Background: an optimization exercise with open tools, aiming at small area and a short achievable clock period. Do not read the settings as production practice. Only simulation tests tie the RTL to the original design; equivalence was not proved. Not every run is shown, and edits may drop behaviour that the tests do not exercise. No activity file was given, so power comes from the tool's default toggle rates.

**Run 1: metal 2**

Scale: 1.5 px per um.
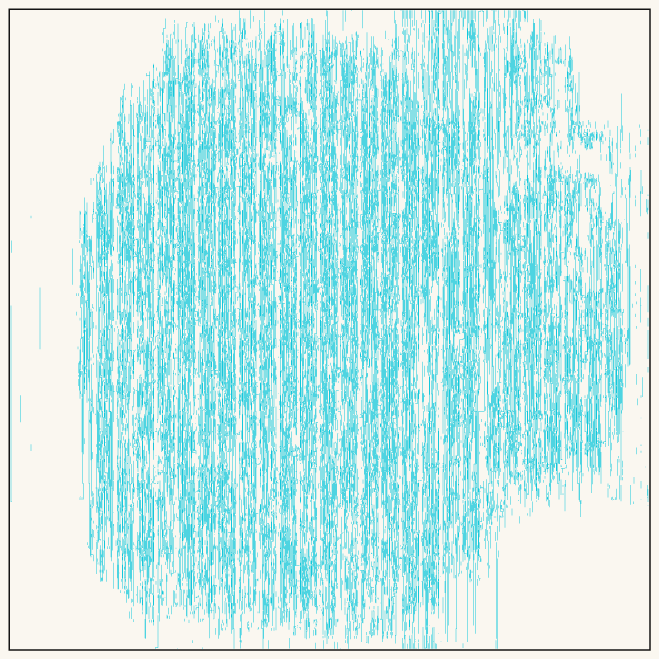
**Run 1: cell placement**

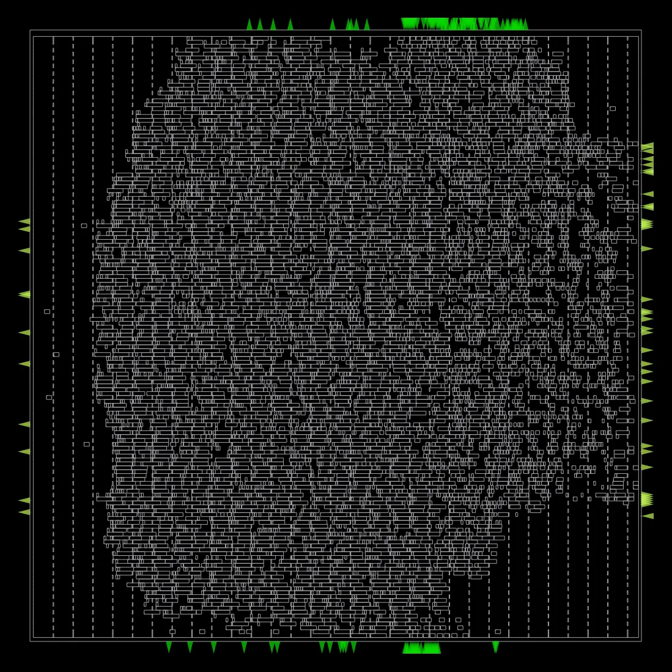
**Run 1: signal wires on met3**

Scale: 1 px per um. Cells faint in the background.
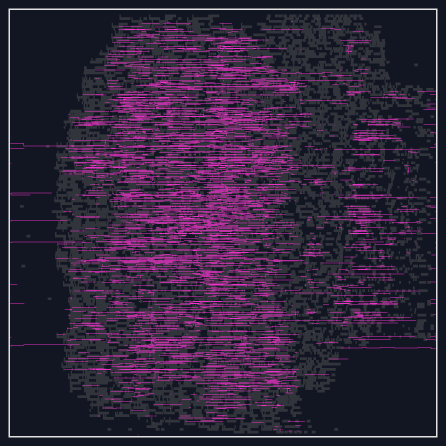
--- run.sh ---
#!/bin/bash
# synth_recipe.tcl (not shown) runs the flow's synth.tcl, then flattens the netlist and writes it again
# the make line also repeats each setting of config.mk as NAME=value (left out here)
make -C /OpenROAD-flow-scripts/flow DESIGN_CONFIG=/design/flow/config.mk WORK_HOME=/design/flow/orfs CLKGATE_MAP_FILE= SYNTH_SCRIPT=/design/flow/synth_recipe.tcl finish
--- config.mk ---
export PLATFORM = sky130hd
export DESIGN_NAME = cpu_top
export DESIGN_NICKNAME = cpu_top
export VERILOG_FILES = /design/flow/design.v
export SDC_FILE = /design/flow/constraint.sdc
export NUM_CORES = 4
export LEC_CHECK = 0
export CAP_MARGIN = 20
export CORE_MARGIN = 2
export CORE_UTILIZATION = 40
export SLEW_MARGIN = 20
--- design.v ---
`timescale 1ns / 1ps
module pc(
    input   wire        clk,
    input   wire        rst,
    input   wire[31:0]  pc_i,
    output  reg[31:0]   pc_o
    );
    always @ (posedge clk) begin
        if(rst) begin
            pc_o <= 32'b0;
        end else begin
            pc_o <= pc_i;
        end
    end
endmodule
`timescale 1ns / 1ps
module reg_if_id(
    input   wire        clk,
    input   wire        rst,
    input   wire[31:0]  if_pc,
    input   wire[31:0]  if_instr,
    output  reg[31:0]   id_pc,
    output  reg[31:0]   id_instr
    );
    always @ (posedge clk) begin
        if(rst) begin
            id_pc <= 32'b0;
            id_instr <= 32'b0;
        end else begin
            id_pc <= if_pc;
            id_instr <= if_instr;
        end
    end
endmodule
`timescale 1ns / 1ps
module cu(
    input   wire[5:0]   cu_opcode,
    input   wire[5:0]   cu_func,
    output  wire[1:0]   cu_branch,       
    output  wire        cu_reg_dst,      
    output  wire        cu_reg_write,    
    output  wire        cu_alu_src,      
    output  wire[3:0]   cu_alu_op,       
    output  wire        cu_mem_write,    
    output  wire        cu_mem2reg,      
    output  wire        cu_sign_ext      
    );
    wire[4:0] instr_id = get_instr_id(cu_opcode, cu_func);
    function [4:0] get_instr_id(input[5:0] opcode, input[5:0] func);
    begin
        case(opcode)
            6'b001000 : get_instr_id = 11;
            6'b001001: get_instr_id = 12;
            6'b001100 : get_instr_id = 13;
            6'b001101  : get_instr_id = 14;
            6'b001110 : get_instr_id = 15;
            6'b001111  : get_instr_id = 16;
            6'b100011   : get_instr_id = 17;
            6'b101011   : get_instr_id = 18;
            6'b000100  : get_instr_id = 19;
            6'b000101  : get_instr_id = 20;
            6'b000010    : get_instr_id = 21;
            6'b000000 : begin
                case(func)
                    6'b100000   : get_instr_id = 1;
                    6'b100001  : get_instr_id = 2;
                    6'b100010   : get_instr_id = 3;
                    6'b100011  : get_instr_id = 4;
                    6'b100100   : get_instr_id = 5;
                    6'b100101    : get_instr_id = 6;
                    6'b100110   : get_instr_id = 7;
                    6'b100111   : get_instr_id = 8;
                    6'b101010   : get_instr_id = 9;
                    6'b101011  : get_instr_id = 10;
                    default     : get_instr_id = 0;
                endcase
            end
            default     : get_instr_id = 0;
        endcase
    end
    endfunction
    assign cu_branch = (instr_id==19) ? 2'b01 :
                        (instr_id==20) ? 2'b10 :
                        (instr_id==21) ? 2'b11 :
                        2'b00;
    assign cu_mem_write = (instr_id==18) ? 1 : 0;
    assign cu_mem2reg = (instr_id==17) ? 1 : 0;
    localparam [21:0] mask_reg_dst = 22'b0000000000011111111110;
    assign cu_reg_dst = mask_reg_dst[instr_id];
    localparam [21:0] mask_reg_write = 22'b0000111111111111111110;
    assign cu_reg_write = mask_reg_write[instr_id];
    localparam [21:0] mask_alu_src = 22'b0001111111100000000000;
    assign cu_alu_src = mask_alu_src[instr_id];
    localparam [21:0] mask_sign_ext = 22'b0111100000100000000000;
    assign cu_sign_ext = mask_sign_ext[instr_id];
    assign cu_alu_op = get_alu_op(instr_id);
    function [4:0] get_alu_op(input [4:0] instr_id);
    begin
        case(instr_id)
            1,2,
            11,12,
            17,18       : get_alu_op = 4'b0001;
            3,4    : get_alu_op = 4'b0010;
            5,13    : get_alu_op = 4'b0011;
            6,14      : get_alu_op = 4'b0100;
            7,15    : get_alu_op = 4'b0101;
            8             : get_alu_op = 4'b0110;
            9             : get_alu_op = 4'b0111;
            10            : get_alu_op = 4'b1000;
            16             : get_alu_op = 4'b1001;
            19,20     : get_alu_op = 4'b1010;
            21               : get_alu_op = 4'b0000;
            default             : get_alu_op = 4'b0000;
        endcase
    end
    endfunction
endmodule
`timescale 1ns / 1ps
module regfile(
    input   wire        clk,
    input   wire        rst,
    input   wire[4:0]   reg_ra1,     
    input   wire[4:0]   reg_ra2,
    input   wire        reg_we,      
    input   wire[4:0]   reg_wa,      
    input   wire[31:0]  reg_wd,      
    input   wire        ex_wreg,     
    input   wire[4:0]   ex_wdst,     
    input   wire[31:0]  ex_wdata,    
    input   wire        mem_wreg,    
    input   wire[4:0]   mem_wdst,    
    input   wire[31:0]  mem_wdata,   
    output  wire[31:0]  reg_rd1,     
    output  wire[31:0]  reg_rd2,
    input   wire        vga_en,      
    input   wire[1:0]   vga_dir,     
    output  wire[31:0]  vga_pos      
    );
    reg [31:0] regs[31:0];
    assign reg_rd1 = (ex_wreg && ex_wdst == reg_ra1) ? ex_wdata :
                     (mem_wreg && mem_wdst == reg_ra1) ? mem_wdata : regs[reg_ra1];
    assign reg_rd2 = (ex_wreg && ex_wdst == reg_ra2) ? ex_wdata :
                     (mem_wreg && mem_wdst == reg_ra2) ? mem_wdata : regs[reg_ra2];
    reg vga_en_d0, vga_en_d1;
    always @(negedge clk) begin
        vga_en_d1 <= vga_en;
        vga_en_d0 <= vga_en_d1;
    end
    integer i;
    always @(negedge clk) begin
        if (rst) begin
            for (i = 0; i <= 31; i = i + 1) regs[i] <= 32'b0;
        end
        else if (reg_we) regs[reg_wa] <= reg_wd;
        else if (!vga_en_d0 && vga_en_d1) regs[5'h6] <= {{14'b0},vga_dir} + 1'b1;
    end
    assign  vga_pos = regs[5'h1];
endmodule
`timescale 1ns / 1ps
module extension(
    input   wire[15:0]  ext_imm16,
    input   wire        ext_sign,
    output  wire[31:0]  ext_imm32
    );
assign ext_imm32 = (ext_sign==1) ? {{16{ext_imm16[15]}}, ext_imm16[15:0]} : {16'b0, ext_imm16[15:0]};
endmodule
`timescale 1ns / 1ps
module branch(
    input   wire[31:0]  br_pc,
    input   wire[31:0]  br_imm,
    input   wire[1:0]   br_op,
    input   wire[31:0]  br_rd1,
    input   wire[31:0]  br_rd2,
    output  wire        br_equal,
    output  wire[31:0]  br_tgt
    );
assign br_equal = (br_rd1==br_rd2) ? 1 : 0;
assign br_tgt = (br_op==2'b11) ? {br_pc[31:28], br_imm[25:0], 2'b00} : (br_pc + (br_imm<<2));
endmodule
`timescale 1ns / 1ps
module reg_id_ex(
    input   wire        clk,
    input   wire        rst,
    input   wire        id_reg_write,
    input   wire        id_alu_src,
    input   wire[3:0]   id_alu_op,
    input   wire        id_mem_write,
    input   wire        id_mem2reg,
    input   wire[31:0]  id_reg_rd1,
    input   wire[31:0]  id_reg_rd2,
    input   wire[4:0]   id_reg_wa,
    input   wire[31:0]  id_imm,
    output  reg         ex_reg_write,
    output  reg         ex_alu_src,
    output  reg[3:0]    ex_alu_op,
    output  reg         ex_mem_write,
    output  reg         ex_mem2reg,
    output  reg[31:0]   ex_reg_rd1,
    output  reg[31:0]   ex_reg_rd2,
    output  reg[4:0]    ex_reg_wa,
    output  reg[31:0]   ex_imm
    );
    always @ (posedge clk) begin
        if (rst) begin
            ex_reg_write <= 1'b0;
            ex_alu_src <= 1'b0;
            ex_alu_op <= 4'b0;
            ex_mem_write <= 1'b0;
            ex_mem2reg <= 1'b0;
            ex_reg_rd1 <= 32'b0;
            ex_reg_rd2 <= 32'b0;
            ex_reg_wa <= 5'b0;
            ex_imm <= 32'b0;
        end else begin
            ex_reg_write <= id_reg_write;
            ex_alu_src <= id_alu_src;
            ex_alu_op <= id_alu_op;
            ex_mem_write <= id_mem_write;
            ex_mem2reg <= id_mem2reg;
            ex_reg_rd1 <= id_reg_rd1;
            ex_reg_rd2 <= id_reg_rd2;
            ex_reg_wa <= id_reg_wa;
            ex_imm <= id_imm;
        end
    end    
endmodule
`timescale 1ns / 1ps
module alu(
    input   wire[3:0]   alu_op,
    input   wire[31:0]  alu_in1,
    input   wire[31:0]  alu_in2,
    output  wire[31:0]  alu_out
    );
    wire [31:0] in1   = alu_in1;
    wire [31:0] in2   = alu_in2;
    wire [31:0] in2_bu = (~alu_in2)+1;
    wire [31:0] result_sub = in1 + in2_bu;
    wire [31:0] o_add = in1+in2;
    wire [31:0] o_sub = result_sub;
    wire [31:0] o_and = in1&in2;
    wire [31:0] o_or = in1|in2;
    wire [31:0] o_xor = in1^in2;
    wire [31:0] o_nor = ~o_or;
    wire [31:0] o_slt = ((in1[31]&&!in2[31])||(!in1[31]&&!in2[31]&&result_sub[31])||(in1[31]&&in2[31]&&result_sub[31]));
    wire [31:0] o_sltu = (in1<in2) ;    
    wire [31:0] o_lui = {alu_in2[15:0], 16'b0};
    assign alu_out = (alu_op == 4'b0001) ? o_add[31:0] :
                     (alu_op == 4'b0010) ? o_sub[31:0] :
                     (alu_op == 4'b0011) ? o_and[31:0] :
                     (alu_op == 4'b0100) ? o_or[31:0] :
                     (alu_op == 4'b0101) ? o_xor[31:0] :
                     (alu_op == 4'b0110) ? o_nor[31:0] :
                     (alu_op == 4'b0111) ? o_slt[31:0] :
                     (alu_op == 4'b1000) ? o_sltu[31:0] :
                     (alu_op == 4'b1001) ? o_lui[31:0] :
                     32'b0;
endmodule
`timescale 1ns / 1ps
module reg_ex_mem(
    input   wire        clk,
    input   wire        rst,
    input   wire        ex_reg_write,
    input   wire        ex_mem_write,
    input   wire        ex_mem2reg,
    input   wire[31:0]  ex_alu_out,
    input   wire[31:0]  ex_mem_wd,
    input   wire[4:0]   ex_reg_wa,
    output  reg         mem_reg_write,
    output  reg         mem_mem_write,
    output  reg         mem_mem2reg,
    output  reg[31:0]   mem_alu_out,
    output  reg[31:0]   mem_mem_wd,
    output  reg[4:0]    mem_reg_wa
    );
    always@ (posedge clk) begin
        if(rst) begin
            mem_reg_wa <= 5'b0;
            mem_reg_write <= 1'b0;
            mem_mem_write <= 1'b0;
            mem_mem_wd <= 32'b0;
            mem_alu_out <= 32'b0;
            mem_mem2reg <= 1'b0;
        end else begin
            mem_reg_wa <= ex_reg_wa;
            mem_mem_wd <= ex_mem_wd;
            mem_reg_write <= ex_reg_write;
            mem_mem_write <= ex_mem_write;
            mem_alu_out <= ex_alu_out;
            mem_mem2reg <= ex_mem2reg;
        end
    end
endmodule
`timescale 1ns / 1ps
module reg_mem_wb(
    input   wire        clk,
    input   wire        rst,
    input   wire        mem_reg_write,
    input   wire        mem_mem2reg,
    input   wire[31:0]  mem_alu_out,
    input   wire[31:0]  mem_mem_rd,
    input   wire[4:0]   mem_reg_wa,
    output  reg         wb_reg_write,
    output  reg         wb_mem2reg,
    output  reg[31:0]   wb_alu_out,
    output  reg[31:0]   wb_mem_rd,
    output  reg[4:0]    wb_reg_wa
    );
    always@ (posedge clk) begin
         if(rst) begin
            wb_reg_write <= 1'b0;
            wb_mem2reg <= 1'b0;
            wb_alu_out <= 32'b0;
            wb_mem_rd <= 32'b0;
            wb_reg_wa <= 5'b0;
        end else begin
            wb_reg_write <= mem_reg_write;
            wb_mem2reg <= mem_mem2reg;
            wb_alu_out <= mem_alu_out;
            wb_mem_rd <= mem_mem_rd;
            wb_reg_wa <= mem_reg_wa;
        end 
    end
endmodule
`timescale 1ns / 1ps
module cpu_top(
    input   wire        clk,
    input   wire        rstn,
    input   wire        vga_en,      
    input   wire[1:0]   vga_dir,     
    output  wire[31:0]  vga_pos,      
    output  wire[9:0]   imem_addr,
    input   wire[31:0]  imem_rdata,
    output  wire[9:0]   dmem_addr,
    output  wire[31:0]  dmem_wdata,
    output  wire        dmem_we,
    output  wire        dmem_re,
    input   wire[31:0]  dmem_rdata
    );
wire rst = !rstn;
wire[31:0]  pc_i;
wire[31:0]  pc_o;
pc _pc(
    .clk(clk),
    .rst(rst),
    .pc_i(pc_i),
    .pc_o(pc_o)
);
wire[31:0]  if_instr;
assign imem_addr = pc_o[11:2];
assign if_instr = imem_rdata;
wire[31:0]  if_pc;
wire[31:0]  id_pc;
wire[31:0]  id_instr;
assign  if_pc = pc_o + 32'h4;
reg_if_id _reg_if_id(
    .clk(clk),
    .rst(rst),
    .if_pc(if_pc),
    .if_instr(if_instr),
    .id_pc(id_pc),
    .id_instr(id_instr)
);
wire[5:0]   opcode;      
wire[5:0]   func;
wire[1:0]   branch;
wire        reg_dst;
wire        id_reg_write;
wire        id_alu_src;
wire[3:0]   id_alu_op;
wire        id_mem_write;
wire        id_mem2reg;
wire        sign_ext;
assign opcode = id_instr[31:26];
assign func = id_instr[5:0];
cu _cu(
    .cu_opcode(opcode),
    .cu_func(func),
    .cu_branch(branch),
    .cu_reg_dst(reg_dst),
    .cu_reg_write(id_reg_write),
    .cu_alu_src(id_alu_src),
    .cu_alu_op(id_alu_op),
    .cu_mem_write(id_mem_write),
    .cu_mem2reg(id_mem2reg),
    .cu_sign_ext(sign_ext)
);
wire[4:0]   ra1;
wire[4:0]   ra2;
wire[4:0]   id_reg_wa;
wire[31:0]  id_reg_rd1;
wire[31:0]  id_reg_rd2;
wire        ex_reg_write;
wire[4:0]   ex_reg_wa;
wire[31:0]  ex_reg_wd;
wire        mem_reg_write;
wire[4:0]   mem_reg_wa;
wire[31:0]  mem_reg_wd;
wire        wb_reg_write;
wire[4:0]   wb_reg_wa;
wire[31:0]  wb_reg_wd;
assign ra1 = id_instr[25:21];
assign ra2 = id_instr[20:16];
assign id_reg_wa = (reg_dst==1) ? id_instr[15:11] : id_instr[20:16];
regfile _regfile(
    .clk(clk),
    .rst(rst),
    .reg_ra1(ra1),
    .reg_ra2(ra2),
    .reg_we(wb_reg_write),
    .reg_wa(wb_reg_wa),
    .reg_wd(wb_reg_wd),
    .ex_wreg(ex_reg_write),
    .ex_wdst(ex_reg_wa),
    .ex_wdata(ex_reg_wd),
    .mem_wreg(mem_reg_write),
    .mem_wdst(mem_reg_wa),
    .mem_wdata(mem_reg_wd),
    .reg_rd1(id_reg_rd1),
    .reg_rd2(id_reg_rd2),
    .vga_en(vga_en),
    .vga_dir(vga_dir),
    .vga_pos(vga_pos)
);
wire[15:0]  imm16;
wire[31:0]  id_imm;
assign imm16 = id_instr[15:0];
extension _extension(
    .ext_imm16(imm16),
    .ext_sign(sign_ext),
    .ext_imm32(id_imm)
);
wire branch_taken;
wire equal;
wire[31:0]  br_tgt;
assign branch_taken = (branch==2'b11) ? 1'b1 :
                    (branch==2'b01 && equal==1'b1) ? 1'b1 :
                    (branch==2'b10 && equal==1'b0) ? 1'b1 :
                    1'b0;
branch _branch(
    .br_pc(id_pc),
    .br_imm(id_imm),
    .br_op(branch),
    .br_rd1(id_reg_rd1),
    .br_rd2(id_reg_rd2),
    .br_equal(equal),
    .br_tgt(br_tgt)
);
assign pc_i = (branch_taken==1) ? br_tgt : if_pc;
wire        ex_alu_src;
wire[3:0]   ex_alu_op;
wire        ex_mem_write;
wire        ex_mem2reg;
wire[31:0]  ex_reg_rd1;
wire[31:0]  ex_reg_rd2;
wire[31:0]  ex_imm;
reg_id_ex _reg_id_ex(
    .clk(clk),
    .rst(rst),
    .id_reg_write(id_reg_write),
    .id_alu_src(id_alu_src),
    .id_alu_op(id_alu_op),
    .id_mem_write(id_mem_write),
    .id_mem2reg(id_mem2reg),
    .id_reg_rd1(id_reg_rd1),
    .id_reg_rd2(id_reg_rd2),
    .id_reg_wa(id_reg_wa),
    .id_imm(id_imm),
    .ex_reg_write(ex_reg_write),
    .ex_alu_src(ex_alu_src),
    .ex_alu_op(ex_alu_op),
    .ex_mem_write(ex_mem_write),
    .ex_mem2reg(ex_mem2reg),
    .ex_reg_rd1(ex_reg_rd1),
    .ex_reg_rd2(ex_reg_rd2),
    .ex_reg_wa(ex_reg_wa),
    .ex_imm(ex_imm)
);
wire[31:0]  alu_in2;
wire[31:0]  ex_alu_out;
assign alu_in2 = (ex_alu_src==1) ? ex_imm : ex_reg_rd2;
assign ex_reg_wd = ex_alu_out;
alu _alu(
    .alu_op(ex_alu_op),
    .alu_in1(ex_reg_rd1),
    .alu_in2(alu_in2),
    .alu_out(ex_alu_out)
);
wire        mem_mem_write;
wire        mem_mem2reg;
wire[31:0]  mem_mem_wd;
wire[31:0]  mem_alu_out;
reg_ex_mem _reg_ex_mem(
    .clk(clk),
    .rst(rst),
    .ex_reg_write(ex_reg_write),
    .ex_mem_write(ex_mem_write),
    .ex_mem2reg(ex_mem2reg),
    .ex_alu_out(ex_alu_out),
    .ex_mem_wd(ex_reg_rd2),
    .ex_reg_wa(ex_reg_wa),
    .mem_reg_write(mem_reg_write),
    .mem_mem_write(mem_mem_write),
    .mem_mem2reg(mem_mem2reg),
    .mem_alu_out(mem_alu_out),
    .mem_mem_wd(mem_mem_wd),
    .mem_reg_wa(mem_reg_wa)
);
wire[31:0]  mem_mem_rd;
assign dmem_addr = mem_alu_out[11:2];
assign dmem_wdata = mem_mem_wd;
assign dmem_we = mem_mem_write;
assign dmem_re = mem_mem2reg;
assign mem_mem_rd = dmem_rdata;
assign mem_reg_wd = (mem_mem2reg==1) ? mem_mem_rd : mem_alu_out;
wire        wb_mem2reg;
wire[31:0]  wb_alu_out;
wire[31:0]  wb_mem_rd;
reg_mem_wb _reg_mem_wb(
    .clk(clk),
    .rst(rst),
    .mem_reg_write(mem_reg_write),
    .mem_mem2reg(mem_mem2reg),
    .mem_alu_out(mem_alu_out),
    .mem_mem_rd(mem_mem_rd),
    .mem_reg_wa(mem_reg_wa),
    .wb_reg_write(wb_reg_write),
    .wb_mem2reg(wb_mem2reg),
    .wb_alu_out(wb_alu_out),
    .wb_mem_rd(wb_mem_rd),
    .wb_reg_wa(wb_reg_wa)
);
assign wb_reg_wd = (wb_mem2reg==1) ? wb_mem_rd : wb_alu_out;
endmodule
--- constraint.sdc ---
create_clock -name core_clock -period 11.0 [get_ports {clk}]
set_input_delay 2.2000 -clock core_clock [delete_from_list [all_inputs] [get_ports {clk}]]
set_output_delay 2.2000 -clock core_clock [all_outputs]
set_load 0.01 [all_outputs]
==> results.json, run 1 <==
{
  "outcome": "no timing/DRC/antenna violations",
  "layout.area.seq_um2": 36630,
  "max_slew_violation_count": 0,
  "multi_input_comb_area_um2": 32250,
  "final.setup.tns_ns": 0,
  "portion_of_total_power_attributed_to_combinational_logic": 0.171,
  "cpPeakStageDelay_ns": 0.86,
  "final_hold_viol_count": 0,
  "synth.avg_cell_area_um2": 11.93,
  "holdBufCountCts": 0,
  "yosysTopAreaCell": "sky130_fd_sc_hd__edfxtp_1",
  "tapcell.inserted": 2340,
  "placement_rows": 154,
  "main_combinational_cell_family_by_area_after_synthesis": "multiplexers",
  "clk_latency_ns": 0.82,
  "post_cts_resize_count": 0,
  "insertedDiodeCount": 6,
  "register_to_register_path_setup_slack_ns": 0.42,
  "power.share.switching": 0.3328,
  "post_cts.repair.setup_buffers": 0,
  "synth_cells": 5975,
  "synth_seq_cells": 1316,
  "routed_wl_um": 290800,
  "clockBufferDepth": 3,
  "whs_endpoint": "_regfile.vga_en_d0",
  "clock_tree_from_tritoncts": "built",
  "ant_nets": 0,
  "worstPathRequired_ns": 11.72,
  "number_of_detailed_routing_iterations_run_before_antenna_repair": 8,
  "clk_pin_slew_worst_paths_ns": 0.06,
  "drc": 0,
  "ys_dominant_reg_cell": "sky130_fd_sc_hd__edfxtp_1",
  "crit_chain": "mux2i_1, a22oi_1, mux2i_1, o311ai_0, buf_4, or3_1, o211ai_1, xnor2_1, o21ai_0, or4_1, a2111oi_0, and4_1, and4_4, and4_1, a32oi_1, o311ai_2",
  "timing_worst_setup_path_type": "register to register",
  "filler_cell_count": 15710,
  "die_area_um2": 181600,
  "yosys.area_share.xor_xnor": 0.01548,
  "place_congestion": 0.9456,
  "yosysUniqueCellTypes": 99,
  "vias_in_the_first_global_route": 58900,
  "floorplan.initialDensity": 0.4034,
  "detailedPlacementHpwl_um": 188200,
  "wire_length_of_the_first_global_routing_pass_um": 408900
}
About 'metal 2':
share of all routed wire: 46%
nets with wire on the layer: 6159
main direction: vertical
longest straight run: 167 um

About 'cell placement':
sequential cells: 1316
Placeable Area: 176700 um2
sequential portion of the cell area: 0.4298
final instance count without filler cells: 9443

About 'signal wires on met3':
main direction: horizontal
share of all routed wire: 13%
wire length on this layer: 37.4 mm
longest straight run: 179 um
nets with wire on the layer: 968

## run 1: per-layer routing
metal  wire, um  share of wire  track usage  up-vias
met3      37420           0.13       0.1056      926
met1     100500           0.35       0.3786    29180
met2     133900           0.46       0.4870     4471
met5        131        0.00045     0.003175        -
met4      18850          0.065       0.1943        8
li1           -              -            -    24220
## run 1: sequential cells by signal, summed over array words and instances (netlist names), 4 cells and up
name / cells
_reg_mem_wb.wb_mem_rd: 32
_reg_mem_wb.wb_alu_out: 32
_reg_if_id.id_instr: 32
_reg_if_id.id_pc: 10
_reg_ex_mem.mem_mem_wd: 32
_reg_id_ex.ex_imm: 18
_regfile.regs: 1024
_reg_id_ex.ex_reg_rd1: 32
_reg_mem_wb.wb_reg_wa: 5
_reg_id_ex.ex_reg_rd2: 32
_reg_id_ex.ex_reg_wa: 5
_reg_ex_mem.mem_alu_out: 32
_reg_ex_mem.mem_reg_wa: 5
_pc.pc_o: 10
_reg_id_ex.ex_alu_op: 4
## run 1: per-stage QoR
step | hold WS (ns) | util | std cells | area (um2)
after global placement | 0.3597 | 0.4279 | 8112 | 75620
after global routing | 0.3744 | 0.4823 | 9437 | 85220
after CTS | 0.3718 | 0.4796 | 9419 | 84750
after detailed placement | 0.3594 | 0.4288 | 8119 | 75760
final | 0.3724 | 0.4824 | 9443 | 85240
after floorplan | 0.3361 | - | 5975 | 71280
## run 1: cell usage after synthesis, types with 11 or more instances
library cell / instances
sky130_fd_sc_hd__nor2_1: 1287
sky130_fd_sc_hd__edfxtp_1: 1024
sky130_fd_sc_hd__mux4_2: 508
sky130_fd_sc_hd__clkbuf_1: 348
sky130_fd_sc_hd__nand2_1: 313
sky130_fd_sc_hd__dfxtp_1: 292
sky130_fd_sc_hd__a21oi_1: 216
sky130_fd_sc_hd__and2_1: 179
sky130_fd_sc_hd__mux2i_1: 177
sky130_fd_sc_hd__inv_1: 147
sky130_fd_sc_hd__o21ai_0: 123
sky130_fd_sc_hd__ha_1: 119
sky130_fd_sc_hd__a22oi_1: 98
sky130_fd_sc_hd__buf_2: 76
sky130_fd_sc_hd__buf_4: 71
sky130_fd_sc_hd__xnor2_1: 70
sky130_fd_sc_hd__nand3_1: 68
sky130_fd_sc_hd__nor3_1: 60
sky130_fd_sc_hd__xor2_1: 56
sky130_fd_sc_hd__o22ai_1: 51
sky130_fd_sc_hd__nor2b_1: 43
sky130_fd_sc_hd__a31oi_1: 37
sky130_fd_sc_hd__o211ai_1: 34
sky130_fd_sc_hd__buf_1: 33
sky130_fd_sc_hd__nor4_1: 32
sky130_fd_sc_hd__mux2_2: 30
sky130_fd_sc_hd__nand2b_1: 30
sky130_fd_sc_hd__a211oi_1: 27
sky130_fd_sc_hd__nand4_1: 27
sky130_fd_sc_hd__o221ai_1: 24
sky130_fd_sc_hd__and3_1: 22
sky130_fd_sc_hd__a221oi_1: 20
sky130_fd_sc_hd__o31ai_1: 20
sky130_fd_sc_hd__a21o_1: 18
sky130_fd_sc_hd__a32oi_1: 18
sky130_fd_sc_hd__a22o_1: 17
sky130_fd_sc_hd__or3_1: 17
sky130_fd_sc_hd__nor3b_1: 13
sky130_fd_sc_hd__o21bai_1: 13
sky130_fd_sc_hd__o21a_1: 12
sky130_fd_sc_hd__mux4_1: 11
sky130_fd_sc_hd__o311ai_0: 11
## run 1: critical path, delay by kind of cell, from the launching register on
family | cells | cell delay, ns
AOI/OAI and AO/OA | 7 | 2.21
buffers and inverters | 1 | 0.23
xor gates and xnor gates | 1 | 0.28
DFF | 1 | 0.33
muxes | 2 | 0.20
and+or+nand+nor | 5 | 1.75
## run 1: cell usage in the layout (no fill, tap or decap), types with 153 or more instances in the layout
| cell type | instances |
|---|---|
| sky130_fd_sc_hd__a21oi_1 | 216 |
| sky130_fd_sc_hd__inv_1 | 1196 |
| sky130_fd_sc_hd__mux4_2 | 508 |
| sky130_fd_sc_hd__dfxtp_1 | 279 |
| sky130_fd_sc_hd__nand2_1 | 267 |
| sky130_fd_sc_hd__nor2_1 | 1285 |
| sky130_fd_sc_hd__clkdlybuf4s50_1 | 153 |
| sky130_fd_sc_hd__edfxtp_1 | 1024 |
| sky130_fd_sc_hd__and2_1 | 179 |
| sky130_fd_sc_hd__clkbuf_16 | 164 |
**Run 1: power grid**

Scale: 1 px per um. Pins as bars on the die edge. Tap cells in grey.
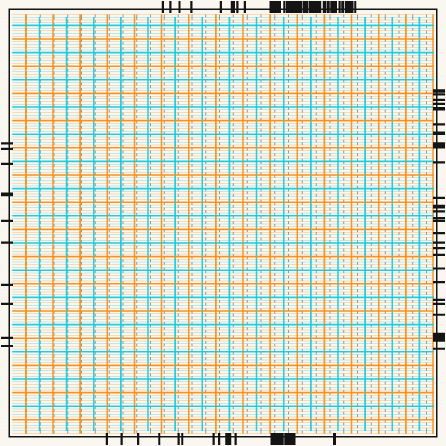

==> run 2: a larger rewrite; changed files in full <==
removed: run.sh
==> design.v <==
`timescale 1ns / 1ps
module rf_aoi6(
    input   wire[2:0]   s,       
    input   wire[2:0]   d,       
    output  wire        y
    );
    assign y = ~(|(s & d));
endmodule
module rf_aoi4(
    input   wire[1:0]   s,
    input   wire[1:0]   d,
    output  wire        y
    );
    assign y = ~(|(s & d));
endmodule
module rf_nand4(
    input   wire        a,
    input   wire        b,
    input   wire        c,
    input   wire        d,
    output  wire        y
    );
    assign y = ~(a & b & c & d);
endmodule
module rf_nand3(
    input   wire        a,
    input   wire        b,
    input   wire        c,
    output  wire        y
    );
    assign y = ~(a & b & c);
endmodule
module rf_or3(
    input   wire        a,
    input   wire        b,
    input   wire        c,
    output  wire        y
    );
    assign y = a | b | c;
endmodule
module rf_rdport(
    input   wire[31:0]      sel,
    input   wire[1023:0]    rf,      
    output  wire[31:0]      q
    );
    genvar b, j, i;
    generate
        for (b = 0; b < 32; b = b + 1) begin : g_bit
            wire [31:0] col;
            wire [10:0] p;
            wire [2:0]  n;
            for (j = 0; j < 32; j = j + 1) begin : g_col
                assign col[j] = rf[j*32 + b];
            end
            for (i = 0; i < 10; i = i + 1) begin : g_aoi
                rf_aoi6 u_aoi(.s(sel[3*i +: 3]), .d(col[3*i +: 3]), .y(p[i]));
            end
            rf_aoi4 u_aoi4(.s(sel[31:30]), .d(col[31:30]), .y(p[10]));
            rf_nand4 u_n0(.a(p[0]), .b(p[1]), .c(p[2]), .d(p[3]), .y(n[0]));
            rf_nand4 u_n1(.a(p[4]), .b(p[5]), .c(p[6]), .d(p[7]), .y(n[1]));
            rf_nand3 u_n2(.a(p[8]), .b(p[9]), .c(p[10]), .y(n[2]));
            rf_or3 u_or(.a(n[0]), .b(n[1]), .c(n[2]), .y(q[b]));
        end
    endgenerate
endmodule
`timescale 1ns / 1ps
module fwd_cmp(
    input   wire[31:0]  alu,     
    input   wire[31:0]  ld,      
    input   wire[31:0]  ma,      
    input   wire[31:0]  vv,      
    input   wire[31:0]  rf1,
    input   wire[31:0]  rf2,
    input   wire[4:0]   s1,      
    input   wire[4:0]   s2,
    output  wire[31:0]  op1,
    output  wire[31:0]  op2,
    output  wire[3:0]   eqp      
    );
    assign op1 = ({32{s1[0]}} & alu) | ({32{s1[1]}} & ld) | ({32{s1[2]}} & ma) |
                 ({32{s1[3]}} & vv)  | ({32{s1[4]}} & rf1);
    assign op2 = ({32{s2[0]}} & alu) | ({32{s2[1]}} & ld) | ({32{s2[2]}} & ma) |
                 ({32{s2[3]}} & vv)  | ({32{s2[4]}} & rf2);
    assign eqp[0] = (op1[7:0]   == op2[7:0]);
    assign eqp[1] = (op1[15:8]  == op2[15:8]);
    assign eqp[2] = (op1[23:16] == op2[23:16]);
    assign eqp[3] = (op1[31:24] == op2[31:24]);
endmodule
module pc_sel(
    input   wire[3:0]   eqp,
    input   wire[9:0]   pc_eq,
    input   wire[9:0]   pc_ne,
    output  wire[9:0]   pc
    );
    assign pc = (&eqp) ? pc_eq : pc_ne;
endmodule
`timescale 1ns / 1ps
module alu(
    input   wire[31:0]  a,
    input   wire[31:0]  in2x,
    input   wire        sub,
    input   wire[3:0]   rsel,
    input   wire[1:0]   lop,     
    input   wire        lui,
    output  wire[31:0]  y
    );
    wire [33:0] sum  = {1'b0, a, sub} + {1'b0, in2x, 1'b1};
    wire        b31  = in2x[31] ^ sub;
    wire        sltu = !sum[33];
    wire        slt  = (a[31] ^ b31) ? a[31] : sum[32];
    reg  [31:0] lres;
    always @(*) begin
        case (lop)
            2'b00: lres = a & in2x;
            2'b01: lres = a | in2x;
            2'b10: lres = a ^ in2x;
            default: lres = lui ? {in2x[15:0], 16'b0} : ~(a | in2x);
        endcase
    end
    assign y = ({32{rsel[0]}} & sum[32:1]) | ({32{rsel[1]}} & lres) |
               {31'b0, (rsel[2] & slt) | (rsel[3] & sltu)};
endmodule
`timescale 1ns / 1ps
module cpu_top(
    input   wire        clk,
    input   wire        rstn,
    input   wire        vga_en,      
    input   wire[1:0]   vga_dir,     
    output  wire[31:0]  vga_pos,     
    output  wire[9:0]   imem_addr,
    input   wire[31:0]  imem_rdata,
    output  wire[9:0]   dmem_addr,
    output  wire[31:0]  dmem_wdata,
    output  wire        dmem_we,
    output  wire        dmem_re,
    input   wire[31:0]  dmem_rdata
    );
wire rst = !rstn;
reg  [9:0]  pc_t, pc_f;      
reg  [3:0]  eqp;
wire [9:0]  pc;
wire [9:0]  pc4 = pc + 10'd1;
wire [9:0]  pc_if_eq, pc_if_ne;
wire [3:0]  eqp_d;
pc_sel u_pcsel(.eqp(eqp), .pc_eq(pc_t), .pc_ne(pc_f), .pc(pc));
assign imem_addr = pc;
always @(posedge clk) begin
    pc_t <= pc_if_eq;
    pc_f <= pc_if_ne;
    eqp  <= eqp_d;
end
reg         id_valid;
reg  [9:0]  id_pc;
reg  [31:0] id_instr;
always @(posedge clk) begin
    id_valid <= !rst;
    id_pc    <= pc4;
    id_instr <= imem_rdata;
end
wire [5:0]  opc = id_instr[31:26];
wire [5:0]  fn  = id_instr[5:0];
wire [4:0]  rs  = id_instr[25:21];
wire [4:0]  rt  = id_instr[20:16];
wire [4:0]  rd  = id_instr[15:11];
wire [15:0] imm = id_instr[15:0];
wire is_r    = (opc == 6'b000000);
wire r_logic = is_r && (fn[5:2] == 4'b1001);             
wire r_arith = is_r && (fn[5:2] == 4'b1000);             
wire r_slt   = is_r && (fn == 6'b101010);
wire r_sltu  = is_r && (fn == 6'b101011);
wire r_ok    = r_logic | r_arith | r_slt | r_sltu;
wire i_addi  = (opc == 6'b001000);
wire i_addiu = (opc == 6'b001001);
wire i_logic = (opc[5:2] == 4'b0011);                    
wire i_lui   = (opc == 6'b001111);
wire i_lw    = (opc == 6'b100011);
wire i_sw    = (opc == 6'b101011);
wire i_beq   = (opc == 6'b000100);
wire i_bne   = (opc == 6'b000101);
wire i_j     = (opc == 6'b000010);
wire d_rw    = id_valid & (r_ok | i_addi | i_addiu | i_logic | i_lw);
wire d_mw    = id_valid & i_sw;
wire d_m2r   = id_valid & i_lw;
wire d_beq   = id_valid & i_beq;
wire d_bne   = id_valid & i_bne;
wire d_j     = id_valid & i_j;
wire [4:0] d_wa = r_ok ? rd : rt;
wire d_alusrc = i_addi | i_addiu | i_logic | i_lw | i_sw;
wire d_immhi  = (i_addi | i_lw | i_sw) & imm[15];
wire d_sub    = (r_arith & fn[1]) | r_slt | r_sltu;
wire [3:0] d_rsel = {r_sltu, r_slt, r_logic | i_logic,
                     !(r_slt | r_sltu | r_logic | i_logic)};
wire [1:0] d_lop  = is_r ? fn[1:0] : opc[1:0];
wire       d_lui  = i_lui;
reg         ex_rw, ex_mw, ex_m2r;
reg  [4:0]  ex_wa;
reg         mem_rw, mem_mw, mem_m2r;
reg  [4:0]  mem_wa;
reg  [31:0] mem_alu, mem_sd;
wire [31:0] alu_out;
wire [31:0] mem_wd = mem_m2r ? dmem_rdata : mem_alu;    
reg         en_d, vga_pend;
wire [31:0] vga_val = {30'b0, vga_dir} + 32'd1;
reg           rst_q;
always @(posedge clk) rst_q <= rst;
wire [31:0]   wd = rst_q ? 32'b0 : mem_wd;
wire [1023:0] rf_flat;
genvar j;
generate
    for (j = 0; j < 32; j = j + 1) begin : g_rf
        reg  [31:0] r;
        wire wi = rst_q || (mem_rw && (mem_wa == j));
        if (j == 6) begin : g_v
            always @(posedge clk) begin
                if (wi)            r <= wd;
                else if (vga_pend) r <= vga_val;
            end
        end else begin : g_n
            always @(posedge clk) begin
                if (wi) r <= wd;
            end
        end
        assign rf_flat[j*32 +: 32] = r;
    end
endgenerate
always @(posedge clk) begin
    en_d     <= vga_en;
    vga_pend <= !en_d && vga_en && !mem_rw;
end
assign vga_pos = rf_flat[32 +: 32];
wire [31:0] sel1 = 32'b1 << rs;
wire [31:0] sel2 = 32'b1 << rt;
wire [31:0] rf1, rf2;
rf_rdport u_rd1(.sel(sel1), .rf(rf_flat), .q(rf1));
rf_rdport u_rd2(.sel(sel2), .rf(rf_flat), .q(rf2));
wire v1  = vga_pend && (rs == 5'd6);
wire v2  = vga_pend && (rt == 5'd6);
wire fe1 = ex_rw  && (ex_wa  == rs);
wire fe2 = ex_rw  && (ex_wa  == rt);
wire fm1 = mem_rw && (mem_wa == rs);
wire fm2 = mem_rw && (mem_wa == rt);
wire s1e = fe1;
wire s1d = !fe1 && fm1 && mem_m2r;
wire s1a = !fe1 && fm1 && !mem_m2r;
wire s1v = !fe1 && !fm1 && v1;
wire s1r = !fe1 && !fm1 && !v1;
wire s2e = fe2;
wire s2d = !fe2 && fm2 && mem_m2r;
wire s2a = !fe2 && fm2 && !mem_m2r;
wire s2v = !fe2 && !fm2 && v2;
wire s2r = !fe2 && !fm2 && !v2;
wire [31:0] op1, op2;
fwd_cmp u_fwd(.alu(alu_out), .ld(dmem_rdata), .ma(mem_alu), .vv(vga_val),
              .rf1(rf1), .rf2(rf2), .s1({s1r, s1v, s1a, s1d, s1e}),
              .s2({s2r, s2v, s2a, s2d, s2e}), .op1(op1), .op2(op2), .eqp(eqp_d));
wire [9:0] tgt = d_j ? imm[9:0] : (id_pc + imm[9:0]);
assign pc_if_eq = rst ? 10'd0 : (d_beq | d_j) ? tgt : pc4;
assign pc_if_ne = rst ? 10'd0 : (d_bne | d_j) ? tgt : pc4;
reg  [31:0] ex_a, ex_in2, ex_sd;
reg         ex_sub, ex_lui;
reg  [3:0]  ex_rsel;
reg  [1:0]  ex_lop;
always @(posedge clk) begin
    if (rst) begin
        ex_rw  <= 1'b0;
        ex_mw  <= 1'b0;
        ex_m2r <= 1'b0;
    end else begin
        ex_rw  <= d_rw;
        ex_mw  <= d_mw;
        ex_m2r <= d_m2r;
    end
    ex_wa     <= d_wa;
    ex_a      <= op1;
    ex_in2    <= (d_alusrc ? {{16{d_immhi}}, imm} : op2) ^ {32{d_sub}};
    ex_sd     <= op2;
    ex_sub    <= d_sub;
    ex_rsel   <= d_rsel;
    ex_lop    <= d_lop;
    ex_lui    <= d_lui;
end
alu u_alu(.a(ex_a), .in2x(ex_in2), .sub(ex_sub), .rsel(ex_rsel), .lop(ex_lop),
          .lui(ex_lui), .y(alu_out));
always @(posedge clk) begin
    if (rst) begin
        mem_rw  <= 1'b0;
        mem_mw  <= 1'b0;
        mem_m2r <= 1'b0;
    end else begin
        mem_rw  <= ex_rw;
        mem_mw  <= ex_mw;
        mem_m2r <= ex_m2r;
    end
    mem_wa  <= ex_wa;
    mem_alu <= alu_out;
    mem_sd  <= ex_sd;
end
assign dmem_addr  = mem_alu[11:2];
assign dmem_wdata = mem_sd;
assign dmem_we    = mem_mw;
assign dmem_re    = mem_m2r;
endmodule
==> flow/run.sh <==
#!/bin/bash
set -e
export BUFFER_PORTS_ARGS="-buffer_cell sky130_fd_sc_hd__buf_2"
bash standard.sh > standard_flow.log 2>&1
==> standard.sh <==
#!/bin/bash
# synth_recipe.tcl (not shown) runs the flow's synth.tcl, then flattens the netlist and writes it again
# the make line also repeats each setting of config.mk as NAME=value (left out here)
make -C /OpenROAD-flow-scripts/flow DESIGN_CONFIG=/design/flow/config.mk WORK_HOME=/design/flow/orfs CLKGATE_MAP_FILE= SYNTH_SCRIPT=/design/flow/synth_recipe.tcl "${@:-finish}"
==> config.mk <==
export PLATFORM = sky130hd
export DESIGN_NAME = cpu_top
export DESIGN_NICKNAME = cpu_top
export VERILOG_FILES = /design/flow/design.v
export SDC_FILE = /design/flow/constraint.sdc
export NUM_CORES = 4
export LEC_CHECK = 0
export CAP_MARGIN = 20
export CORE_MARGIN = 2
export CORE_UTILIZATION = 40
export SLEW_MARGIN = 20
export SYNTH_HIERARCHICAL = 1
**Run 2: power grid**

Scale: 1 px per um. Pins as bars on the die edge. Tap cells in grey.
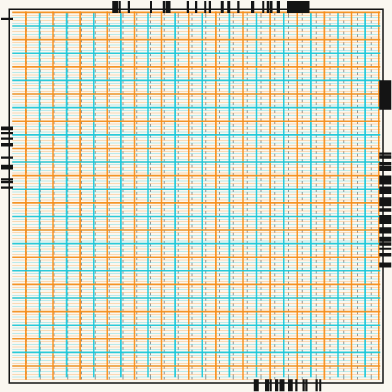
[orange] VSS
[cyan] VDD
met5 straps: 27
signal pins: 155

**Run 2: cell placement**

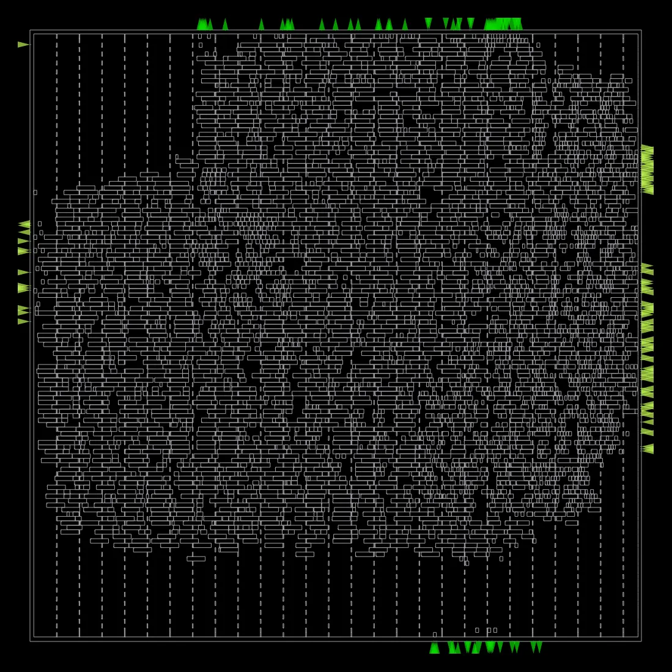
Filler cells: 11910
placement row count: 135
TAP cells: 1781
final instance count without filler cells: 6007

**Run 2: signal wires on met3**

Scale: 1 px per um. Cells faint in the background.
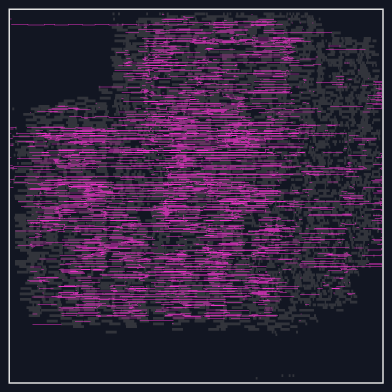
longest straight run: 246 um
share of all routed wire: 15%
nets with wire on the layer: 856

**Run 2: metal 2**

Scale: 1.5 px per um.
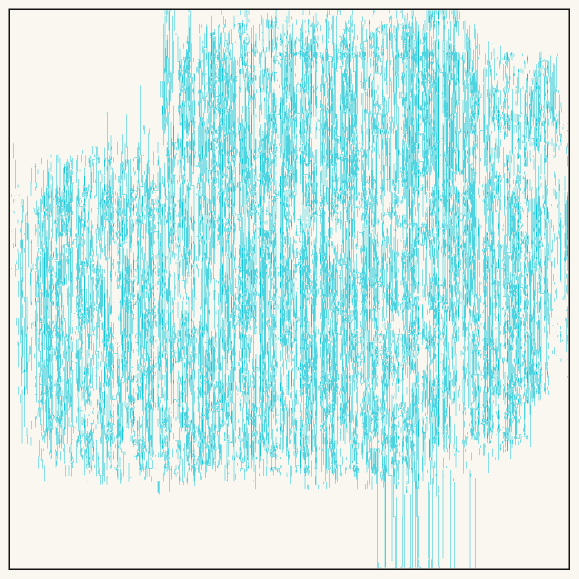
share of all routed wire: 43%
nets with wire on the layer: 3716

==> run 2 against run 1 <==
Against the previous run:
- critical path depth fell by 13
- highest routed layer unchanged
- area after synthesis fell by 24%
- largest cell class unchanged
- sequential cell count fell by 38
- final cell count fell by 36%
- still clean
- critical endpoint is now imem_addr[0]
- count of clock-buffer cells in the layout rose by 4
- first-iteration DRC count rose by 18%
- worst setup slack improved by 6.2 ns
- via count fell by 28%
==> results.json, run 2 <==
{
  "holdBufCountCts": 0,
  "max_ffs_per_register": 1024,
  "hold-worst-slack_ns": 0.3245,
  "clockBufferDepth": 3,
  "grt_use_met2": 0.4462,
  "wire_length_of_the_first_global_routing_pass_um": 297500,
  "cp.buffers_inverters": 1,
  "final_hold_viol_count": 0,
  "worst-endpoint-arrival_ns": 2.18,
  "crit_chain": "nand4_4, mux2_2, buf_2",
  "final.setup.tns_ns": 0,
  "synth.most_common_cell": "sky130_fd_sc_hd__edfxtp_1",
  "yosys.area_share.xor_xnor": 0.01840,
  "netlist_top_cells_count": "sky130_fd_sc_hd__edfxtp_1 (1024), sky130_fd_sc_hd__a222oi_1 (704), sky130_fd_sc_hd__dfxtp_1 (254)",
  "grt_use_met1": 0.4030,
  "timing_worst_setup_path_type": "register to output pin",
  "post-route-util": 0.4640,
  "layout_common_cells": "sky130_fd_sc_hd__edfxtp_1 (1024), sky130_fd_sc_hd__a222oi_1 (704), sky130_fd_sc_hd__dfxtp_1 (250)",
  "whs_endpoint": "mem_sd[12]",
  "registers.top_by_ff_count": "g_rf.r",
  "yosysUniqueCellTypes": 85,
  "floorplan.initialDensity": 0.4016,
  "post_cts.repair.setup_buffers": 0,
  "max_slew_violation_count": 0,
  "die_area_um2": 138600,
  "ys_dominant_reg_cell": "sky130_fd_sc_hd__edfxtp_1",
  "register_to_register_path_setup_slack_ns": 6.76,
  "worst_path_dominant_cell_family": "multiplexers",
  "synth_seq_cells": 1278,
  "grt_most_used_layer": "met2",
  "synth.avg_cell_area_um2": 14.49,
  "grtUsageMet3": 0.08987,
  "detailedPlacementHpwl_um": 133300,
  "clock_tree_from_tritoncts": "built",
  "post_cts_resize_count": 0,
  "number_of_detailed_routing_iterations_run_before_antenna_repair": 14,
  "final_common_cell": "sky130_fd_sc_hd__edfxtp_1",
  "timing.critical_path.depth": 3,
  "clk_latency_ns": 0.80,
  "cpPeakStageDelay_ns": 0.47,
  "placeable_area_um2": 135100,
  "routed_wl_um": 217900,
  "outcome": "no timing/DRC/antenna violations",
  "place_congestion": 0.9636,
  "synth_cells": 3746,
  "main_combinational_cell_family_by_area_after_synthesis": "compound AO/OA/AOI/OAI gates",
  "clk_pin_slew_worst_paths_ns": 0.06,
  "vias_in_the_first_global_route": 39120,
  "ant_nets": 0,
  "place_inst": 5754,
  "yosysTopAreaCell": "sky130_fd_sc_hd__edfxtp_1",
  "drc": 0,
  "synthSimpleGateAreaFrac": 0.07525
}
-- run 2: cell types whose count changed after synthesis, moves of 64 or more --
cell	delta
sky130_fd_sc_hd__a22oi_2	+64
sky130_fd_sc_hd__a21oi_1	-128
sky130_fd_sc_hd__nand4_1	+118
sky130_fd_sc_hd__nand2_1	-138
sky130_fd_sc_hd__nor2_1	-1120
sky130_fd_sc_hd__clkbuf_1	-266
sky130_fd_sc_hd__mux2i_1	-120
sky130_fd_sc_hd__a222oi_1	+701
sky130_fd_sc_hd__mux4_2	-505
sky130_fd_sc_hd__and2_1	-171
-- run 2: how the worst max path moves through the flow --
stage / startpoint / end / slack (ns)
after global routing: eqp[0] / imem_addr[0] / 6.58
after global placement: ex_in2[4] / eqp[3] / 6.98
after detailed placement: ex_in2[4] / eqp[3] / 6.91
final: eqp[0] / imem_addr[0] / 6.62
after floorplan: id_instr[19] / eqp[0] / 7.40
after CTS: eqp[3] / imem_addr[0] / 6.56
-- run 2: power by group --
part / internal [uW] / switching, uW
Combinational: 669 / 1740
Clock: 2440 / 1950
Sequential: 6410 / 560
-- run 2: layout make-up --
class	instances	area, um2
Multi-Input combinational cell	2295	18170
Sequential cell	1278	35840
Fill cell	11910	72430
Antenna cell	16	40.04
Clock buffer	178	3684
Tap cell	1781	2228
Clock inverter	59	501.7
Inverter	103	386.6
Timing Repair Buffer	297	1844
-- run 2: cells by family after synthesis --
kind of cell	Yosys count
compound gates	1177
xor+xnor	114
fa+ha+maj	77
buf+inv	230
flops	1278
mux	76
other cells	1
simple gates	793
-- run 2: per-module statistics from Yosys, one instance, submodules excluded, excerpt --
module    area [um2]  flops+latches  copies in the design
pc_sel         133.9              0                     1
fwd_cmp         1853              0                     1
rf_nand3       5.005              0                    64
alu             3800              0                     1
rf_or3         6.256              0                    64
rf_nand4       6.256              0                   128
cpu_top        39760           1278                     1
rf_aoi4        12.51              0                    64
rf_aoi6        10.01              0                   640
-- run 2: per-stage QoR --
| stage | power (uW) | instance area, um2 |
|---|---|---|
| 6_report | 13780 | 62700 |
| 5_1_grt | 14180 | 62670 |
| 4_1_cts | 13680 | 62660 |
| 3_5_place_dp | 9346 | 58470 |
| 3_3_place_gp | 9282 | 58460 |
| 2_1_floorplan | 8140 | 54490 |
-- run 2: layer usage --
layer	vias to the layer above	wire, um	part of all wire
li1	17180	-	-
met1	20990	77880	0.36
met2	3682	93120	0.43
met3	645	33100	0.15
met4	16	13750	0.063
met5	-	104	0.00048
==> run 2 -> run 3 <==
==> run.sh (new file) <==
#!/bin/bash
# synth_recipe.tcl (not shown) runs the flow's synth.tcl, then flattens the netlist and writes it again
# the make line also repeats each setting of config.mk as NAME=value (left out here)
make -C /OpenROAD-flow-scripts/flow DESIGN_CONFIG=/design/flow/config.mk WORK_HOME=/design/flow/orfs CLKGATE_MAP_FILE= SYNTH_SCRIPT=/design/flow/synth_recipe.tcl finish
removed: flow/run.sh
removed: standard.sh
**Run 3: cell placement**

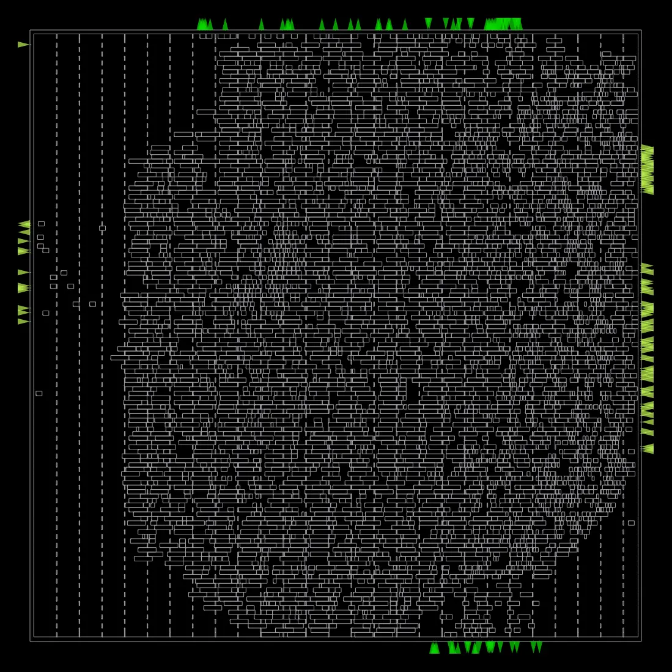
final instance count without filler cells: 6005
sequential cells: 1278

**Run 3: metal 2**

Scale: 1.5 px per um.
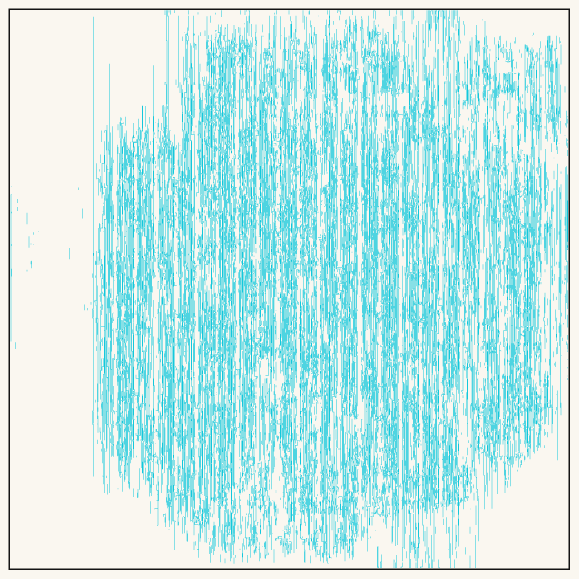
wire length on this layer: 102 mm
longest straight run: 195 um
share of all routed wire: 42%
main direction: vertical

==> run 3 against run 2 <==
Against the previous run:
- combinational power is 2% higher
- die area stayed put
- largest power group unchanged
- routed wire length is 11% higher
- largest cell class unchanged
- via count is 4.6% higher
- clock skew is 0.0027 ns higher
- fmax is 10% lower
- sequential cell count stayed put
- first-iteration DRC count is 10% higher
- global-route usage is 3.4 points higher
- worst setup slack worse by 0.50 ns
==> results.json, run 3 <==
{
  "met2_wirelength_um": 102000,
  "yosysUniqueCellTypes": 85,
  "detailedPlacementHpwl_um": 143700,
  "registers.top_by_ff_count": "g_rf.r",
  "crit_chain": "nand4_4, mux2_2, clkdlybuf4s50_1",
  "yosysTopAreaCell": "sky130_fd_sc_hd__edfxtp_1",
  "ant_nets": 0,
  "drc": 0,
  "synth.yosys.seq_area_share": 0.6603,
  "m1WireLength_um": 80100,
  "outcome": "no timing/DRC/antenna violations",
  "place_congestion": 0.9731,
  "die_area_um2": 138600,
  "synth_cells": 3746,
  "route.met3.wl_um": 39960,
  "clock_tree_from_tritoncts": "built",
  "ys_top_cells_by_area": "sky130_fd_sc_hd__edfxtp_1 (57%), sky130_fd_sc_hd__a222oi_1 (13%), sky130_fd_sc_hd__dfxtp_1 (9.4%)",
  "floorplan.initialDensity": 0.4016,
  "final_hold_viol_count": 0,
  "synth_seq_cells": 1278,
  "synth.most_common_cell": "sky130_fd_sc_hd__edfxtp_1",
  "max_ffs_per_register": 1024,
  "post_cts_resize_count": 0,
  "fin_area_um2": 63700,
  "post_cts.repair.setup_buffers": 0,
  "placement_rows": 135,
  "wire_length_of_the_first_global_routing_pass_um": 323200,
  "routed_wl_um": 242500,
  "holdBufCountCts": 0,
  "filler_cell_count": 11780,
  "clk_pin_slew_worst_paths_ns": 0.06,
  "cp.buffers_inverters": 1,
  "timing_worst_setup_path_type": "register to output pin",
  "worst-endpoint-arrival_ns": 2.68,
  "worst_path_dominant_cell_family": "buffers and inverters",
  "hold_path.class": "register to register",
  "post_drt_wl_per_cell_um": 40.39,
  "layout_common_cells": "sky130_fd_sc_hd__edfxtp_1 (1024), sky130_fd_sc_hd__a222oi_1 (704), sky130_fd_sc_hd__dfxtp_1 (251)",
  "vias_in_the_first_global_route": 41420,
  "placeable_area_um2": 135100,
  "ys_dominant_reg_cell": "sky130_fd_sc_hd__edfxtp_1",
  "final_common_cell": "sky130_fd_sc_hd__edfxtp_1",
  "clockBufferDepth": 3,
  "number_of_detailed_routing_iterations_run_before_antenna_repair": 17,
  "post-route-util": 0.4714,
  "top_routing_layer_used": "met5",
  "synth.avg_cell_area_um2": 14.49
}
**Run 3: signal wires on met3**

Scale: 1 px per um. Cells faint in the background.
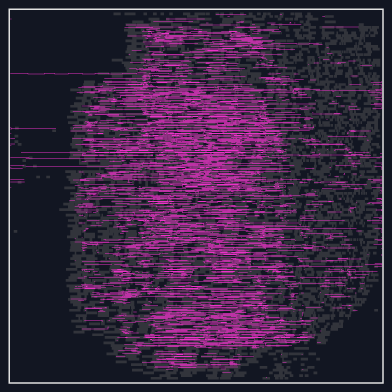
share of all routed wire: 16%
longest straight run: 212 um
main direction: horizontal

==> run 3: cell counts after synthesis <==
No cell type changed its count.
==> run 3: Yosys stat by module (local to each module, per instance), excerpt <==
module | flip-flops and latches | times used | area, um2
cpu_top | 1278 | 1 | 39760
rf_aoi4 | 0 | 64 | 12.51
alu | 0 | 1 | 3800
fwd_cmp | 0 | 1 | 1853
rf_nand3 | 0 | 64 | 5.005
rf_or3 | 0 | 64 | 6.256
pc_sel | 0 | 1 | 133.9
rf_nand4 | 0 | 128 | 6.256
rf_aoi6 | 0 | 640 | 10.01
==> run 3: final timing paths <==
kind	from	endpoint	slack, ns	cells after the start
setup reg to reg	id_instr[18]	eqp[3]	6.34	11
hold reg to reg	ex_sd[5]	mem_sd[5]	0.33	0
hold / removal	ex_sd[5]	mem_sd[5]	0.33	0
setup / recovery	eqp[0]	imem_addr[0]	6.12	3
==> run 3: routing by layer <==
| metal | GRT usage | vias up |
|---|---|---|
| met3 | 0.1421 | 1052 |
| li1 | - | 17170 |
| met2 | 0.4955 | 4494 |
| met4 | 0.2280 | 12 |
| met5 | 0.003846 | - |
| met1 | 0.4025 | 21750 |
==> run 3: area by class of cell <==
class,instances,area (um2),share of cell area
antenna,8,20.02,0.0003143
clock buffer,176,3764,0.05908
clock inverter,64,564.3,0.008859
inverter,103,386.6,0.006070
multi-input combinational,2295,18250,0.2865
sequential,1278,35840,0.5627
tap,1781,2228,0.03498
timing repair buffer,300,2645,0.04152
==> run 3: through the flow <==
step                      instances  power [uW]  setup slack [ns]  hold slack [ns]
after floorplan                3803        8140             7.400           0.3096
after global placement         5756        9325             6.674           0.3120
after detailed placement       5757        9380             6.646           0.3121
after CTS                      5997       13860             6.083           0.3259
after global routing           5997       14380             6.095           0.3307
final                          6005       14020             6.121           0.3251
==> run 3: power breakdown <==
part           switching (uW)  internal, uW  total (uW)
Clock                    1960          2600        4560
Sequential                591          6420        7010
Combinational            1710           736        2450
==> run 3: kinds of logic after synthesis <==
logic type               share of synthesized area
flip-flops                                  0.6603
buffers and inverters                      0.01812
AO/OA/AOI/OAI                               0.1948
adder cells (fa/ha/maj)                    0.01803
AND/OR/NAND/NOR                            0.07525
multiplexers                               0.01508
XOR/XNOR                                   0.01840
other                                   0.00006910
==> run 3: worst reg2reg max path, cell delays in order (launching register included) <==
cell,delay (ns)
sky130_fd_sc_hd__dfxtp_1,0.64
sky130_fd_sc_hd__nand2b_1,0.47
sky130_fd_sc_hd__nor2_2,0.08
sky130_fd_sc_hd__buf_4,0.39
sky130_fd_sc_hd__a222oi_1,0.54
sky130_fd_sc_hd__nand4_1,0.58
sky130_fd_sc_hd__or3_1,0.75
sky130_fd_sc_hd__a222oi_1,0.29
sky130_fd_sc_hd__nand2_1,0.16
sky130_fd_sc_hd__xnor2_1,0.39
sky130_fd_sc_hd__nand4_1,0.17
sky130_fd_sc_hd__nor2_1,0.13
--- run 4 (changed files replaced; the others as in run 3) ---
removed: run.sh
==> design.v <==
`timescale 1ns / 1ps
module rf_aoi6(
    input   wire[2:0]   s,       
    input   wire[2:0]   d,       
    output  wire        y
    );
    assign y = ~(|(s & d));
endmodule
module rf_aoi4(
    input   wire[1:0]   s,
    input   wire[1:0]   d,
    output  wire        y
    );
    assign y = ~(|(s & d));
endmodule
module rf_nand4(
    input   wire        a,
    input   wire        b,
    input   wire        c,
    input   wire        d,
    output  wire        y
    );
    assign y = ~(a & b & c & d);
endmodule
module rf_nand3(
    input   wire        a,
    input   wire        b,
    input   wire        c,
    output  wire        y
    );
    assign y = ~(a & b & c);
endmodule
module rf_rdport(
    input   wire[31:0]      sel,
    input   wire[1023:0]    rf,      
    output  wire[31:0]      q0,
    output  wire[31:0]      q1,
    output  wire[31:0]      q2
    );
    genvar b, j, i;
    generate
        for (b = 0; b < 32; b = b + 1) begin : g_bit
            wire [31:0] col;
            wire [10:0] p;
            for (j = 0; j < 32; j = j + 1) begin : g_col
                assign col[j] = rf[j*32 + b];
            end
            for (i = 0; i < 10; i = i + 1) begin : g_aoi
                rf_aoi6 u_aoi(.s(sel[3*i +: 3]), .d(col[3*i +: 3]), .y(p[i]));
            end
            rf_aoi4 u_aoi4(.s(sel[31:30]), .d(col[31:30]), .y(p[10]));
            rf_nand4 u_n0(.a(p[0]), .b(p[1]), .c(p[2]), .d(p[3]), .y(q0[b]));
            rf_nand4 u_n1(.a(p[4]), .b(p[5]), .c(p[6]), .d(p[7]), .y(q1[b]));
            rf_nand3 u_n2(.a(p[8]), .b(p[9]), .c(p[10]), .y(q2[b]));
        end
    endgenerate
endmodule
`timescale 1ns / 1ps
module fw_aoi222(
    input   wire        a1,
    input   wire        a2,
    input   wire        b1,
    input   wire        b2,
    input   wire        c1,
    input   wire        c2,
    output  wire        y
    );
    assign y = ~((a1 & a2) | (b1 & b2) | (c1 & c2));
endmodule
module fw_aoi22(
    input   wire        a1,
    input   wire        a2,
    input   wire        b1,
    input   wire        b2,
    output  wire        y
    );
    assign y = ~((a1 & a2) | (b1 & b2));
endmodule
module fw_nor3(
    input   wire        a,
    input   wire        b,
    input   wire        c,
    output  wire        y
    );
    assign y = ~(a | b | c);
endmodule
module fw_nor2(
    input   wire        a,
    input   wire        b,
    output  wire        y
    );
    assign y = ~(a | b);
endmodule
module fw_nand2(
    input   wire        a,
    input   wire        b,
    output  wire        y
    );
    assign y = ~(a & b);
endmodule
module fw_nand3(
    input   wire        a,
    input   wire        b,
    input   wire        c,
    output  wire        y
    );
    assign y = ~(a & b & c);
endmodule
module fw_nand4(
    input   wire        a,
    input   wire        b,
    input   wire        c,
    input   wire        d,
    output  wire        y
    );
    assign y = ~(a & b & c & d);
endmodule
module fw_xor(
    input   wire        a,
    input   wire        b,
    output  wire        y
    );
    assign y = a ^ b;
endmodule
module fw_inv(
    input   wire        a,
    output  wire        y
    );
    assign y = ~a;
endmodule
module fw_op(
    input   wire[4:0]   s,
    input   wire[3:0]   re,      
    input   wire[31:0]  sum,
    input   wire        slt,
    input   wire        sltu,
    input   wire[31:0]  lr,
    input   wire[31:0]  ld,
    input   wire[31:0]  ma,
    input   wire[2:0]   vv,
    input   wire[31:0]  q0,
    input   wire[31:0]  q1,
    input   wire[31:0]  q2,
    output  wire[31:0]  op
    );
    wire es = s[0] & re[0];
    wire e2 = s[0] & re[2];
    wire e3 = s[0] & re[3];
    genvar i;
    generate
        for (i = 0; i < 32; i = i + 1) begin : g_b
            wire ta, tb, tc;
            fw_aoi222 u_a(.a1(es), .a2(sum[i]), .b1(s[1]), .b2(ld[i]),
                          .c1(s[2]), .c2(ma[i]), .y(ta));
            fw_nor3 u_b(.a(q0[i]), .b(q1[i]), .c(q2[i]), .y(tb));
            if (i < 3) begin : g_v
                fw_aoi22 u_c(.a1(s[0]), .a2(lr[i]), .b1(s[3]), .b2(vv[i]), .y(tc));
            end else begin : g_n
                fw_nand2 u_c(.a(s[0]), .b(lr[i]), .y(tc));
            end
            if (i == 0) begin : g_s
                wire td;
                fw_aoi22 u_d(.a1(e2), .a2(slt), .b1(e3), .b2(sltu), .y(td));
                fw_nand4 u_o(.a(ta), .b(tb), .c(tc), .d(td), .y(op[i]));
            end else begin : g_o
                fw_nand3 u_o(.a(ta), .b(tb), .c(tc), .y(op[i]));
            end
        end
    endgenerate
endmodule
module fw_eq(
    input   wire[31:0]  a,
    input   wire[31:0]  b,
    output  wire        eq0,
    output  wire        eq1,
    output  wire        eqn0,
    output  wire        eqn1
    );
    wire [31:0] x;
    wire [10:0] g;       
    wire [2:0]  h;       
    genvar i;
    generate
        for (i = 0; i < 32; i = i + 1) begin : g_x
            fw_xor u_x(.a(a[i]), .b(b[i]), .y(x[i]));
        end
        for (i = 0; i < 10; i = i + 1) begin : g_g
            fw_nor3 u_g(.a(x[3*i]), .b(x[3*i+1]), .c(x[3*i+2]), .y(g[i]));
        end
    endgenerate
    fw_nor2 u_g10(.a(x[30]), .b(x[31]), .y(g[10]));
    fw_nand4 u_h0(.a(g[0]), .b(g[1]), .c(g[2]), .d(g[3]), .y(h[0]));
    fw_nand4 u_h1(.a(g[4]), .b(g[5]), .c(g[6]), .d(g[7]), .y(h[1]));
    fw_nand3 u_h2(.a(g[8]), .b(g[9]), .c(g[10]), .y(h[2]));
    fw_nor3 u_e0(.a(h[0]), .b(h[1]), .c(h[2]), .y(eq0));
    fw_nor3 u_e1(.a(h[0]), .b(h[1]), .c(h[2]), .y(eq1));
    fw_inv u_n0(.a(eq0), .y(eqn0));
    fw_inv u_n1(.a(eq1), .y(eqn1));
endmodule
module pc_sel(
    input   wire[1:0]   eq,      
    input   wire[1:0]   eqn,     
    input   wire[9:0]   pc_eq,
    input   wire[9:0]   pc_ne,
    output  wire[9:0]   pc_next
    );
    genvar i;
    generate
        for (i = 0; i < 10; i = i + 1) begin : g_b
            wire t, f;
            fw_nand2 u_t(.a(eq[i / 5]), .b(pc_eq[i]), .y(t));
            fw_nand2 u_f(.a(eqn[i / 5]), .b(pc_ne[i]), .y(f));
            fw_nand2 u_o(.a(t), .b(f), .y(pc_next[i]));
        end
    endgenerate
endmodule
`timescale 1ns / 1ps
module ks_pg(
    input   wire        a,
    input   wire        b,
    output  wire        gn,
    output  wire        pn
    );
    assign gn = ~(a & b);
    assign pn = ~(a | b);
endmodule
module ks_np(
    input   wire        ghn,     
    input   wire        phn,
    input   wire        gln,     
    input   wire        pln,
    output  wire        g,
    output  wire        p
    );
    assign g = ~(ghn & (phn | gln));
    assign p = ~(phn | pln);
endmodule
module ks_pn(
    input   wire        gh,
    input   wire        ph,
    input   wire        gl,
    input   wire        pl,
    output  wire        gn,
    output  wire        pn
    );
    assign gn = ~(gh | (ph & gl));
    assign pn = ~(ph & pl);
endmodule
module ks_inv(
    input   wire        a,
    output  wire        y
    );
    assign y = ~a;
endmodule
module ks_xor(
    input   wire        a,
    input   wire        b,
    output  wire        y
    );
    assign y = a ^ b;
endmodule
module alu_slt(
    input   wire        x,
    input   wire        c,
    input   wire        a,
    output  wire        y
    );
    assign y = x ? ~c : a;
endmodule
module add32(
    input   wire[31:0]  a,
    input   wire[31:0]  b,
    input   wire        ci,
    output  wire[31:0]  s,
    output  wire        x31,     
    output  wire        c31,     
    output  wire        con      
    );
    wire [32:0] g [0:6];
    wire [32:0] p [0:6];
    wire [31:0] x;
    genvar i, l;
    generate
        ks_inv u_ci(.a(ci), .y(g[0][0]));
        assign p[0][0] = 1'b1;               
        for (i = 0; i < 32; i = i + 1) begin : g_pg
            ks_pg u_pg(.a(a[i]), .b(b[i]), .gn(g[0][i+1]), .pn(p[0][i+1]));
            ks_xor u_x(.a(a[i]), .b(b[i]), .y(x[i]));
        end
        for (l = 1; l <= 6; l = l + 1) begin : g_lv
            for (i = 0; i <= 32; i = i + 1) begin : g_pos
                if (i >= (1 << (l - 1))) begin : g_c
                    if (l % 2 == 1) begin : g_np
                        ks_np u(.ghn(g[l-1][i]), .phn(p[l-1][i]),
                                .gln(g[l-1][i - (1 << (l - 1))]),
                                .pln(p[l-1][i - (1 << (l - 1))]),
                                .g(g[l][i]), .p(p[l][i]));
                    end else begin : g_pn
                        ks_pn u(.gh(g[l-1][i]), .ph(p[l-1][i]),
                                .gl(g[l-1][i - (1 << (l - 1))]),
                                .pl(p[l-1][i - (1 << (l - 1))]),
                                .gn(g[l][i]), .pn(p[l][i]));
                    end
                end else begin : g_t
                    ks_inv u(.a(g[l-1][i]), .y(g[l][i]));
                    assign p[l][i] = 1'b0;
                end
            end
        end
        for (i = 0; i < 32; i = i + 1) begin : g_s
            ks_xor u_s(.a(x[i]), .b(g[5][i]), .y(s[i]));
        end
    endgenerate
    assign con = g[6][32];
    assign x31 = x[31];
    assign c31 = g[5][31];
endmodule
module alu(
    input   wire[31:0]  a,
    input   wire[31:0]  in2x,
    input   wire        sub,
    input   wire[3:0]   rsel,
    input   wire[1:0]   lop,     
    input   wire        lui,
    output  wire[31:0]  sum,     
    output  wire        slt,
    output  wire        sltu,
    output  wire[31:0]  lr,      
    output  wire[31:0]  y
    );
    wire        x31, c31;
    add32 u_add(.a(a), .b(in2x), .ci(sub), .s(sum), .x31(x31), .c31(c31), .con(sltu));
    alu_slt u_slt(.x(x31), .c(c31), .a(a[31]), .y(slt));
    reg  [31:0] lres;
    always @(*) begin
        case (lop)
            2'b00: lres = a & in2x;
            2'b01: lres = a | in2x;
            2'b10: lres = a ^ in2x;
            default: lres = lui ? {in2x[15:0], 16'b0} : ~(a | in2x);
        endcase
    end
    assign lr = {32{rsel[1]}} & lres;
    assign y  = ({32{rsel[0]}} & sum) | lr | {31'b0, (rsel[2] & slt) | (rsel[3] & sltu)};
endmodule
`timescale 1ns / 1ps
module cpu_top(
    input   wire        clk,
    input   wire        rstn,
    input   wire        vga_en,      
    input   wire[1:0]   vga_dir,     
    output  wire[31:0]  vga_pos,     
    output  wire[9:0]   imem_addr,
    input   wire[31:0]  imem_rdata,
    output  wire[9:0]   dmem_addr,
    output  wire[31:0]  dmem_wdata,
    output  wire        dmem_we,
    output  wire        dmem_re,
    input   wire[31:0]  dmem_rdata
    );
wire rst = !rstn;
reg  [9:0]  pc;
wire [9:0]  pc4 = pc + 10'd1;
wire [9:0]  pc_if_eq, pc_if_ne;      
wire [9:0]  pc_next;
wire [1:0]  eq, eqn;
assign imem_addr = pc;
always @(posedge clk) begin
    pc <= pc_next;
end
reg         id_valid;
reg  [9:0]  id_pc;
reg  [5:0]  id_op;
reg  [20:0] id_lo;           
wire [31:0] id_instr = {id_op, 5'b0, id_lo};
reg  [3:0]  lo1, lo2;        
reg  [7:0]  hi1, hi2;        
reg  [4:0]  s1, s2;          
wire [4:0]  f_rs = imem_rdata[25:21];
wire [4:0]  f_rt = imem_rdata[20:16];
wire [4:0]  s1_d, s2_d;
always @(posedge clk) begin
    id_valid <= !rst;
    id_pc    <= pc4;
    id_op    <= imem_rdata[31:26];
    id_lo    <= imem_rdata[20:0];
    lo1      <= 4'b1 << f_rs[1:0];
    hi1      <= 8'b1 << f_rs[4:2];
    lo2      <= 4'b1 << f_rt[1:0];
    hi2      <= 8'b1 << f_rt[4:2];
    s1       <= s1_d;
    s2       <= s2_d;
end
wire [5:0]  opc = id_instr[31:26];
wire [5:0]  fn  = id_instr[5:0];
wire [4:0]  rt  = id_instr[20:16];
wire [4:0]  rd  = id_instr[15:11];
wire [15:0] imm = id_instr[15:0];
wire is_r    = (opc == 6'b000000);
wire r_logic = is_r && (fn[5:2] == 4'b1001);             
wire r_arith = is_r && (fn[5:2] == 4'b1000);             
wire r_slt   = is_r && (fn == 6'b101010);
wire r_sltu  = is_r && (fn == 6'b101011);
wire r_ok    = r_logic | r_arith | r_slt | r_sltu;
wire i_addi  = (opc == 6'b001000);
wire i_addiu = (opc == 6'b001001);
wire i_logic = (opc[5:2] == 4'b0011);                    
wire i_lui   = (opc == 6'b001111);
wire i_lw    = (opc == 6'b100011);
wire i_sw    = (opc == 6'b101011);
wire i_beq   = (opc == 6'b000100);
wire i_bne   = (opc == 6'b000101);
wire i_j     = (opc == 6'b000010);
wire d_rw    = id_valid & (r_ok | i_addi | i_addiu | i_logic | i_lw);
wire d_mw    = id_valid & i_sw;
wire d_m2r   = id_valid & i_lw;
wire d_beq   = id_valid & i_beq;
wire d_bne   = id_valid & i_bne;
wire d_j     = id_valid & i_j;
wire [4:0] d_wa = r_ok ? rd : rt;
wire d_alusrc = i_addi | i_addiu | i_logic | i_lw | i_sw;
wire d_immhi  = (i_addi | i_lw | i_sw) & imm[15];
wire d_sub    = (r_arith & fn[1]) | r_slt | r_sltu;
wire [3:0] d_rsel = {r_sltu, r_slt, r_logic | i_logic,
                     !(r_slt | r_sltu | r_logic | i_logic)};
wire [1:0] d_lop  = is_r ? fn[1:0] : opc[1:0];
wire       d_lui  = i_lui;
reg         ex_rw, ex_mw, ex_m2r;
reg  [4:0]  ex_wa;
reg         mem_rw, mem_mw, mem_m2r, wsel;
reg  [4:0]  mem_wa;
reg  [31:0] mem_alu, mem_sd;
wire [31:0] alu_out, alu_sum, alu_lr;
wire        alu_slt, alu_sltu;
wire [31:0] mem_wd = wsel ? dmem_rdata : mem_alu;       
reg         en_d, vga_pend;
wire [31:0] vga_val = {30'b0, vga_dir} + 32'd1;
reg           rst_q;
always @(posedge clk) rst_q <= rst;
wire [31:0]   wd = rst_q ? 32'b0 : mem_wd;
wire [1023:0] rf_flat;
genvar j;
generate
    for (j = 0; j < 32; j = j + 1) begin : g_rf
        reg  [31:0] r;
        wire wi = rst_q || (mem_rw && (mem_wa == j));
        if (j == 6) begin : g_v
            always @(posedge clk) begin
                if (wi)            r <= wd;
                else if (vga_pend) r <= vga_val;
            end
        end else begin : g_n
            always @(posedge clk) begin
                if (wi) r <= wd;
            end
        end
        assign rf_flat[j*32 +: 32] = r;
    end
endgenerate
always @(posedge clk) begin
    en_d     <= vga_en;
    vga_pend <= n_vga;
end
assign vga_pos = rf_flat[32 +: 32];
wire [31:0] sel1, sel2;
generate
    for (j = 0; j < 32; j = j + 1) begin : g_sel
        assign sel1[j] = hi1[j / 4] & lo1[j % 4] & s1[4];
        assign sel2[j] = hi2[j / 4] & lo2[j % 4] & s2[4];
    end
endgenerate
wire [31:0] r1q0, r1q1, r1q2, r2q0, r2q1, r2q2;
rf_rdport u_rd1(.sel(sel1), .rf(rf_flat), .q0(r1q0), .q1(r1q1), .q2(r1q2));
rf_rdport u_rd2(.sel(sel2), .rf(rf_flat), .q0(r2q0), .q1(r2q1), .q2(r2q2));
wire n_ex_rw   = !rst && d_rw;
wire n_mem_rw  = !rst && ex_rw;
wire n_mem_m2r = !rst && ex_m2r;
wire n_vga     = !en_d && vga_en && !mem_rw;        
wire fe1 = n_ex_rw  && (d_wa  == f_rs);
wire fe2 = n_ex_rw  && (d_wa  == f_rt);
wire fm1 = n_mem_rw && (ex_wa == f_rs);
wire fm2 = n_mem_rw && (ex_wa == f_rt);
wire v1  = n_vga && (f_rs == 5'd6);
wire v2  = n_vga && (f_rt == 5'd6);
assign s1_d = {!fe1 && !fm1 && !v1, !fe1 && !fm1 && v1,
               !fe1 && fm1 && !n_mem_m2r, !fe1 && fm1 && n_mem_m2r, fe1};
assign s2_d = {!fe2 && !fm2 && !v2, !fe2 && !fm2 && v2,
               !fe2 && fm2 && !n_mem_m2r, !fe2 && fm2 && n_mem_m2r, fe2};
wire [31:0] op1, op2;
fw_op u_op1(.s(s1), .re(ex_rsel), .sum(alu_sum), .slt(alu_slt), .sltu(alu_sltu),
            .lr(alu_lr), .ld(dmem_rdata),
            .ma(mem_alu), .vv(vga_val[2:0]), .q0(r1q0), .q1(r1q1), .q2(r1q2), .op(op1));
fw_op u_op2(.s(s2), .re(ex_rsel), .sum(alu_sum), .slt(alu_slt), .sltu(alu_sltu),
            .lr(alu_lr), .ld(dmem_rdata),
            .ma(mem_alu), .vv(vga_val[2:0]), .q0(r2q0), .q1(r2q1), .q2(r2q2), .op(op2));
fw_eq u_eq(.a(op1), .b(op2), .eq0(eq[0]), .eq1(eq[1]), .eqn0(eqn[0]), .eqn1(eqn[1]));
pc_sel u_pcsel(.eq(eq), .eqn(eqn), .pc_eq(pc_if_eq), .pc_ne(pc_if_ne), .pc_next(pc_next));
wire [9:0] tgt = d_j ? imm[9:0] : (id_pc + imm[9:0]);
assign pc_if_eq = rst ? 10'd0 : (d_beq | d_j) ? tgt : pc4;
assign pc_if_ne = rst ? 10'd0 : (d_bne | d_j) ? tgt : pc4;
reg  [31:0] ex_a, ex_in2, ex_sd;
reg         ex_sub, ex_lui;
reg  [3:0]  ex_rsel;
reg  [1:0]  ex_lop;
always @(posedge clk) begin
    if (rst) begin
        ex_rw  <= 1'b0;
        ex_mw  <= 1'b0;
        ex_m2r <= 1'b0;
    end else begin
        ex_rw  <= d_rw;
        ex_mw  <= d_mw;
        ex_m2r <= d_m2r;
    end
    ex_wa     <= d_wa;
    ex_a      <= op1;
    ex_in2    <= (d_alusrc ? {{16{d_immhi}}, imm} : op2) ^ {32{d_sub}};
    ex_sd     <= op2;
    ex_sub    <= d_sub;
    ex_rsel   <= d_rsel;
    ex_lop    <= d_lop;
    ex_lui    <= d_lui;
end
alu u_alu(.a(ex_a), .in2x(ex_in2), .sub(ex_sub), .rsel(ex_rsel), .lop(ex_lop),
          .lui(ex_lui), .sum(alu_sum), .slt(alu_slt), .sltu(alu_sltu),
          .lr(alu_lr), .y(alu_out));
always @(posedge clk) begin
    if (rst) begin
        mem_rw  <= 1'b0;
        mem_mw  <= 1'b0;
        mem_m2r <= 1'b0;
    end else begin
        mem_rw  <= ex_rw;
        mem_mw  <= ex_mw;
        mem_m2r <= ex_m2r;
    end
    wsel    <= ex_m2r;
    mem_wa  <= ex_wa;
    mem_alu <= alu_out;
    mem_sd  <= ex_sd;
end
assign dmem_addr  = mem_alu[11:2];
assign dmem_wdata = mem_sd;
assign dmem_we    = mem_mw;
assign dmem_re    = mem_m2r;
endmodule
==> flow/run.sh <==
#!/bin/bash
set -e
export BUFFER_PORTS_ARGS="-buffer_cell sky130_fd_sc_hd__buf_2"
export SETUP_SLACK_MARGIN=7.5
bash standard.sh > standard_flow.log 2>&1
==> standard.sh <==
#!/bin/bash
# synth_recipe.tcl (not shown) runs the flow's synth.tcl, then flattens the netlist and writes it again
# the make line also repeats each setting of config.mk as NAME=value (left out here)
make -C /OpenROAD-flow-scripts/flow DESIGN_CONFIG=/design/flow/config.mk WORK_HOME=/design/flow/orfs CLKGATE_MAP_FILE= SYNTH_SCRIPT=/design/flow/synth_recipe.tcl "${@:-finish}"
==> config.mk <==
export PLATFORM = sky130hd
export DESIGN_NAME = cpu_top
export DESIGN_NICKNAME = cpu_top
export VERILOG_FILES = /design/flow/design.v
export SDC_FILE = /design/flow/constraint.sdc
export NUM_CORES = 4
export LEC_CHECK = 0
export CAP_MARGIN = 20
export CORE_MARGIN = 2
export CORE_UTILIZATION = 60
export SLEW_MARGIN = 20
export SYNTH_HIERARCHICAL = 1
**Run 4: metal 2**

Scale: 2 px per um.
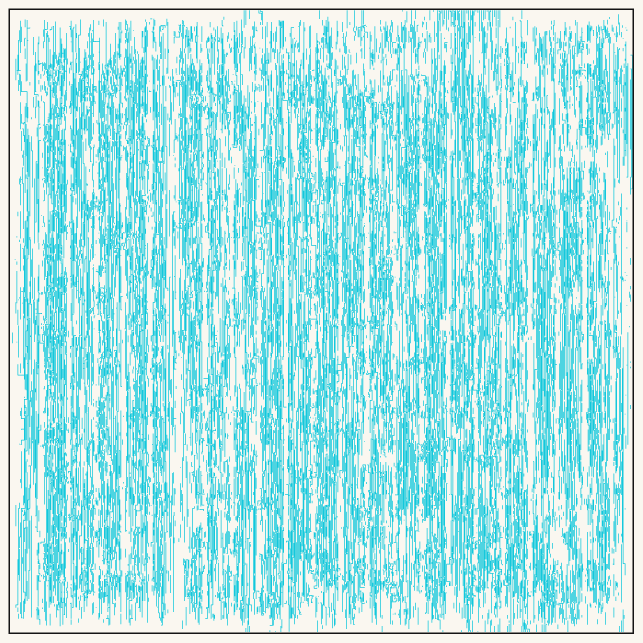
longest straight run: 108 um
nets with wire on the layer: 4101
main direction: vertical
share of all routed wire: 45%
wire length on this layer: 91.5 mm

**Run 4: cell placement**

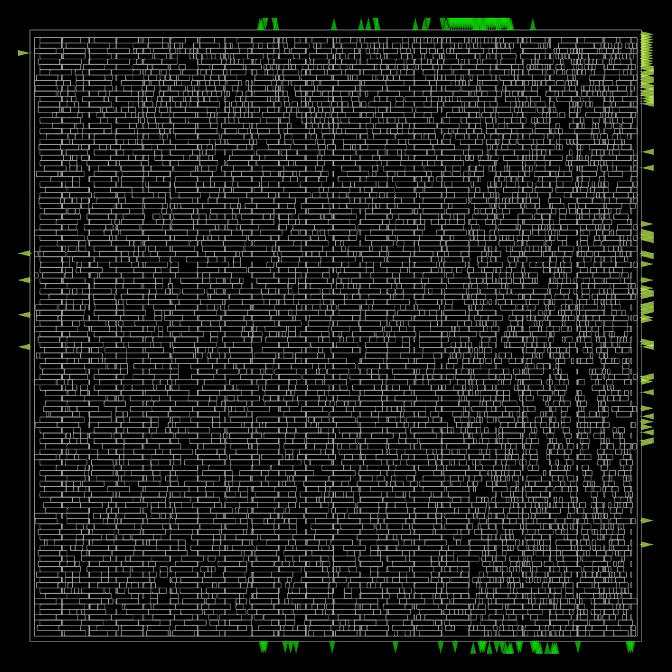
Placeable Area: 93470 um2
Final Core Density: 0.6997

**Run 4: power grid**

Scale: 1.5 px per um. Pins as bars on the die edge. Tap cells in grey.
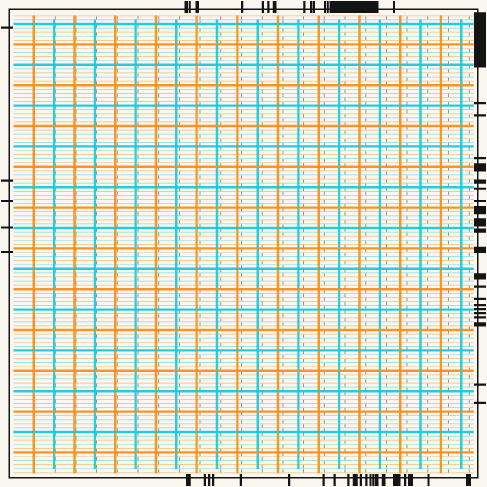
[orange] VSS
[cyan] VDD
met4 straps: 22
met1 rails: 113
signal pins: 155
rows: 112

**Run 4: signal wires on met3**

Scale: 1.5 px per um. Cells faint in the background.
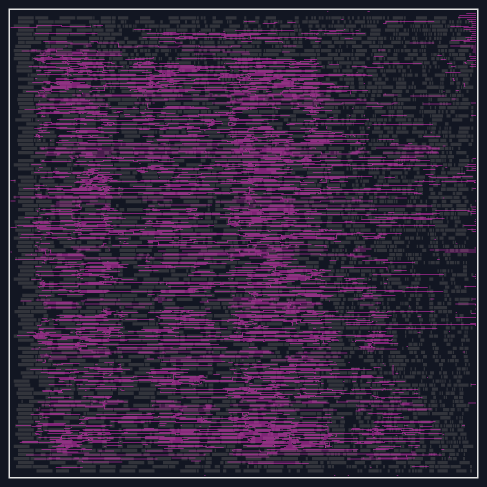
wire length on this layer: 33.0 mm
nets with wire on the layer: 865

==> run 4 against run 3 <==
Against the previous run:
- area after synthesis rose by 4.4%
- total power rose by 0.87%
- sequential power grew 2%
- clock skew rose by 0.0070 ns
- first-iteration DRC count down 16%
- global-route usage grew 7.2 points
- combinational power up 8%
- critical endpoint is now pc[4]
- highest routed layer unchanged
==> results.json, run 4 <==
{
  "outcome": "no timing/DRC/antenna violations",
  "final.setup.tns_ns": 0,
  "detailedPlacementHpwl_um": 123800,
  "clockBufferDepth": 3,
  "layout_common_cells": "sky130_fd_sc_hd__edfxtp_1 (1024), sky130_fd_sc_hd__a222oi_1 (705), sky130_fd_sc_hd__nand2_1 (247)",
  "worstPathRequired_ns": 11.63,
  "timing_worst_setup_path_type": "register to register",
  "cp.buffers_inverters": 4,
  "floorplan.initialDensity": 0.6061,
  "holdBufCountCts": 0,
  "timing.critical_path.depth": 15,
  "worst_setup_path_startpoint": "s2[4]",
  "register_to_register_path_setup_slack_ns": 7.12,
  "worstRegToRegCells": 15,
  "synth_cells": 4021,
  "drt_iter0_markers": 9421,
  "ant_nets": 0,
  "wire_length_of_the_first_global_routing_pass_um": 288000,
  "max_slew_violation_count": 0,
  "clk_pin_slew_worst_paths_ns": 0.06,
  "finalNetCount": 4548,
  "drc": 0,
  "clock_tree_from_tritoncts": "built",
  "place_congestion": 0.9338,
  "registers.top_by_ff_count": "g_rf.r",
  "post_drt_wl_per_cell_um": 35.55,
  "die_area_um2": 96890,
  "worst-endpoint-arrival_ns": 4.51,
  "final_common_cell": "sky130_fd_sc_hd__edfxtp_1",
  "r2r_end": "pc[4]",
  "vias_in_the_first_global_route": 42290,
  "hold-worst-slack_ns": 0.3253,
  "hold_path.class": "register to register",
  "clk_latency_ns": 0.76,
  "placement_rows": 112,
  "final_hold_viol_count": 0,
  "cpPeakStageDelay_ns": 0.44,
  "launch_point_of_the_worst_reg_to_reg_path": "s2[4]",
  "number_of_detailed_routing_iterations_run_before_antenna_repair": 13,
  "timing.critical_path.to": "pc[4]",
  "routed_wl_um": 205000,
  "crit_chain": "buf_4, and3_1, buf_12, a222oi_1, nand4_1, nor3_4, nand3_2, xor2_1, nor3_2, nand4_1, buf_4, nor3_4, inv_2, nand2_1, nand2_1",
  "max_ffs_per_register": 1024,
  "report.power.total_uw": 14140,
  "synth.avg_cell_area_um2": 14.09
}
-- run 4: power by group --
part           switching [uW]  internal, uW  total (uW)
Clock                    1920          2450        4370
Combinational            1840           805        2640
Sequential                636          6500        7130
-- run 4: area by class of cell --
type                       instances  area (um2)
sequential                      1294       36290
fill                            6555       28060
multi-input combinational       2519       20480
clock buffer                     179        3641
timing repair buffer             338        2472
tap                             1254        1569
clock inverter                    60       493.0
inverter                         115       431.7
antenna                            9       22.52
-- run 4: timing repair --
| item | in CTS | in global routing |
|---|---|---|
| resized for setup | 215 | 62 |
| cloned | 0 | 1 |
| setup endpoints to repair | 64 | 43 |
| buffers inserted | 36 | 15 |
| pin swaps | 59 | 71 |
-- run 4: worst min-delay path by stage --
stage,endpoint,slack [ns],from,cells after the start
floorplan,mem_sd[0],0.31,ex_sd[0],0
global placement,mem_sd[7],0.31,ex_sd[7],0
detailed placement,mem_sd[26],0.31,ex_sd[26],0
CTS,mem_sd[26],0.33,ex_sd[26],0
global route,mem_sd[7],0.33,ex_sd[7],0
finish,mem_sd[26],0.33,ex_sd[26],0
-- run 4: layer usage --
metal / track usage / part of all wire / routed length, um / up-vias
li1: - / - / - / 18080
met3: 0.1296 / 0.16 / 32980 / 768
met5: 0 / 0.000054 / 11 / -
met1: 0.5324 / 0.34 / 69680 / 21610
met4: 0.1906 / 0.053 / 10820 / 2
met2: 0.6304 / 0.45 / 91540 / 3879
-- run 4: stage by stage --
step / setup WS [ns] / std cells
5_1_grt: 7.168 / 5762
3_5_place_dp: 6.390 / 5467
2_1_floorplan: 7.210 / 4021
3_3_place_gp: 6.482 / 5466
6_report: 7.123 / 5768
4_1_cts: 7.303 / 5742
==> run 4 -> run 5 <==
--- a/design.v
+++ b/design.v
@@ -8,3 +8,5 @@
 endmodule
-module rf_aoi4(
+module rf_grp(
+    input   wire        p8,
+    input   wire        p9,
     input   wire[1:0]   s,
@@ -13,3 +15,4 @@
     );
-    assign y = ~(|(s & d));
+    wire p10 = ~(|(s & d));
+    assign y = ~(p8 & p9 & p10);
 endmodule
@@ -24,10 +27,2 @@
 endmodule
-module rf_nand3(
-    input   wire        a,
-    input   wire        b,
-    input   wire        c,
-    output  wire        y
-    );
-    assign y = ~(a & b & c);
-endmodule
 module rf_rdport(
@@ -50,6 +45,5 @@
             end
-            rf_aoi4 u_aoi4(.s(sel[31:30]), .d(col[31:30]), .y(p[10]));
             rf_nand4 u_n0(.a(p[0]), .b(p[1]), .c(p[2]), .d(p[3]), .y(q0[b]));
             rf_nand4 u_n1(.a(p[4]), .b(p[5]), .c(p[6]), .d(p[7]), .y(q1[b]));
-            rf_nand3 u_n2(.a(p[8]), .b(p[9]), .c(p[10]), .y(q2[b]));
+            rf_grp u_n2(.p8(p[8]), .p9(p[9]), .s(sel[31:30]), .d(col[31:30]), .y(q2[b]));
         end
@@ -274,3 +268,3 @@
     output  wire[31:0]  s,
-    output  wire        x31,     
+    output  wire[31:0]  x,       
     output  wire        c31,     
@@ -280,3 +274,2 @@
     wire [32:0] p [0:6];
-    wire [31:0] x;
     genvar i, l;
@@ -314,3 +307,2 @@
     assign con = g[6][32];
-    assign x31 = x[31];
     assign c31 = g[5][31];
@@ -330,5 +322,6 @@
     );
-    wire        x31, c31;
-    add32 u_add(.a(a), .b(in2x), .ci(sub), .s(sum), .x31(x31), .c31(c31), .con(sltu));
-    alu_slt u_slt(.x(x31), .c(c31), .a(a[31]), .y(slt));
+    wire [31:0] x;
+    wire        c31;
+    add32 u_add(.a(a), .b(in2x), .ci(sub), .s(sum), .x(x), .c31(c31), .con(sltu));
+    alu_slt u_slt(.x(x[31]), .c(c31), .a(a[31]), .y(slt));
     reg  [31:0] lres;
@@ -336,6 +329,6 @@
         case (lop)
-            2'b00: lres = a & in2x;
-            2'b01: lres = a | in2x;
-            2'b10: lres = a ^ in2x;
-            default: lres = lui ? {in2x[15:0], 16'b0} : ~(a | in2x);
+            2'b00: lres = a & ~x;
+            2'b01: lres = a | x;
+            2'b10: lres = x;
+            default: lres = lui ? {in2x[15:0], 16'b0} : ~(a | x);
         endcase
==> flow/run.sh (replaced) <==
#!/bin/bash
set -e
export BUFFER_PORTS_ARGS="-buffer_cell sky130_fd_sc_hd__buf_2"
export SETUP_SLACK_MARGIN=7.3
bash standard.sh > standard_flow.log 2>&1
**Run 5: cell placement**

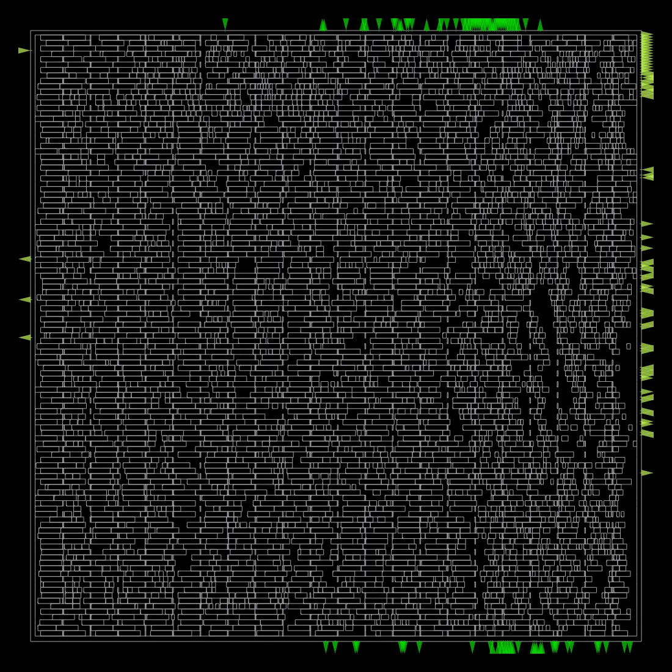
Final Core Density: 0.7019
Filler cells: 6088

**Run 5: power grid**

Scale: 1.5 px per um. Pins as bars on the die edge. Tap cells in grey.
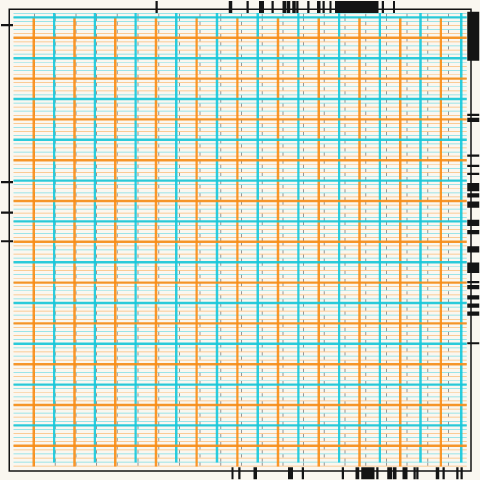
[cyan] VDD
[orange] VSS
met1 rails: 112
rows: 111
tap cells: 1186
met4 straps: 22

**Run 5: signal wires on met3**

Scale: 1.5 px per um. Cells faint in the background.
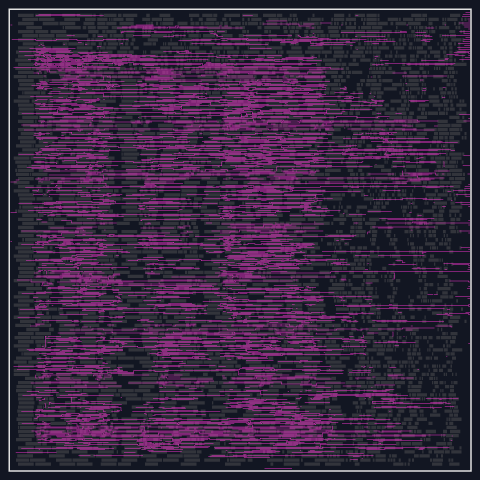
nets with wire on the layer: 943
main direction: horizontal

**Run 5: metal 2**

Scale: 2 px per um.
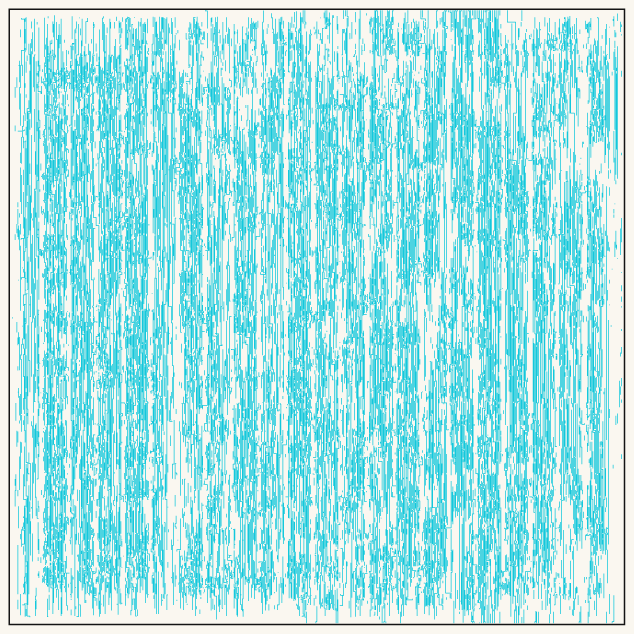
main direction: vertical
wire length on this layer: 94.0 mm
nets with wire on the layer: 3894

==> run 5 against run 4 <==
Against the previous run:
- sequential share of layout area increased by 1.1 points
- routed wire length grew 2.1%
- critical endpoint unchanged
- fmax decreased by 0.69%
- worst hold slack better by 0.0057 ns
- via count fell by 0.75%
- cell area shrank 2.1%
- sequential cell count stayed put
- count of clock-buffer cells in the layout down 13
- sequential power hardly changed
- largest cell class unchanged
- critical path depth down 1
==> results.json, run 5 <==
{
  "clk_latency_ns": 0.76,
  "final_hold_viol_count": 0,
  "number_of_detailed_routing_iterations_run_before_antenna_repair": 13,
  "crit_chain": "buf_6, and3_4, buf_12, a222oi_1, nand4_1, nor3_2, nand3_1, xor2_1, nor3_2, nand4_1, nor3_4, buf_4, nand2_1, nand2_1",
  "dpl_cell_area_um2": 58110,
  "worst_setup_path_startpoint": "s1[4]",
  "cp.buffers_inverters": 3,
  "holdBufCountCts": 0,
  "floorplan.initialDensity": 0.6031,
  "timing_worst_setup_path_type": "register to register",
  "die_area_um2": 94150,
  "grt_setup_unrepaired": "yes",
  "grt_overflow": 0,
  "drt_iter0_markers": 11390,
  "final_common_cell": "sky130_fd_sc_hd__edfxtp_1",
  "worst_path_dominant_cell_family": "simple AND/OR/NAND/NOR gates",
  "timing.final.setup_violations": 0,
  "worstPathRequired_ns": 11.69,
  "clock_tree_from_tritoncts": "built",
  "final.setup.tns_ns": 0,
  "vias_in_the_first_global_route": 41590,
  "final_cell_count_no_fill": 5447,
  "fin_area_um2": 64040,
  "max_slew_violation_count": 0,
  "detailedPlacementHpwl_um": 123600,
  "registers.top_by_ff_count": "g_rf.r",
  "cpPeakStageDelay_ns": 0.56,
  "hold_start": "ex_sd[8]",
  "dp_worst_setup_slack_ns": 6.448,
  "worst-endpoint-arrival_ns": 4.60,
  "clk_pin_slew_worst_paths_ns": 0.06,
  "outcome": "no timing/DRC/antenna violations",
  "synth_cells": 3793,
  "clockBufferDepth": 3,
  "hold_path.class": "register to register",
  "layout_common_cells": "sky130_fd_sc_hd__edfxtp_1 (1024), sky130_fd_sc_hd__a222oi_1 (705), sky130_fd_sc_hd__dfxtp_1 (239)",
  "max_ffs_per_register": 1024,
  "routed_wl_um": 209300,
  "finalNetCount": 4232,
  "place_congestion": 0.9946,
  "wire_length_of_the_first_global_routing_pass_um": 284100,
  "place_inst": 5168,
  "launch_point_of_the_worst_reg_to_reg_path": "s1[4]",
  "synth.avg_cell_area_um2": 14.51
}
## run 5: repair_timing
action | CTS | global route
resized for setup | 84 | 191
gates cloned | 0 | 14
setup buffers | 7 | 11
setup endpoints to repair | 14 | 13
pin swaps | 30 | 86
endpoints found under the hold margin | 0 | 0
## run 5: routing by layer
layer,routed length [um],GRT usage
met1,68790,0.5389
met2,94010,0.6500
met3,35080,0.1438
met4,11390,0.1753
met5,54,0
## run 5: final timing paths
| check | to | slack [ns] | cells past startpoint |
|---|---|---|---|
| worst min-delay path | mem_sd[8] | 0.33 | 0 |
| worst min register to register | mem_sd[8] | 0.33 | 0 |
| worst max-delay path | pc[4] | 7.10 | 14 |
| worst max register to register | pc[4] | 7.10 | 14 |
## run 5: worst reg2reg max path, stage by stage, from the launching register on
cell and delay, ns:
sky130_fd_sc_hd__dfxtp_4 0.38, sky130_fd_sc_hd__buf_6 0.15, sky130_fd_sc_hd__and3_4 0.22, sky130_fd_sc_hd__buf_12 0.18
sky130_fd_sc_hd__a222oi_1 0.41, sky130_fd_sc_hd__nand4_1 0.50, sky130_fd_sc_hd__nor3_2 0.56, sky130_fd_sc_hd__nand3_1 0.21
sky130_fd_sc_hd__xor2_1 0.19, sky130_fd_sc_hd__nor3_2 0.23, sky130_fd_sc_hd__nand4_1 0.25, sky130_fd_sc_hd__nor3_4 0.27
sky130_fd_sc_hd__buf_4 0.17, sky130_fd_sc_hd__nand2_1 0.05, sky130_fd_sc_hd__nand2_1 0.07
## run 5: cell type report
type                    count  area, um2  share of cell area
diodes                      6      15.01           0.0002344
clock buffers             166       3607             0.05633
flip-flops and latches   1294      36210              0.5654
well taps                1186       1484             0.02317
multi-input cells        2341      19140              0.2989
repair buffers            312       2550             0.03982
clock inverters            74      779.5             0.01217
inverters                  68      255.2            0.003986
## run 5: stage by stage
stage	hold WS, ns	total power [uW]
2_1_floorplan	0.3096	8436
3_3_place_gp	0.3137	9367
3_5_place_dp	0.3150	9517
4_1_cts	0.3306	14060
5_1_grt	0.3319	14650
6_report	0.3310	14280
## run 5: where the power goes
group          switching [uW]  internal, uW  leakage, uW  total (uW)
sequential                613          6490       0.0127        7100
combinational            1840           767      0.00805        2600
clock                    1960          2610      0.00215        4570
==> run 5 -> run 6 <==
--- a/config.mk
+++ b/config.mk
@@ -10,2 +10,4 @@
 export CORE_UTILIZATION = 60
+export CTS_CLUSTER_DIAMETER = 70
+export CTS_CLUSTER_SIZE = 26
 export SLEW_MARGIN = 20
**Run 6: cell placement**

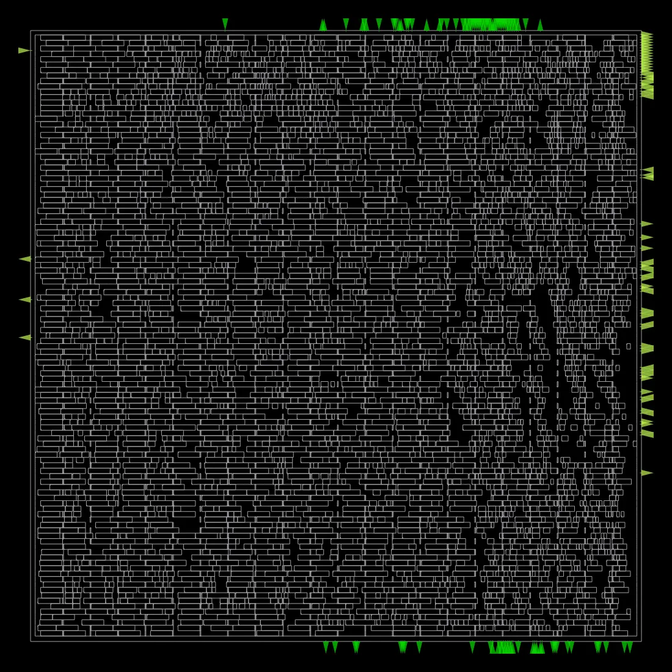
Filler cells: 6347
final instance count without filler cells: 5324
Final Core Density: 0.6767
placement row count: 111
Placeable Area: 91250 um2

**Run 6: metal 2**

Scale: 2 px per um.
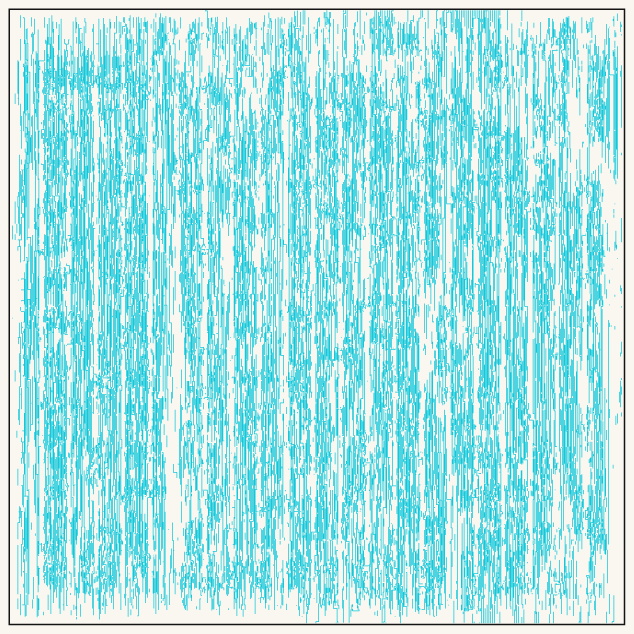
wire length on this layer: 91.6 mm
main direction: vertical
share of all routed wire: 45%

**Run 6: signal wires on met3**

Scale: 1.5 px per um. Cells faint in the background.
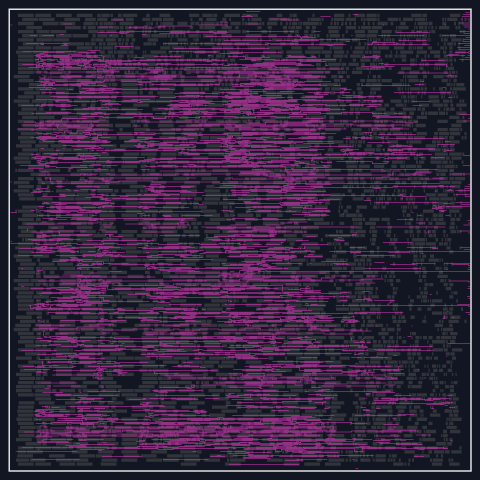
longest straight run: 146 um
wire length on this layer: 33.8 mm
nets with wire on the layer: 946
main direction: horizontal
share of all routed wire: 17%

==> run 6 against run 5 <==
Against the previous run:
- area after synthesis did not move
- non-clock buffer count stayed put
- register-to-register slack lost 0.02 ns
- cell area fell by 3.6%
- core utilization shrank 2.5 points
- clock skew up 0.0035 ns
- total power shrank 11%
- critical path type unchanged
- clock power shrank 33%
==> results.json, run 6 <==
{
  "outcome": "no timing/DRC/antenna violations",
  "finalNetCount": 4168,
  "worstRegToRegCells": 15,
  "place_congestion": 0.9946,
  "final.setup.tns_ns": 0,
  "wire_length_of_the_first_global_routing_pass_um": 280000,
  "final_hold_viol_count": 0,
  "registers.top_by_ff_count": "g_rf.r",
  "max_ffs_per_register": 1024,
  "routed_wl_um": 204700,
  "r2r_end": "pc[4]",
  "number_of_detailed_routing_iterations_run_before_antenna_repair": 15,
  "pwr-share-seq": 0.557,
  "worstHoldPathCells": 0,
  "floorplan.initialDensity": 0.6031,
  "ant_nets": 0,
  "final_common_cell": "sky130_fd_sc_hd__edfxtp_1",
  "worst-endpoint-arrival_ns": 4.55,
  "multi_input_comb_area_um2": 19060,
  "layout.area.seq_um2": 36210,
  "timing.final.setup_violations": 0,
  "clockBufferDepth": 3,
  "holdBufCountCts": 0,
  "drc": 0,
  "detailedPlacementHpwl_um": 123600,
  "post_drt_wl_per_cell_um": 38.45,
  "power.internal_uw": 8590,
  "synth.avg_cell_area_um2": 14.51,
  "timing_worst_setup_path_type": "register to register",
  "layout_common_cells": "sky130_fd_sc_hd__edfxtp_1 (1024), sky130_fd_sc_hd__a222oi_1 (705), sky130_fd_sc_hd__dfxtp_1 (240)",
  "worstPathRequired_ns": 11.62,
  "power.share.switching": 0.3241,
  "place_inst": 5168,
  "max_slew_violation_count": 0,
  "grt_overflow": 0,
  "clock_power_share": 0.240,
  "clock_tree_from_tritoncts": "built",
  "register_to_register_path_setup_slack_ns": 7.07,
  "whs_endpoint": "mem_sd[31]"
}
## run 6: changes by cell type in the layout (fill, tap and decap cells not counted), moves of 4 or more
| cell | before | now |
|---|---|---|
| sky130_fd_sc_hd__and3_1 | 59 | 64 |
| sky130_fd_sc_hd__and3_4 | 13 | 8 |
| sky130_fd_sc_hd__buf_4 | 93 | 106 |
| sky130_fd_sc_hd__buf_6 | 32 | 27 |
| sky130_fd_sc_hd__bufinv_16 | 11 | 2 |
| sky130_fd_sc_hd__clkbuf_1 | 22 | 5 |
| sky130_fd_sc_hd__clkbuf_16 | 151 | 84 |
| sky130_fd_sc_hd__clkbuf_8 | 7 | 1 |
| sky130_fd_sc_hd__clkinv_1 | 21 | 2 |
| sky130_fd_sc_hd__clkinv_2 | 24 | 4 |
| sky130_fd_sc_hd__inv_6 | 4 | 8 |
| sky130_fd_sc_hd__inv_8 | 0 | 5 |
| sky130_fd_sc_hd__nand2_1 | 212 | 219 |
| sky130_fd_sc_hd__nand2_2 | 11 | 5 |
## run 6: worst max path at each step
stage                         startpoint             to  slack [ns]  depth (start not counted)
final                              s1[4]          pc[4]        7.07                         15
after global routing               s1[4]          pc[2]        7.10                         15
after CTS                     ex_in2[12]          pc[8]        7.30                         17
after detailed placement  dmem_rdata[21]          pc[1]        6.45                         10
after global placement    dmem_rdata[21]          pc[1]        6.55                         10
after floorplan                mem_wa[1]  g_rf[22].r[0]        7.21                          4
## run 6: timing repair
item | CTS | global route
resized for setup | 85 | 125
gates cloned | 0 | 9
pin swaps | 26 | 57
endpoints found under the setup margin | 10 | 10
buffers inserted | 3 | 20
## run 6: layer usage
| layer | track usage | up-vias | routed length (um) |
|---|---|---|---|
| met5 | 0 | - | 0 |
| met4 | 0.1677 | 0 | 11630 |
| met3 | 0.1327 | 758 | 33820 |
| met2 | 0.6399 | 4166 | 91620 |
| met1 | 0.5378 | 21120 | 67650 |
| li1 | - | 17220 | - |
## run 6: area by class of cell
type                    count  share of cell area
flip-flops and latches   1294              0.5863
multi-input cells        2341              0.3086
repair buffers            312             0.03902
clock buffers              80             0.03070
well taps                1186             0.02403
clock inverters            35            0.006808
inverters                  68            0.004133
diodes                      8           0.0003242
## run 6: through the flow
stage	worst slack, ns	instance area [um2]	power, uW	hold slack (ns)
after detailed placement	6.448	58110	9517	0.3150
final	7.073	61750	12710	0.3388
after floorplan	7.210	55080	8436	0.3096
after CTS	7.298	60740	12510	0.3403
after global routing	7.099	61740	13050	0.3424
after global placement	6.554	58080	9367	0.3137
## run 6: power by group through the flow
| stage | Sequential (uW) | Clock, uW | Combinational (uW) |
|---|---|---|---|
| 3_5_place_dp | 7150 | 0 | 2360 |
| 3_3_place_gp | 7070 | 0 | 2300 |
| 6_report | 7080 | 3050 | 2580 |
| 2_1_floorplan | 6960 | 0 | 1480 |
| 4_1_cts | 7050 | 3050 | 2410 |
| 5_1_grt | 7160 | 3220 | 2680 |
## run 6: worst max-delay path, cell delays in order (launching register included)
cell	delay, ns
sky130_fd_sc_hd__dfxtp_4	0.37
sky130_fd_sc_hd__buf_12	0.14
sky130_fd_sc_hd__and3_4	0.16
sky130_fd_sc_hd__buf_4	0.18
sky130_fd_sc_hd__clkbuf_16	0.21
sky130_fd_sc_hd__a222oi_1	0.40
sky130_fd_sc_hd__nand4_1	0.36
sky130_fd_sc_hd__nor3_2	0.57
sky130_fd_sc_hd__nand3_1	0.22
sky130_fd_sc_hd__xor2_1	0.21
sky130_fd_sc_hd__nor3_2	0.17
sky130_fd_sc_hd__nand4_1	0.24
sky130_fd_sc_hd__nor3_4	0.33
sky130_fd_sc_hd__buf_4	0.17
sky130_fd_sc_hd__nand2_1	0.05
sky130_fd_sc_hd__nand2_1	0.06
==> run 6 -> run 7 <==
--- a/design.v
+++ b/design.v
@@ -72,2 +72,11 @@
 endmodule
+module fw_oai31(
+    input   wire        a1,
+    input   wire        a2,
+    input   wire        a3,
+    input   wire        b1,
+    output  wire        y
+    );
+    assign y = ~((a1 | a2 | a3) & b1);
+endmodule
 module fw_nor3(
@@ -148,3 +157,3 @@
                           .c1(s[2]), .c2(ma[i]), .y(ta));
-            fw_nor3 u_b(.a(q0[i]), .b(q1[i]), .c(q2[i]), .y(tb));
+            fw_oai31 u_b(.a1(q0[i]), .a2(q1[i]), .a3(q2[i]), .b1(s[4]), .y(tb));
             if (i < 3) begin : g_v
@@ -368,4 +377,3 @@
 wire [31:0] id_instr = {id_op, 5'b0, id_lo};
-reg  [3:0]  lo1, lo2;        
-reg  [7:0]  hi1, hi2;        
+reg  [31:0] sel1, sel2;      
 reg  [4:0]  s1, s2;          
@@ -379,6 +387,4 @@
     id_lo    <= imem_rdata[20:0];
-    lo1      <= 4'b1 << f_rs[1:0];
-    hi1      <= 8'b1 << f_rs[4:2];
-    lo2      <= 4'b1 << f_rt[1:0];
-    hi2      <= 8'b1 << f_rt[4:2];
+    sel1     <= 32'b1 << f_rs;
+    sel2     <= 32'b1 << f_rt;
     s1       <= s1_d;
@@ -457,9 +463,2 @@
 assign vga_pos = rf_flat[32 +: 32];
-wire [31:0] sel1, sel2;
-generate
-    for (j = 0; j < 32; j = j + 1) begin : g_sel
-        assign sel1[j] = hi1[j / 4] & lo1[j % 4] & s1[4];
-        assign sel2[j] = hi2[j / 4] & lo2[j % 4] & s2[4];
-    end
-endgenerate
 wire [31:0] r1q0, r1q1, r1q2, r2q0, r2q1, r2q2;
==> flow/run.sh (replaced) <==
#!/bin/bash
set -e
export BUFFER_PORTS_ARGS="-buffer_cell sky130_fd_sc_hd__buf_2"
export SETUP_SLACK_MARGIN=7.4
bash standard.sh > standard_flow.log 2>&1
**Run 7: signal wires on met3**

Scale: 1.5 px per um. Cells faint in the background.
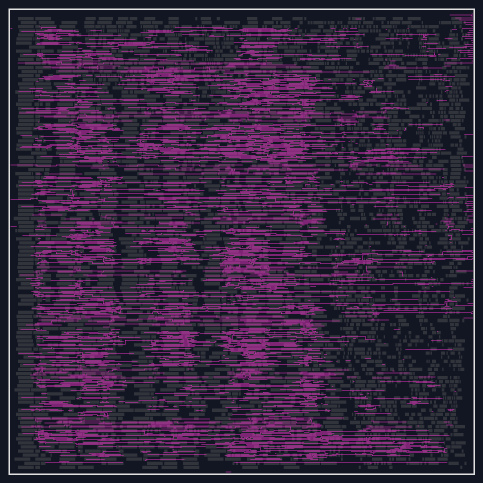
share of all routed wire: 17%
wire length on this layer: 34.2 mm
longest straight run: 142 um
main direction: horizontal
nets with wire on the layer: 889

**Run 7: power grid**

Scale: 1.5 px per um. Pins as bars on the die edge. Tap cells in grey.
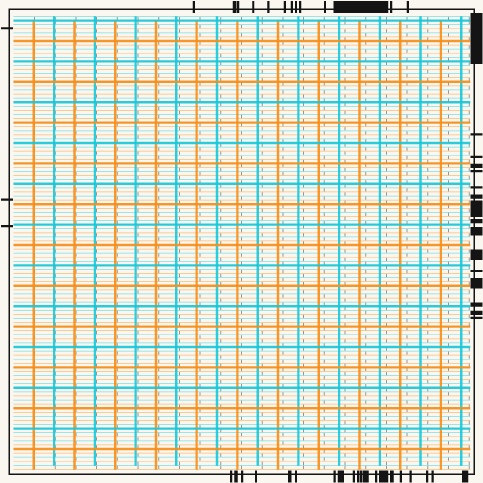
[cyan] VDD
[orange] VSS
met4 straps: 22
met5 straps: 22
rows: 111
signal pins: 155
tap cells: 1243

**Run 7: cell placement**

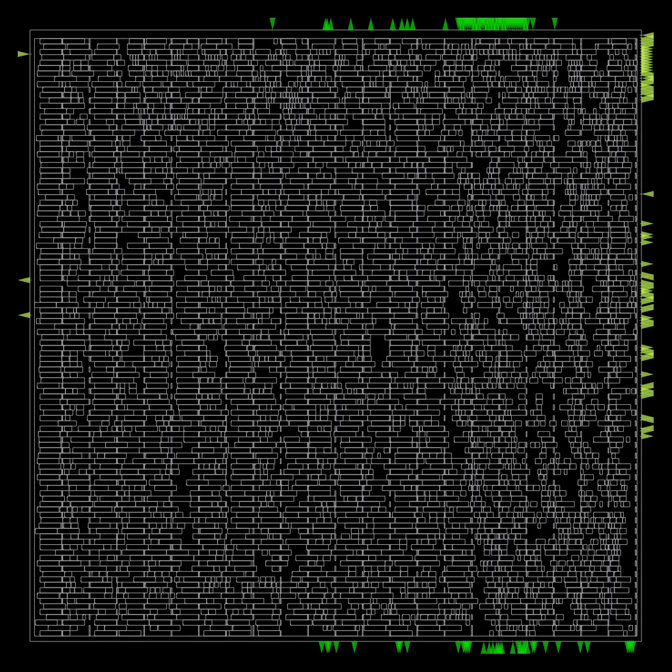
Final Core Density: 0.6846
sequential cells: 1334
sequential portion of the cell area: 0.5894

**Run 7: metal 2**

Scale: 2 px per um.
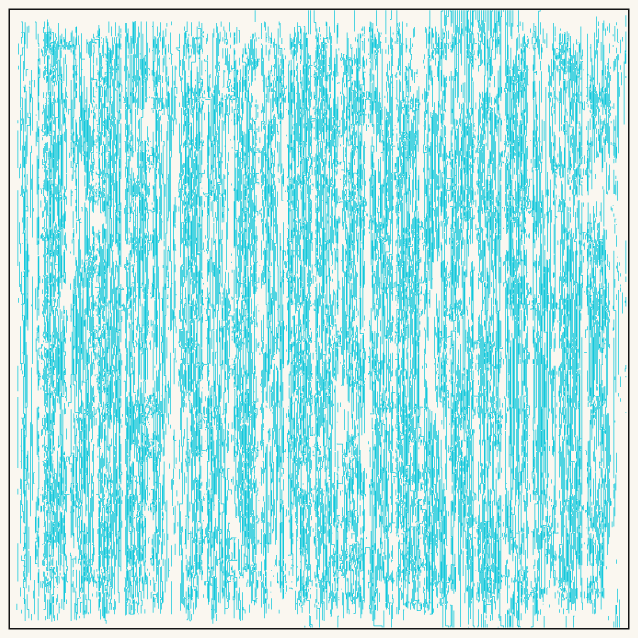
longest straight run: 112 um
nets with wire on the layer: 3871

==> run 7 against run 6 <==
Against the previous run:
- critical endpoint is now pc[5]
- still clean on timing, DRC and antenna
- fmax grew 6.7%
- via count about the same
- sequential power is 2% higher
- total power rose by 2.8%
- critical path type unchanged
- non-clock buffer count is 6 higher
- first-iteration DRC count fell by 2.1%
- largest power group unchanged
- area after synthesis is 1.4% higher
- register-to-register slack better by 0.25 ns
- die area up 1.4%
- critical path depth is 3 lower
- synthesized cell count grew 0.90%
==> results.json, run 7 <==
{
  "outcome": "no timing/DRC/antenna violations",
  "worst-endpoint-arrival_ns": 4.23,
  "placement_rows": 111,
  "vias_in_the_first_global_route": 41230,
  "synth_cells": 3827,
  "synth.avg_cell_area_um2": 14.58,
  "final.setup.tns_ns": 0,
  "post_drt_wl_per_cell_um": 37.45,
  "timing.final.setup_violations": 0,
  "worst_path_dominant_cell_family": "simple AND/OR/NAND/NOR gates",
  "worstPathRequired_ns": 11.56,
  "cp.buffers_inverters": 2,
  "max_ffs_per_register": 1024,
  "number_of_detailed_routing_iterations_run_before_antenna_repair": 15,
  "max_slew_violation_count": 0,
  "routed_wl_um": 203400,
  "crit_path_frequent_cell": "sky130_fd_sc_hd__nand2_1",
  "portion_of_total_power_attributed_to_combinational_logic": 0.214,
  "placeable_area_um2": 91940,
  "registers.top_by_ff_count": "g_rf.r",
  "clock_tree_from_tritoncts": "built",
  "worst_path_max_delay_cell": "sky130_fd_sc_hd__a222oi_1",
  "pwr-share-seq": 0.554,
  "ant_nets": 0,
  "dp_worst_setup_slack_ns": 6.420,
  "netSwitchingPower_uw": 4257,
  "die_area_um2": 95470,
  "wire_length_of_the_first_global_routing_pass_um": 284600,
  "clockBufferDepth": 3,
  "final.setup.worst_slack_ns": 7.321,
  "finalNetCount": 4212,
  "power.share.switching": 0.3257,
  "clk_latency_ns": 0.70,
  "holdBufCountCts": 0,
  "cpPeakStageDelay_ns": 0.59,
  "place_congestion": 1.033,
  "crit_chain": "buf_4, a222oi_1, nand4_1, o31ai_4, nand3_1, xor2_1, nor3_2, nand3_4, nor3_4, inv_2, nand2_1, nand2_1",
  "drt_iter0_markers": 10780,
  "final_common_cell": "sky130_fd_sc_hd__edfxtp_1",
  "layout_common_cells": "sky130_fd_sc_hd__edfxtp_1 (1024), sky130_fd_sc_hd__a222oi_1 (705), sky130_fd_sc_hd__dfxtp_1 (239)",
  "clock_power_share": 0.232,
  "grt_setup_unrepaired": "yes",
  "detailedPlacementHpwl_um": 125300,
  "report.power.total_uw": 13070,
  "drc": 0
}
[run 7: cell count changes in the layout (fill, tap and decap cells not counted), sizes merged, moves of 5 or more]
cell / before / now
nor3: 156 / 89
o31ai: 7 / 71
and3: 72 / 10
nor2: 165 / 218
dfxtp: 270 / 310
buf: 302 / 318
nand2: 227 / 236
nor3b: 10 / 4
xor2: 122 / 117
[run 7: worst register-to-register path: stages (launching register included)]
cell	delay, ns
sky130_fd_sc_hd__dfxtp_2	0.32
sky130_fd_sc_hd__buf_4	0.29
sky130_fd_sc_hd__a222oi_1	0.63
sky130_fd_sc_hd__nand4_1	0.38
sky130_fd_sc_hd__o31ai_4	0.52
sky130_fd_sc_hd__nand3_1	0.24
sky130_fd_sc_hd__xor2_1	0.24
sky130_fd_sc_hd__nor3_2	0.20
sky130_fd_sc_hd__nand3_4	0.20
sky130_fd_sc_hd__nor3_4	0.29
sky130_fd_sc_hd__inv_2	0.10
sky130_fd_sc_hd__nand2_1	0.07
sky130_fd_sc_hd__nand2_1	0.06
[run 7: final timing paths]
| path | start | to | slack, ns | depth (start not counted) |
|---|---|---|---|---|
| worst max-delay path | sel2[3] | pc[5] | 7.32 | 12 |
| worst min-delay path | ex_sd[7] | mem_sd[7] | 0.34 | 0 |
| worst max register to register | sel2[3] | pc[5] | 7.32 | 12 |
| worst min register to register | ex_sd[7] | mem_sd[7] | 0.34 | 0 |
[run 7: power by group through the flow]
stage	Sequential (uW)	Clock (uW)	Combinational [uW]
after global routing	7320	3210	2910
after floorplan	7130	0	1490
after CTS	7190	3040	2490
after global placement	7200	0	2360
final	7240	3030	2800
after detailed placement	7290	0	2420
[run 7: through the flow]
step | instance area, um2 | utilization | hold WS, ns
6_report | 62940 | 0.6846 | 0.3360
5_1_grt | 62930 | 0.6845 | 0.3424
4_1_cts | 61720 | 0.6713 | 0.3331
3_5_place_dp | 59010 | 0.6418 | 0.3121
3_3_place_gp | 59000 | 0.6417 | 0.3121
2_1_floorplan | 55880 | - | 0.3096
[run 7: metal layers]
metal	wire (um)	track usage	vias up
met5	42	0	-
met3	34210	0.1410	775
met4	10990	0.1830	6
li1	-	-	17340
met1	66830	0.5290	21110
met2	91380	0.6440	4055
[run 7: timing repair]
item / in CTS / in global routing
resized for setup: 96 / 215
gates cloned: 0 / 0
endpoints found under the setup margin: 16 / 18
pin swaps: 12 / 126
setup buffers: 13 / 22
[run 7: layout make-up]
type                       instances  area [um2]
inverter                          67       251.5
clock buffer                      89        1894
sequential                      1334       37090
antenna                            8       20.02
tap                             1243        1555
multi-input combinational       2339       19620
fill                            6382       29000
timing repair buffer             318        2116
clock inverter                    34       386.6

re-timing with driven ports:
How much do the figures lean on ideal ports? The routed layouts below were timed once more, with nothing changed but the port constraints. Step 1 assumes that a clkbuf_16 drives the clock port and a buf_2 every other input. Step 2 times the ports against the registers' clock, not the clock port: input delays grow and output delays shrink by t, the midpoint of the rising clock arrivals with the driver on. Slacks: no drivers / after step 1 / after step 2; pairs: no drivers / after step 1.
| run | t (ns) | slack for setup (ns) | worst hold slack (ns) | worst register clock-pin slew, ns | worst data-port slew with drivers (ns) |
|---|---|---|---|---|---|
| run 2 | 0.865 | 6.624 / 6.546 / 6.759 | 0.324 / 0.324 / 0.324 | 0.07 / 0.07 | 0.13 |
| run 3 | 0.863 | 6.121 / 6.036 / 6.344 | 0.325 / 0.325 / 0.325 | 0.07 / 0.07 | 0.10 |
| run 4 | 0.822 | 7.123 / 7.123 / 6.693 | 0.325 / 0.325 / 0.325 | 0.06 / 0.06 | 0.09 |
| run 5 | 0.824 | 7.096 / 7.096 / 6.717 | 0.331 / 0.331 / 0.331 | 0.07 / 0.07 | 0.11 |
| run 6 | 0.742 | 7.073 / 7.073 / 6.690 | 0.339 / 0.339 / 0.339 | 0.11 / 0.11 | 0.10 |
| run 7 | 0.751 | 7.321 / 7.284 / 6.673 | 0.336 / 0.336 / 0.336 | 0.10 / 0.10 | 0.13 |
After both steps setup and hold are still met in every run listed. The setup slack of run 7, which loses most, moves by -0.037 ns with the drivers and by -0.648 ns with both steps.
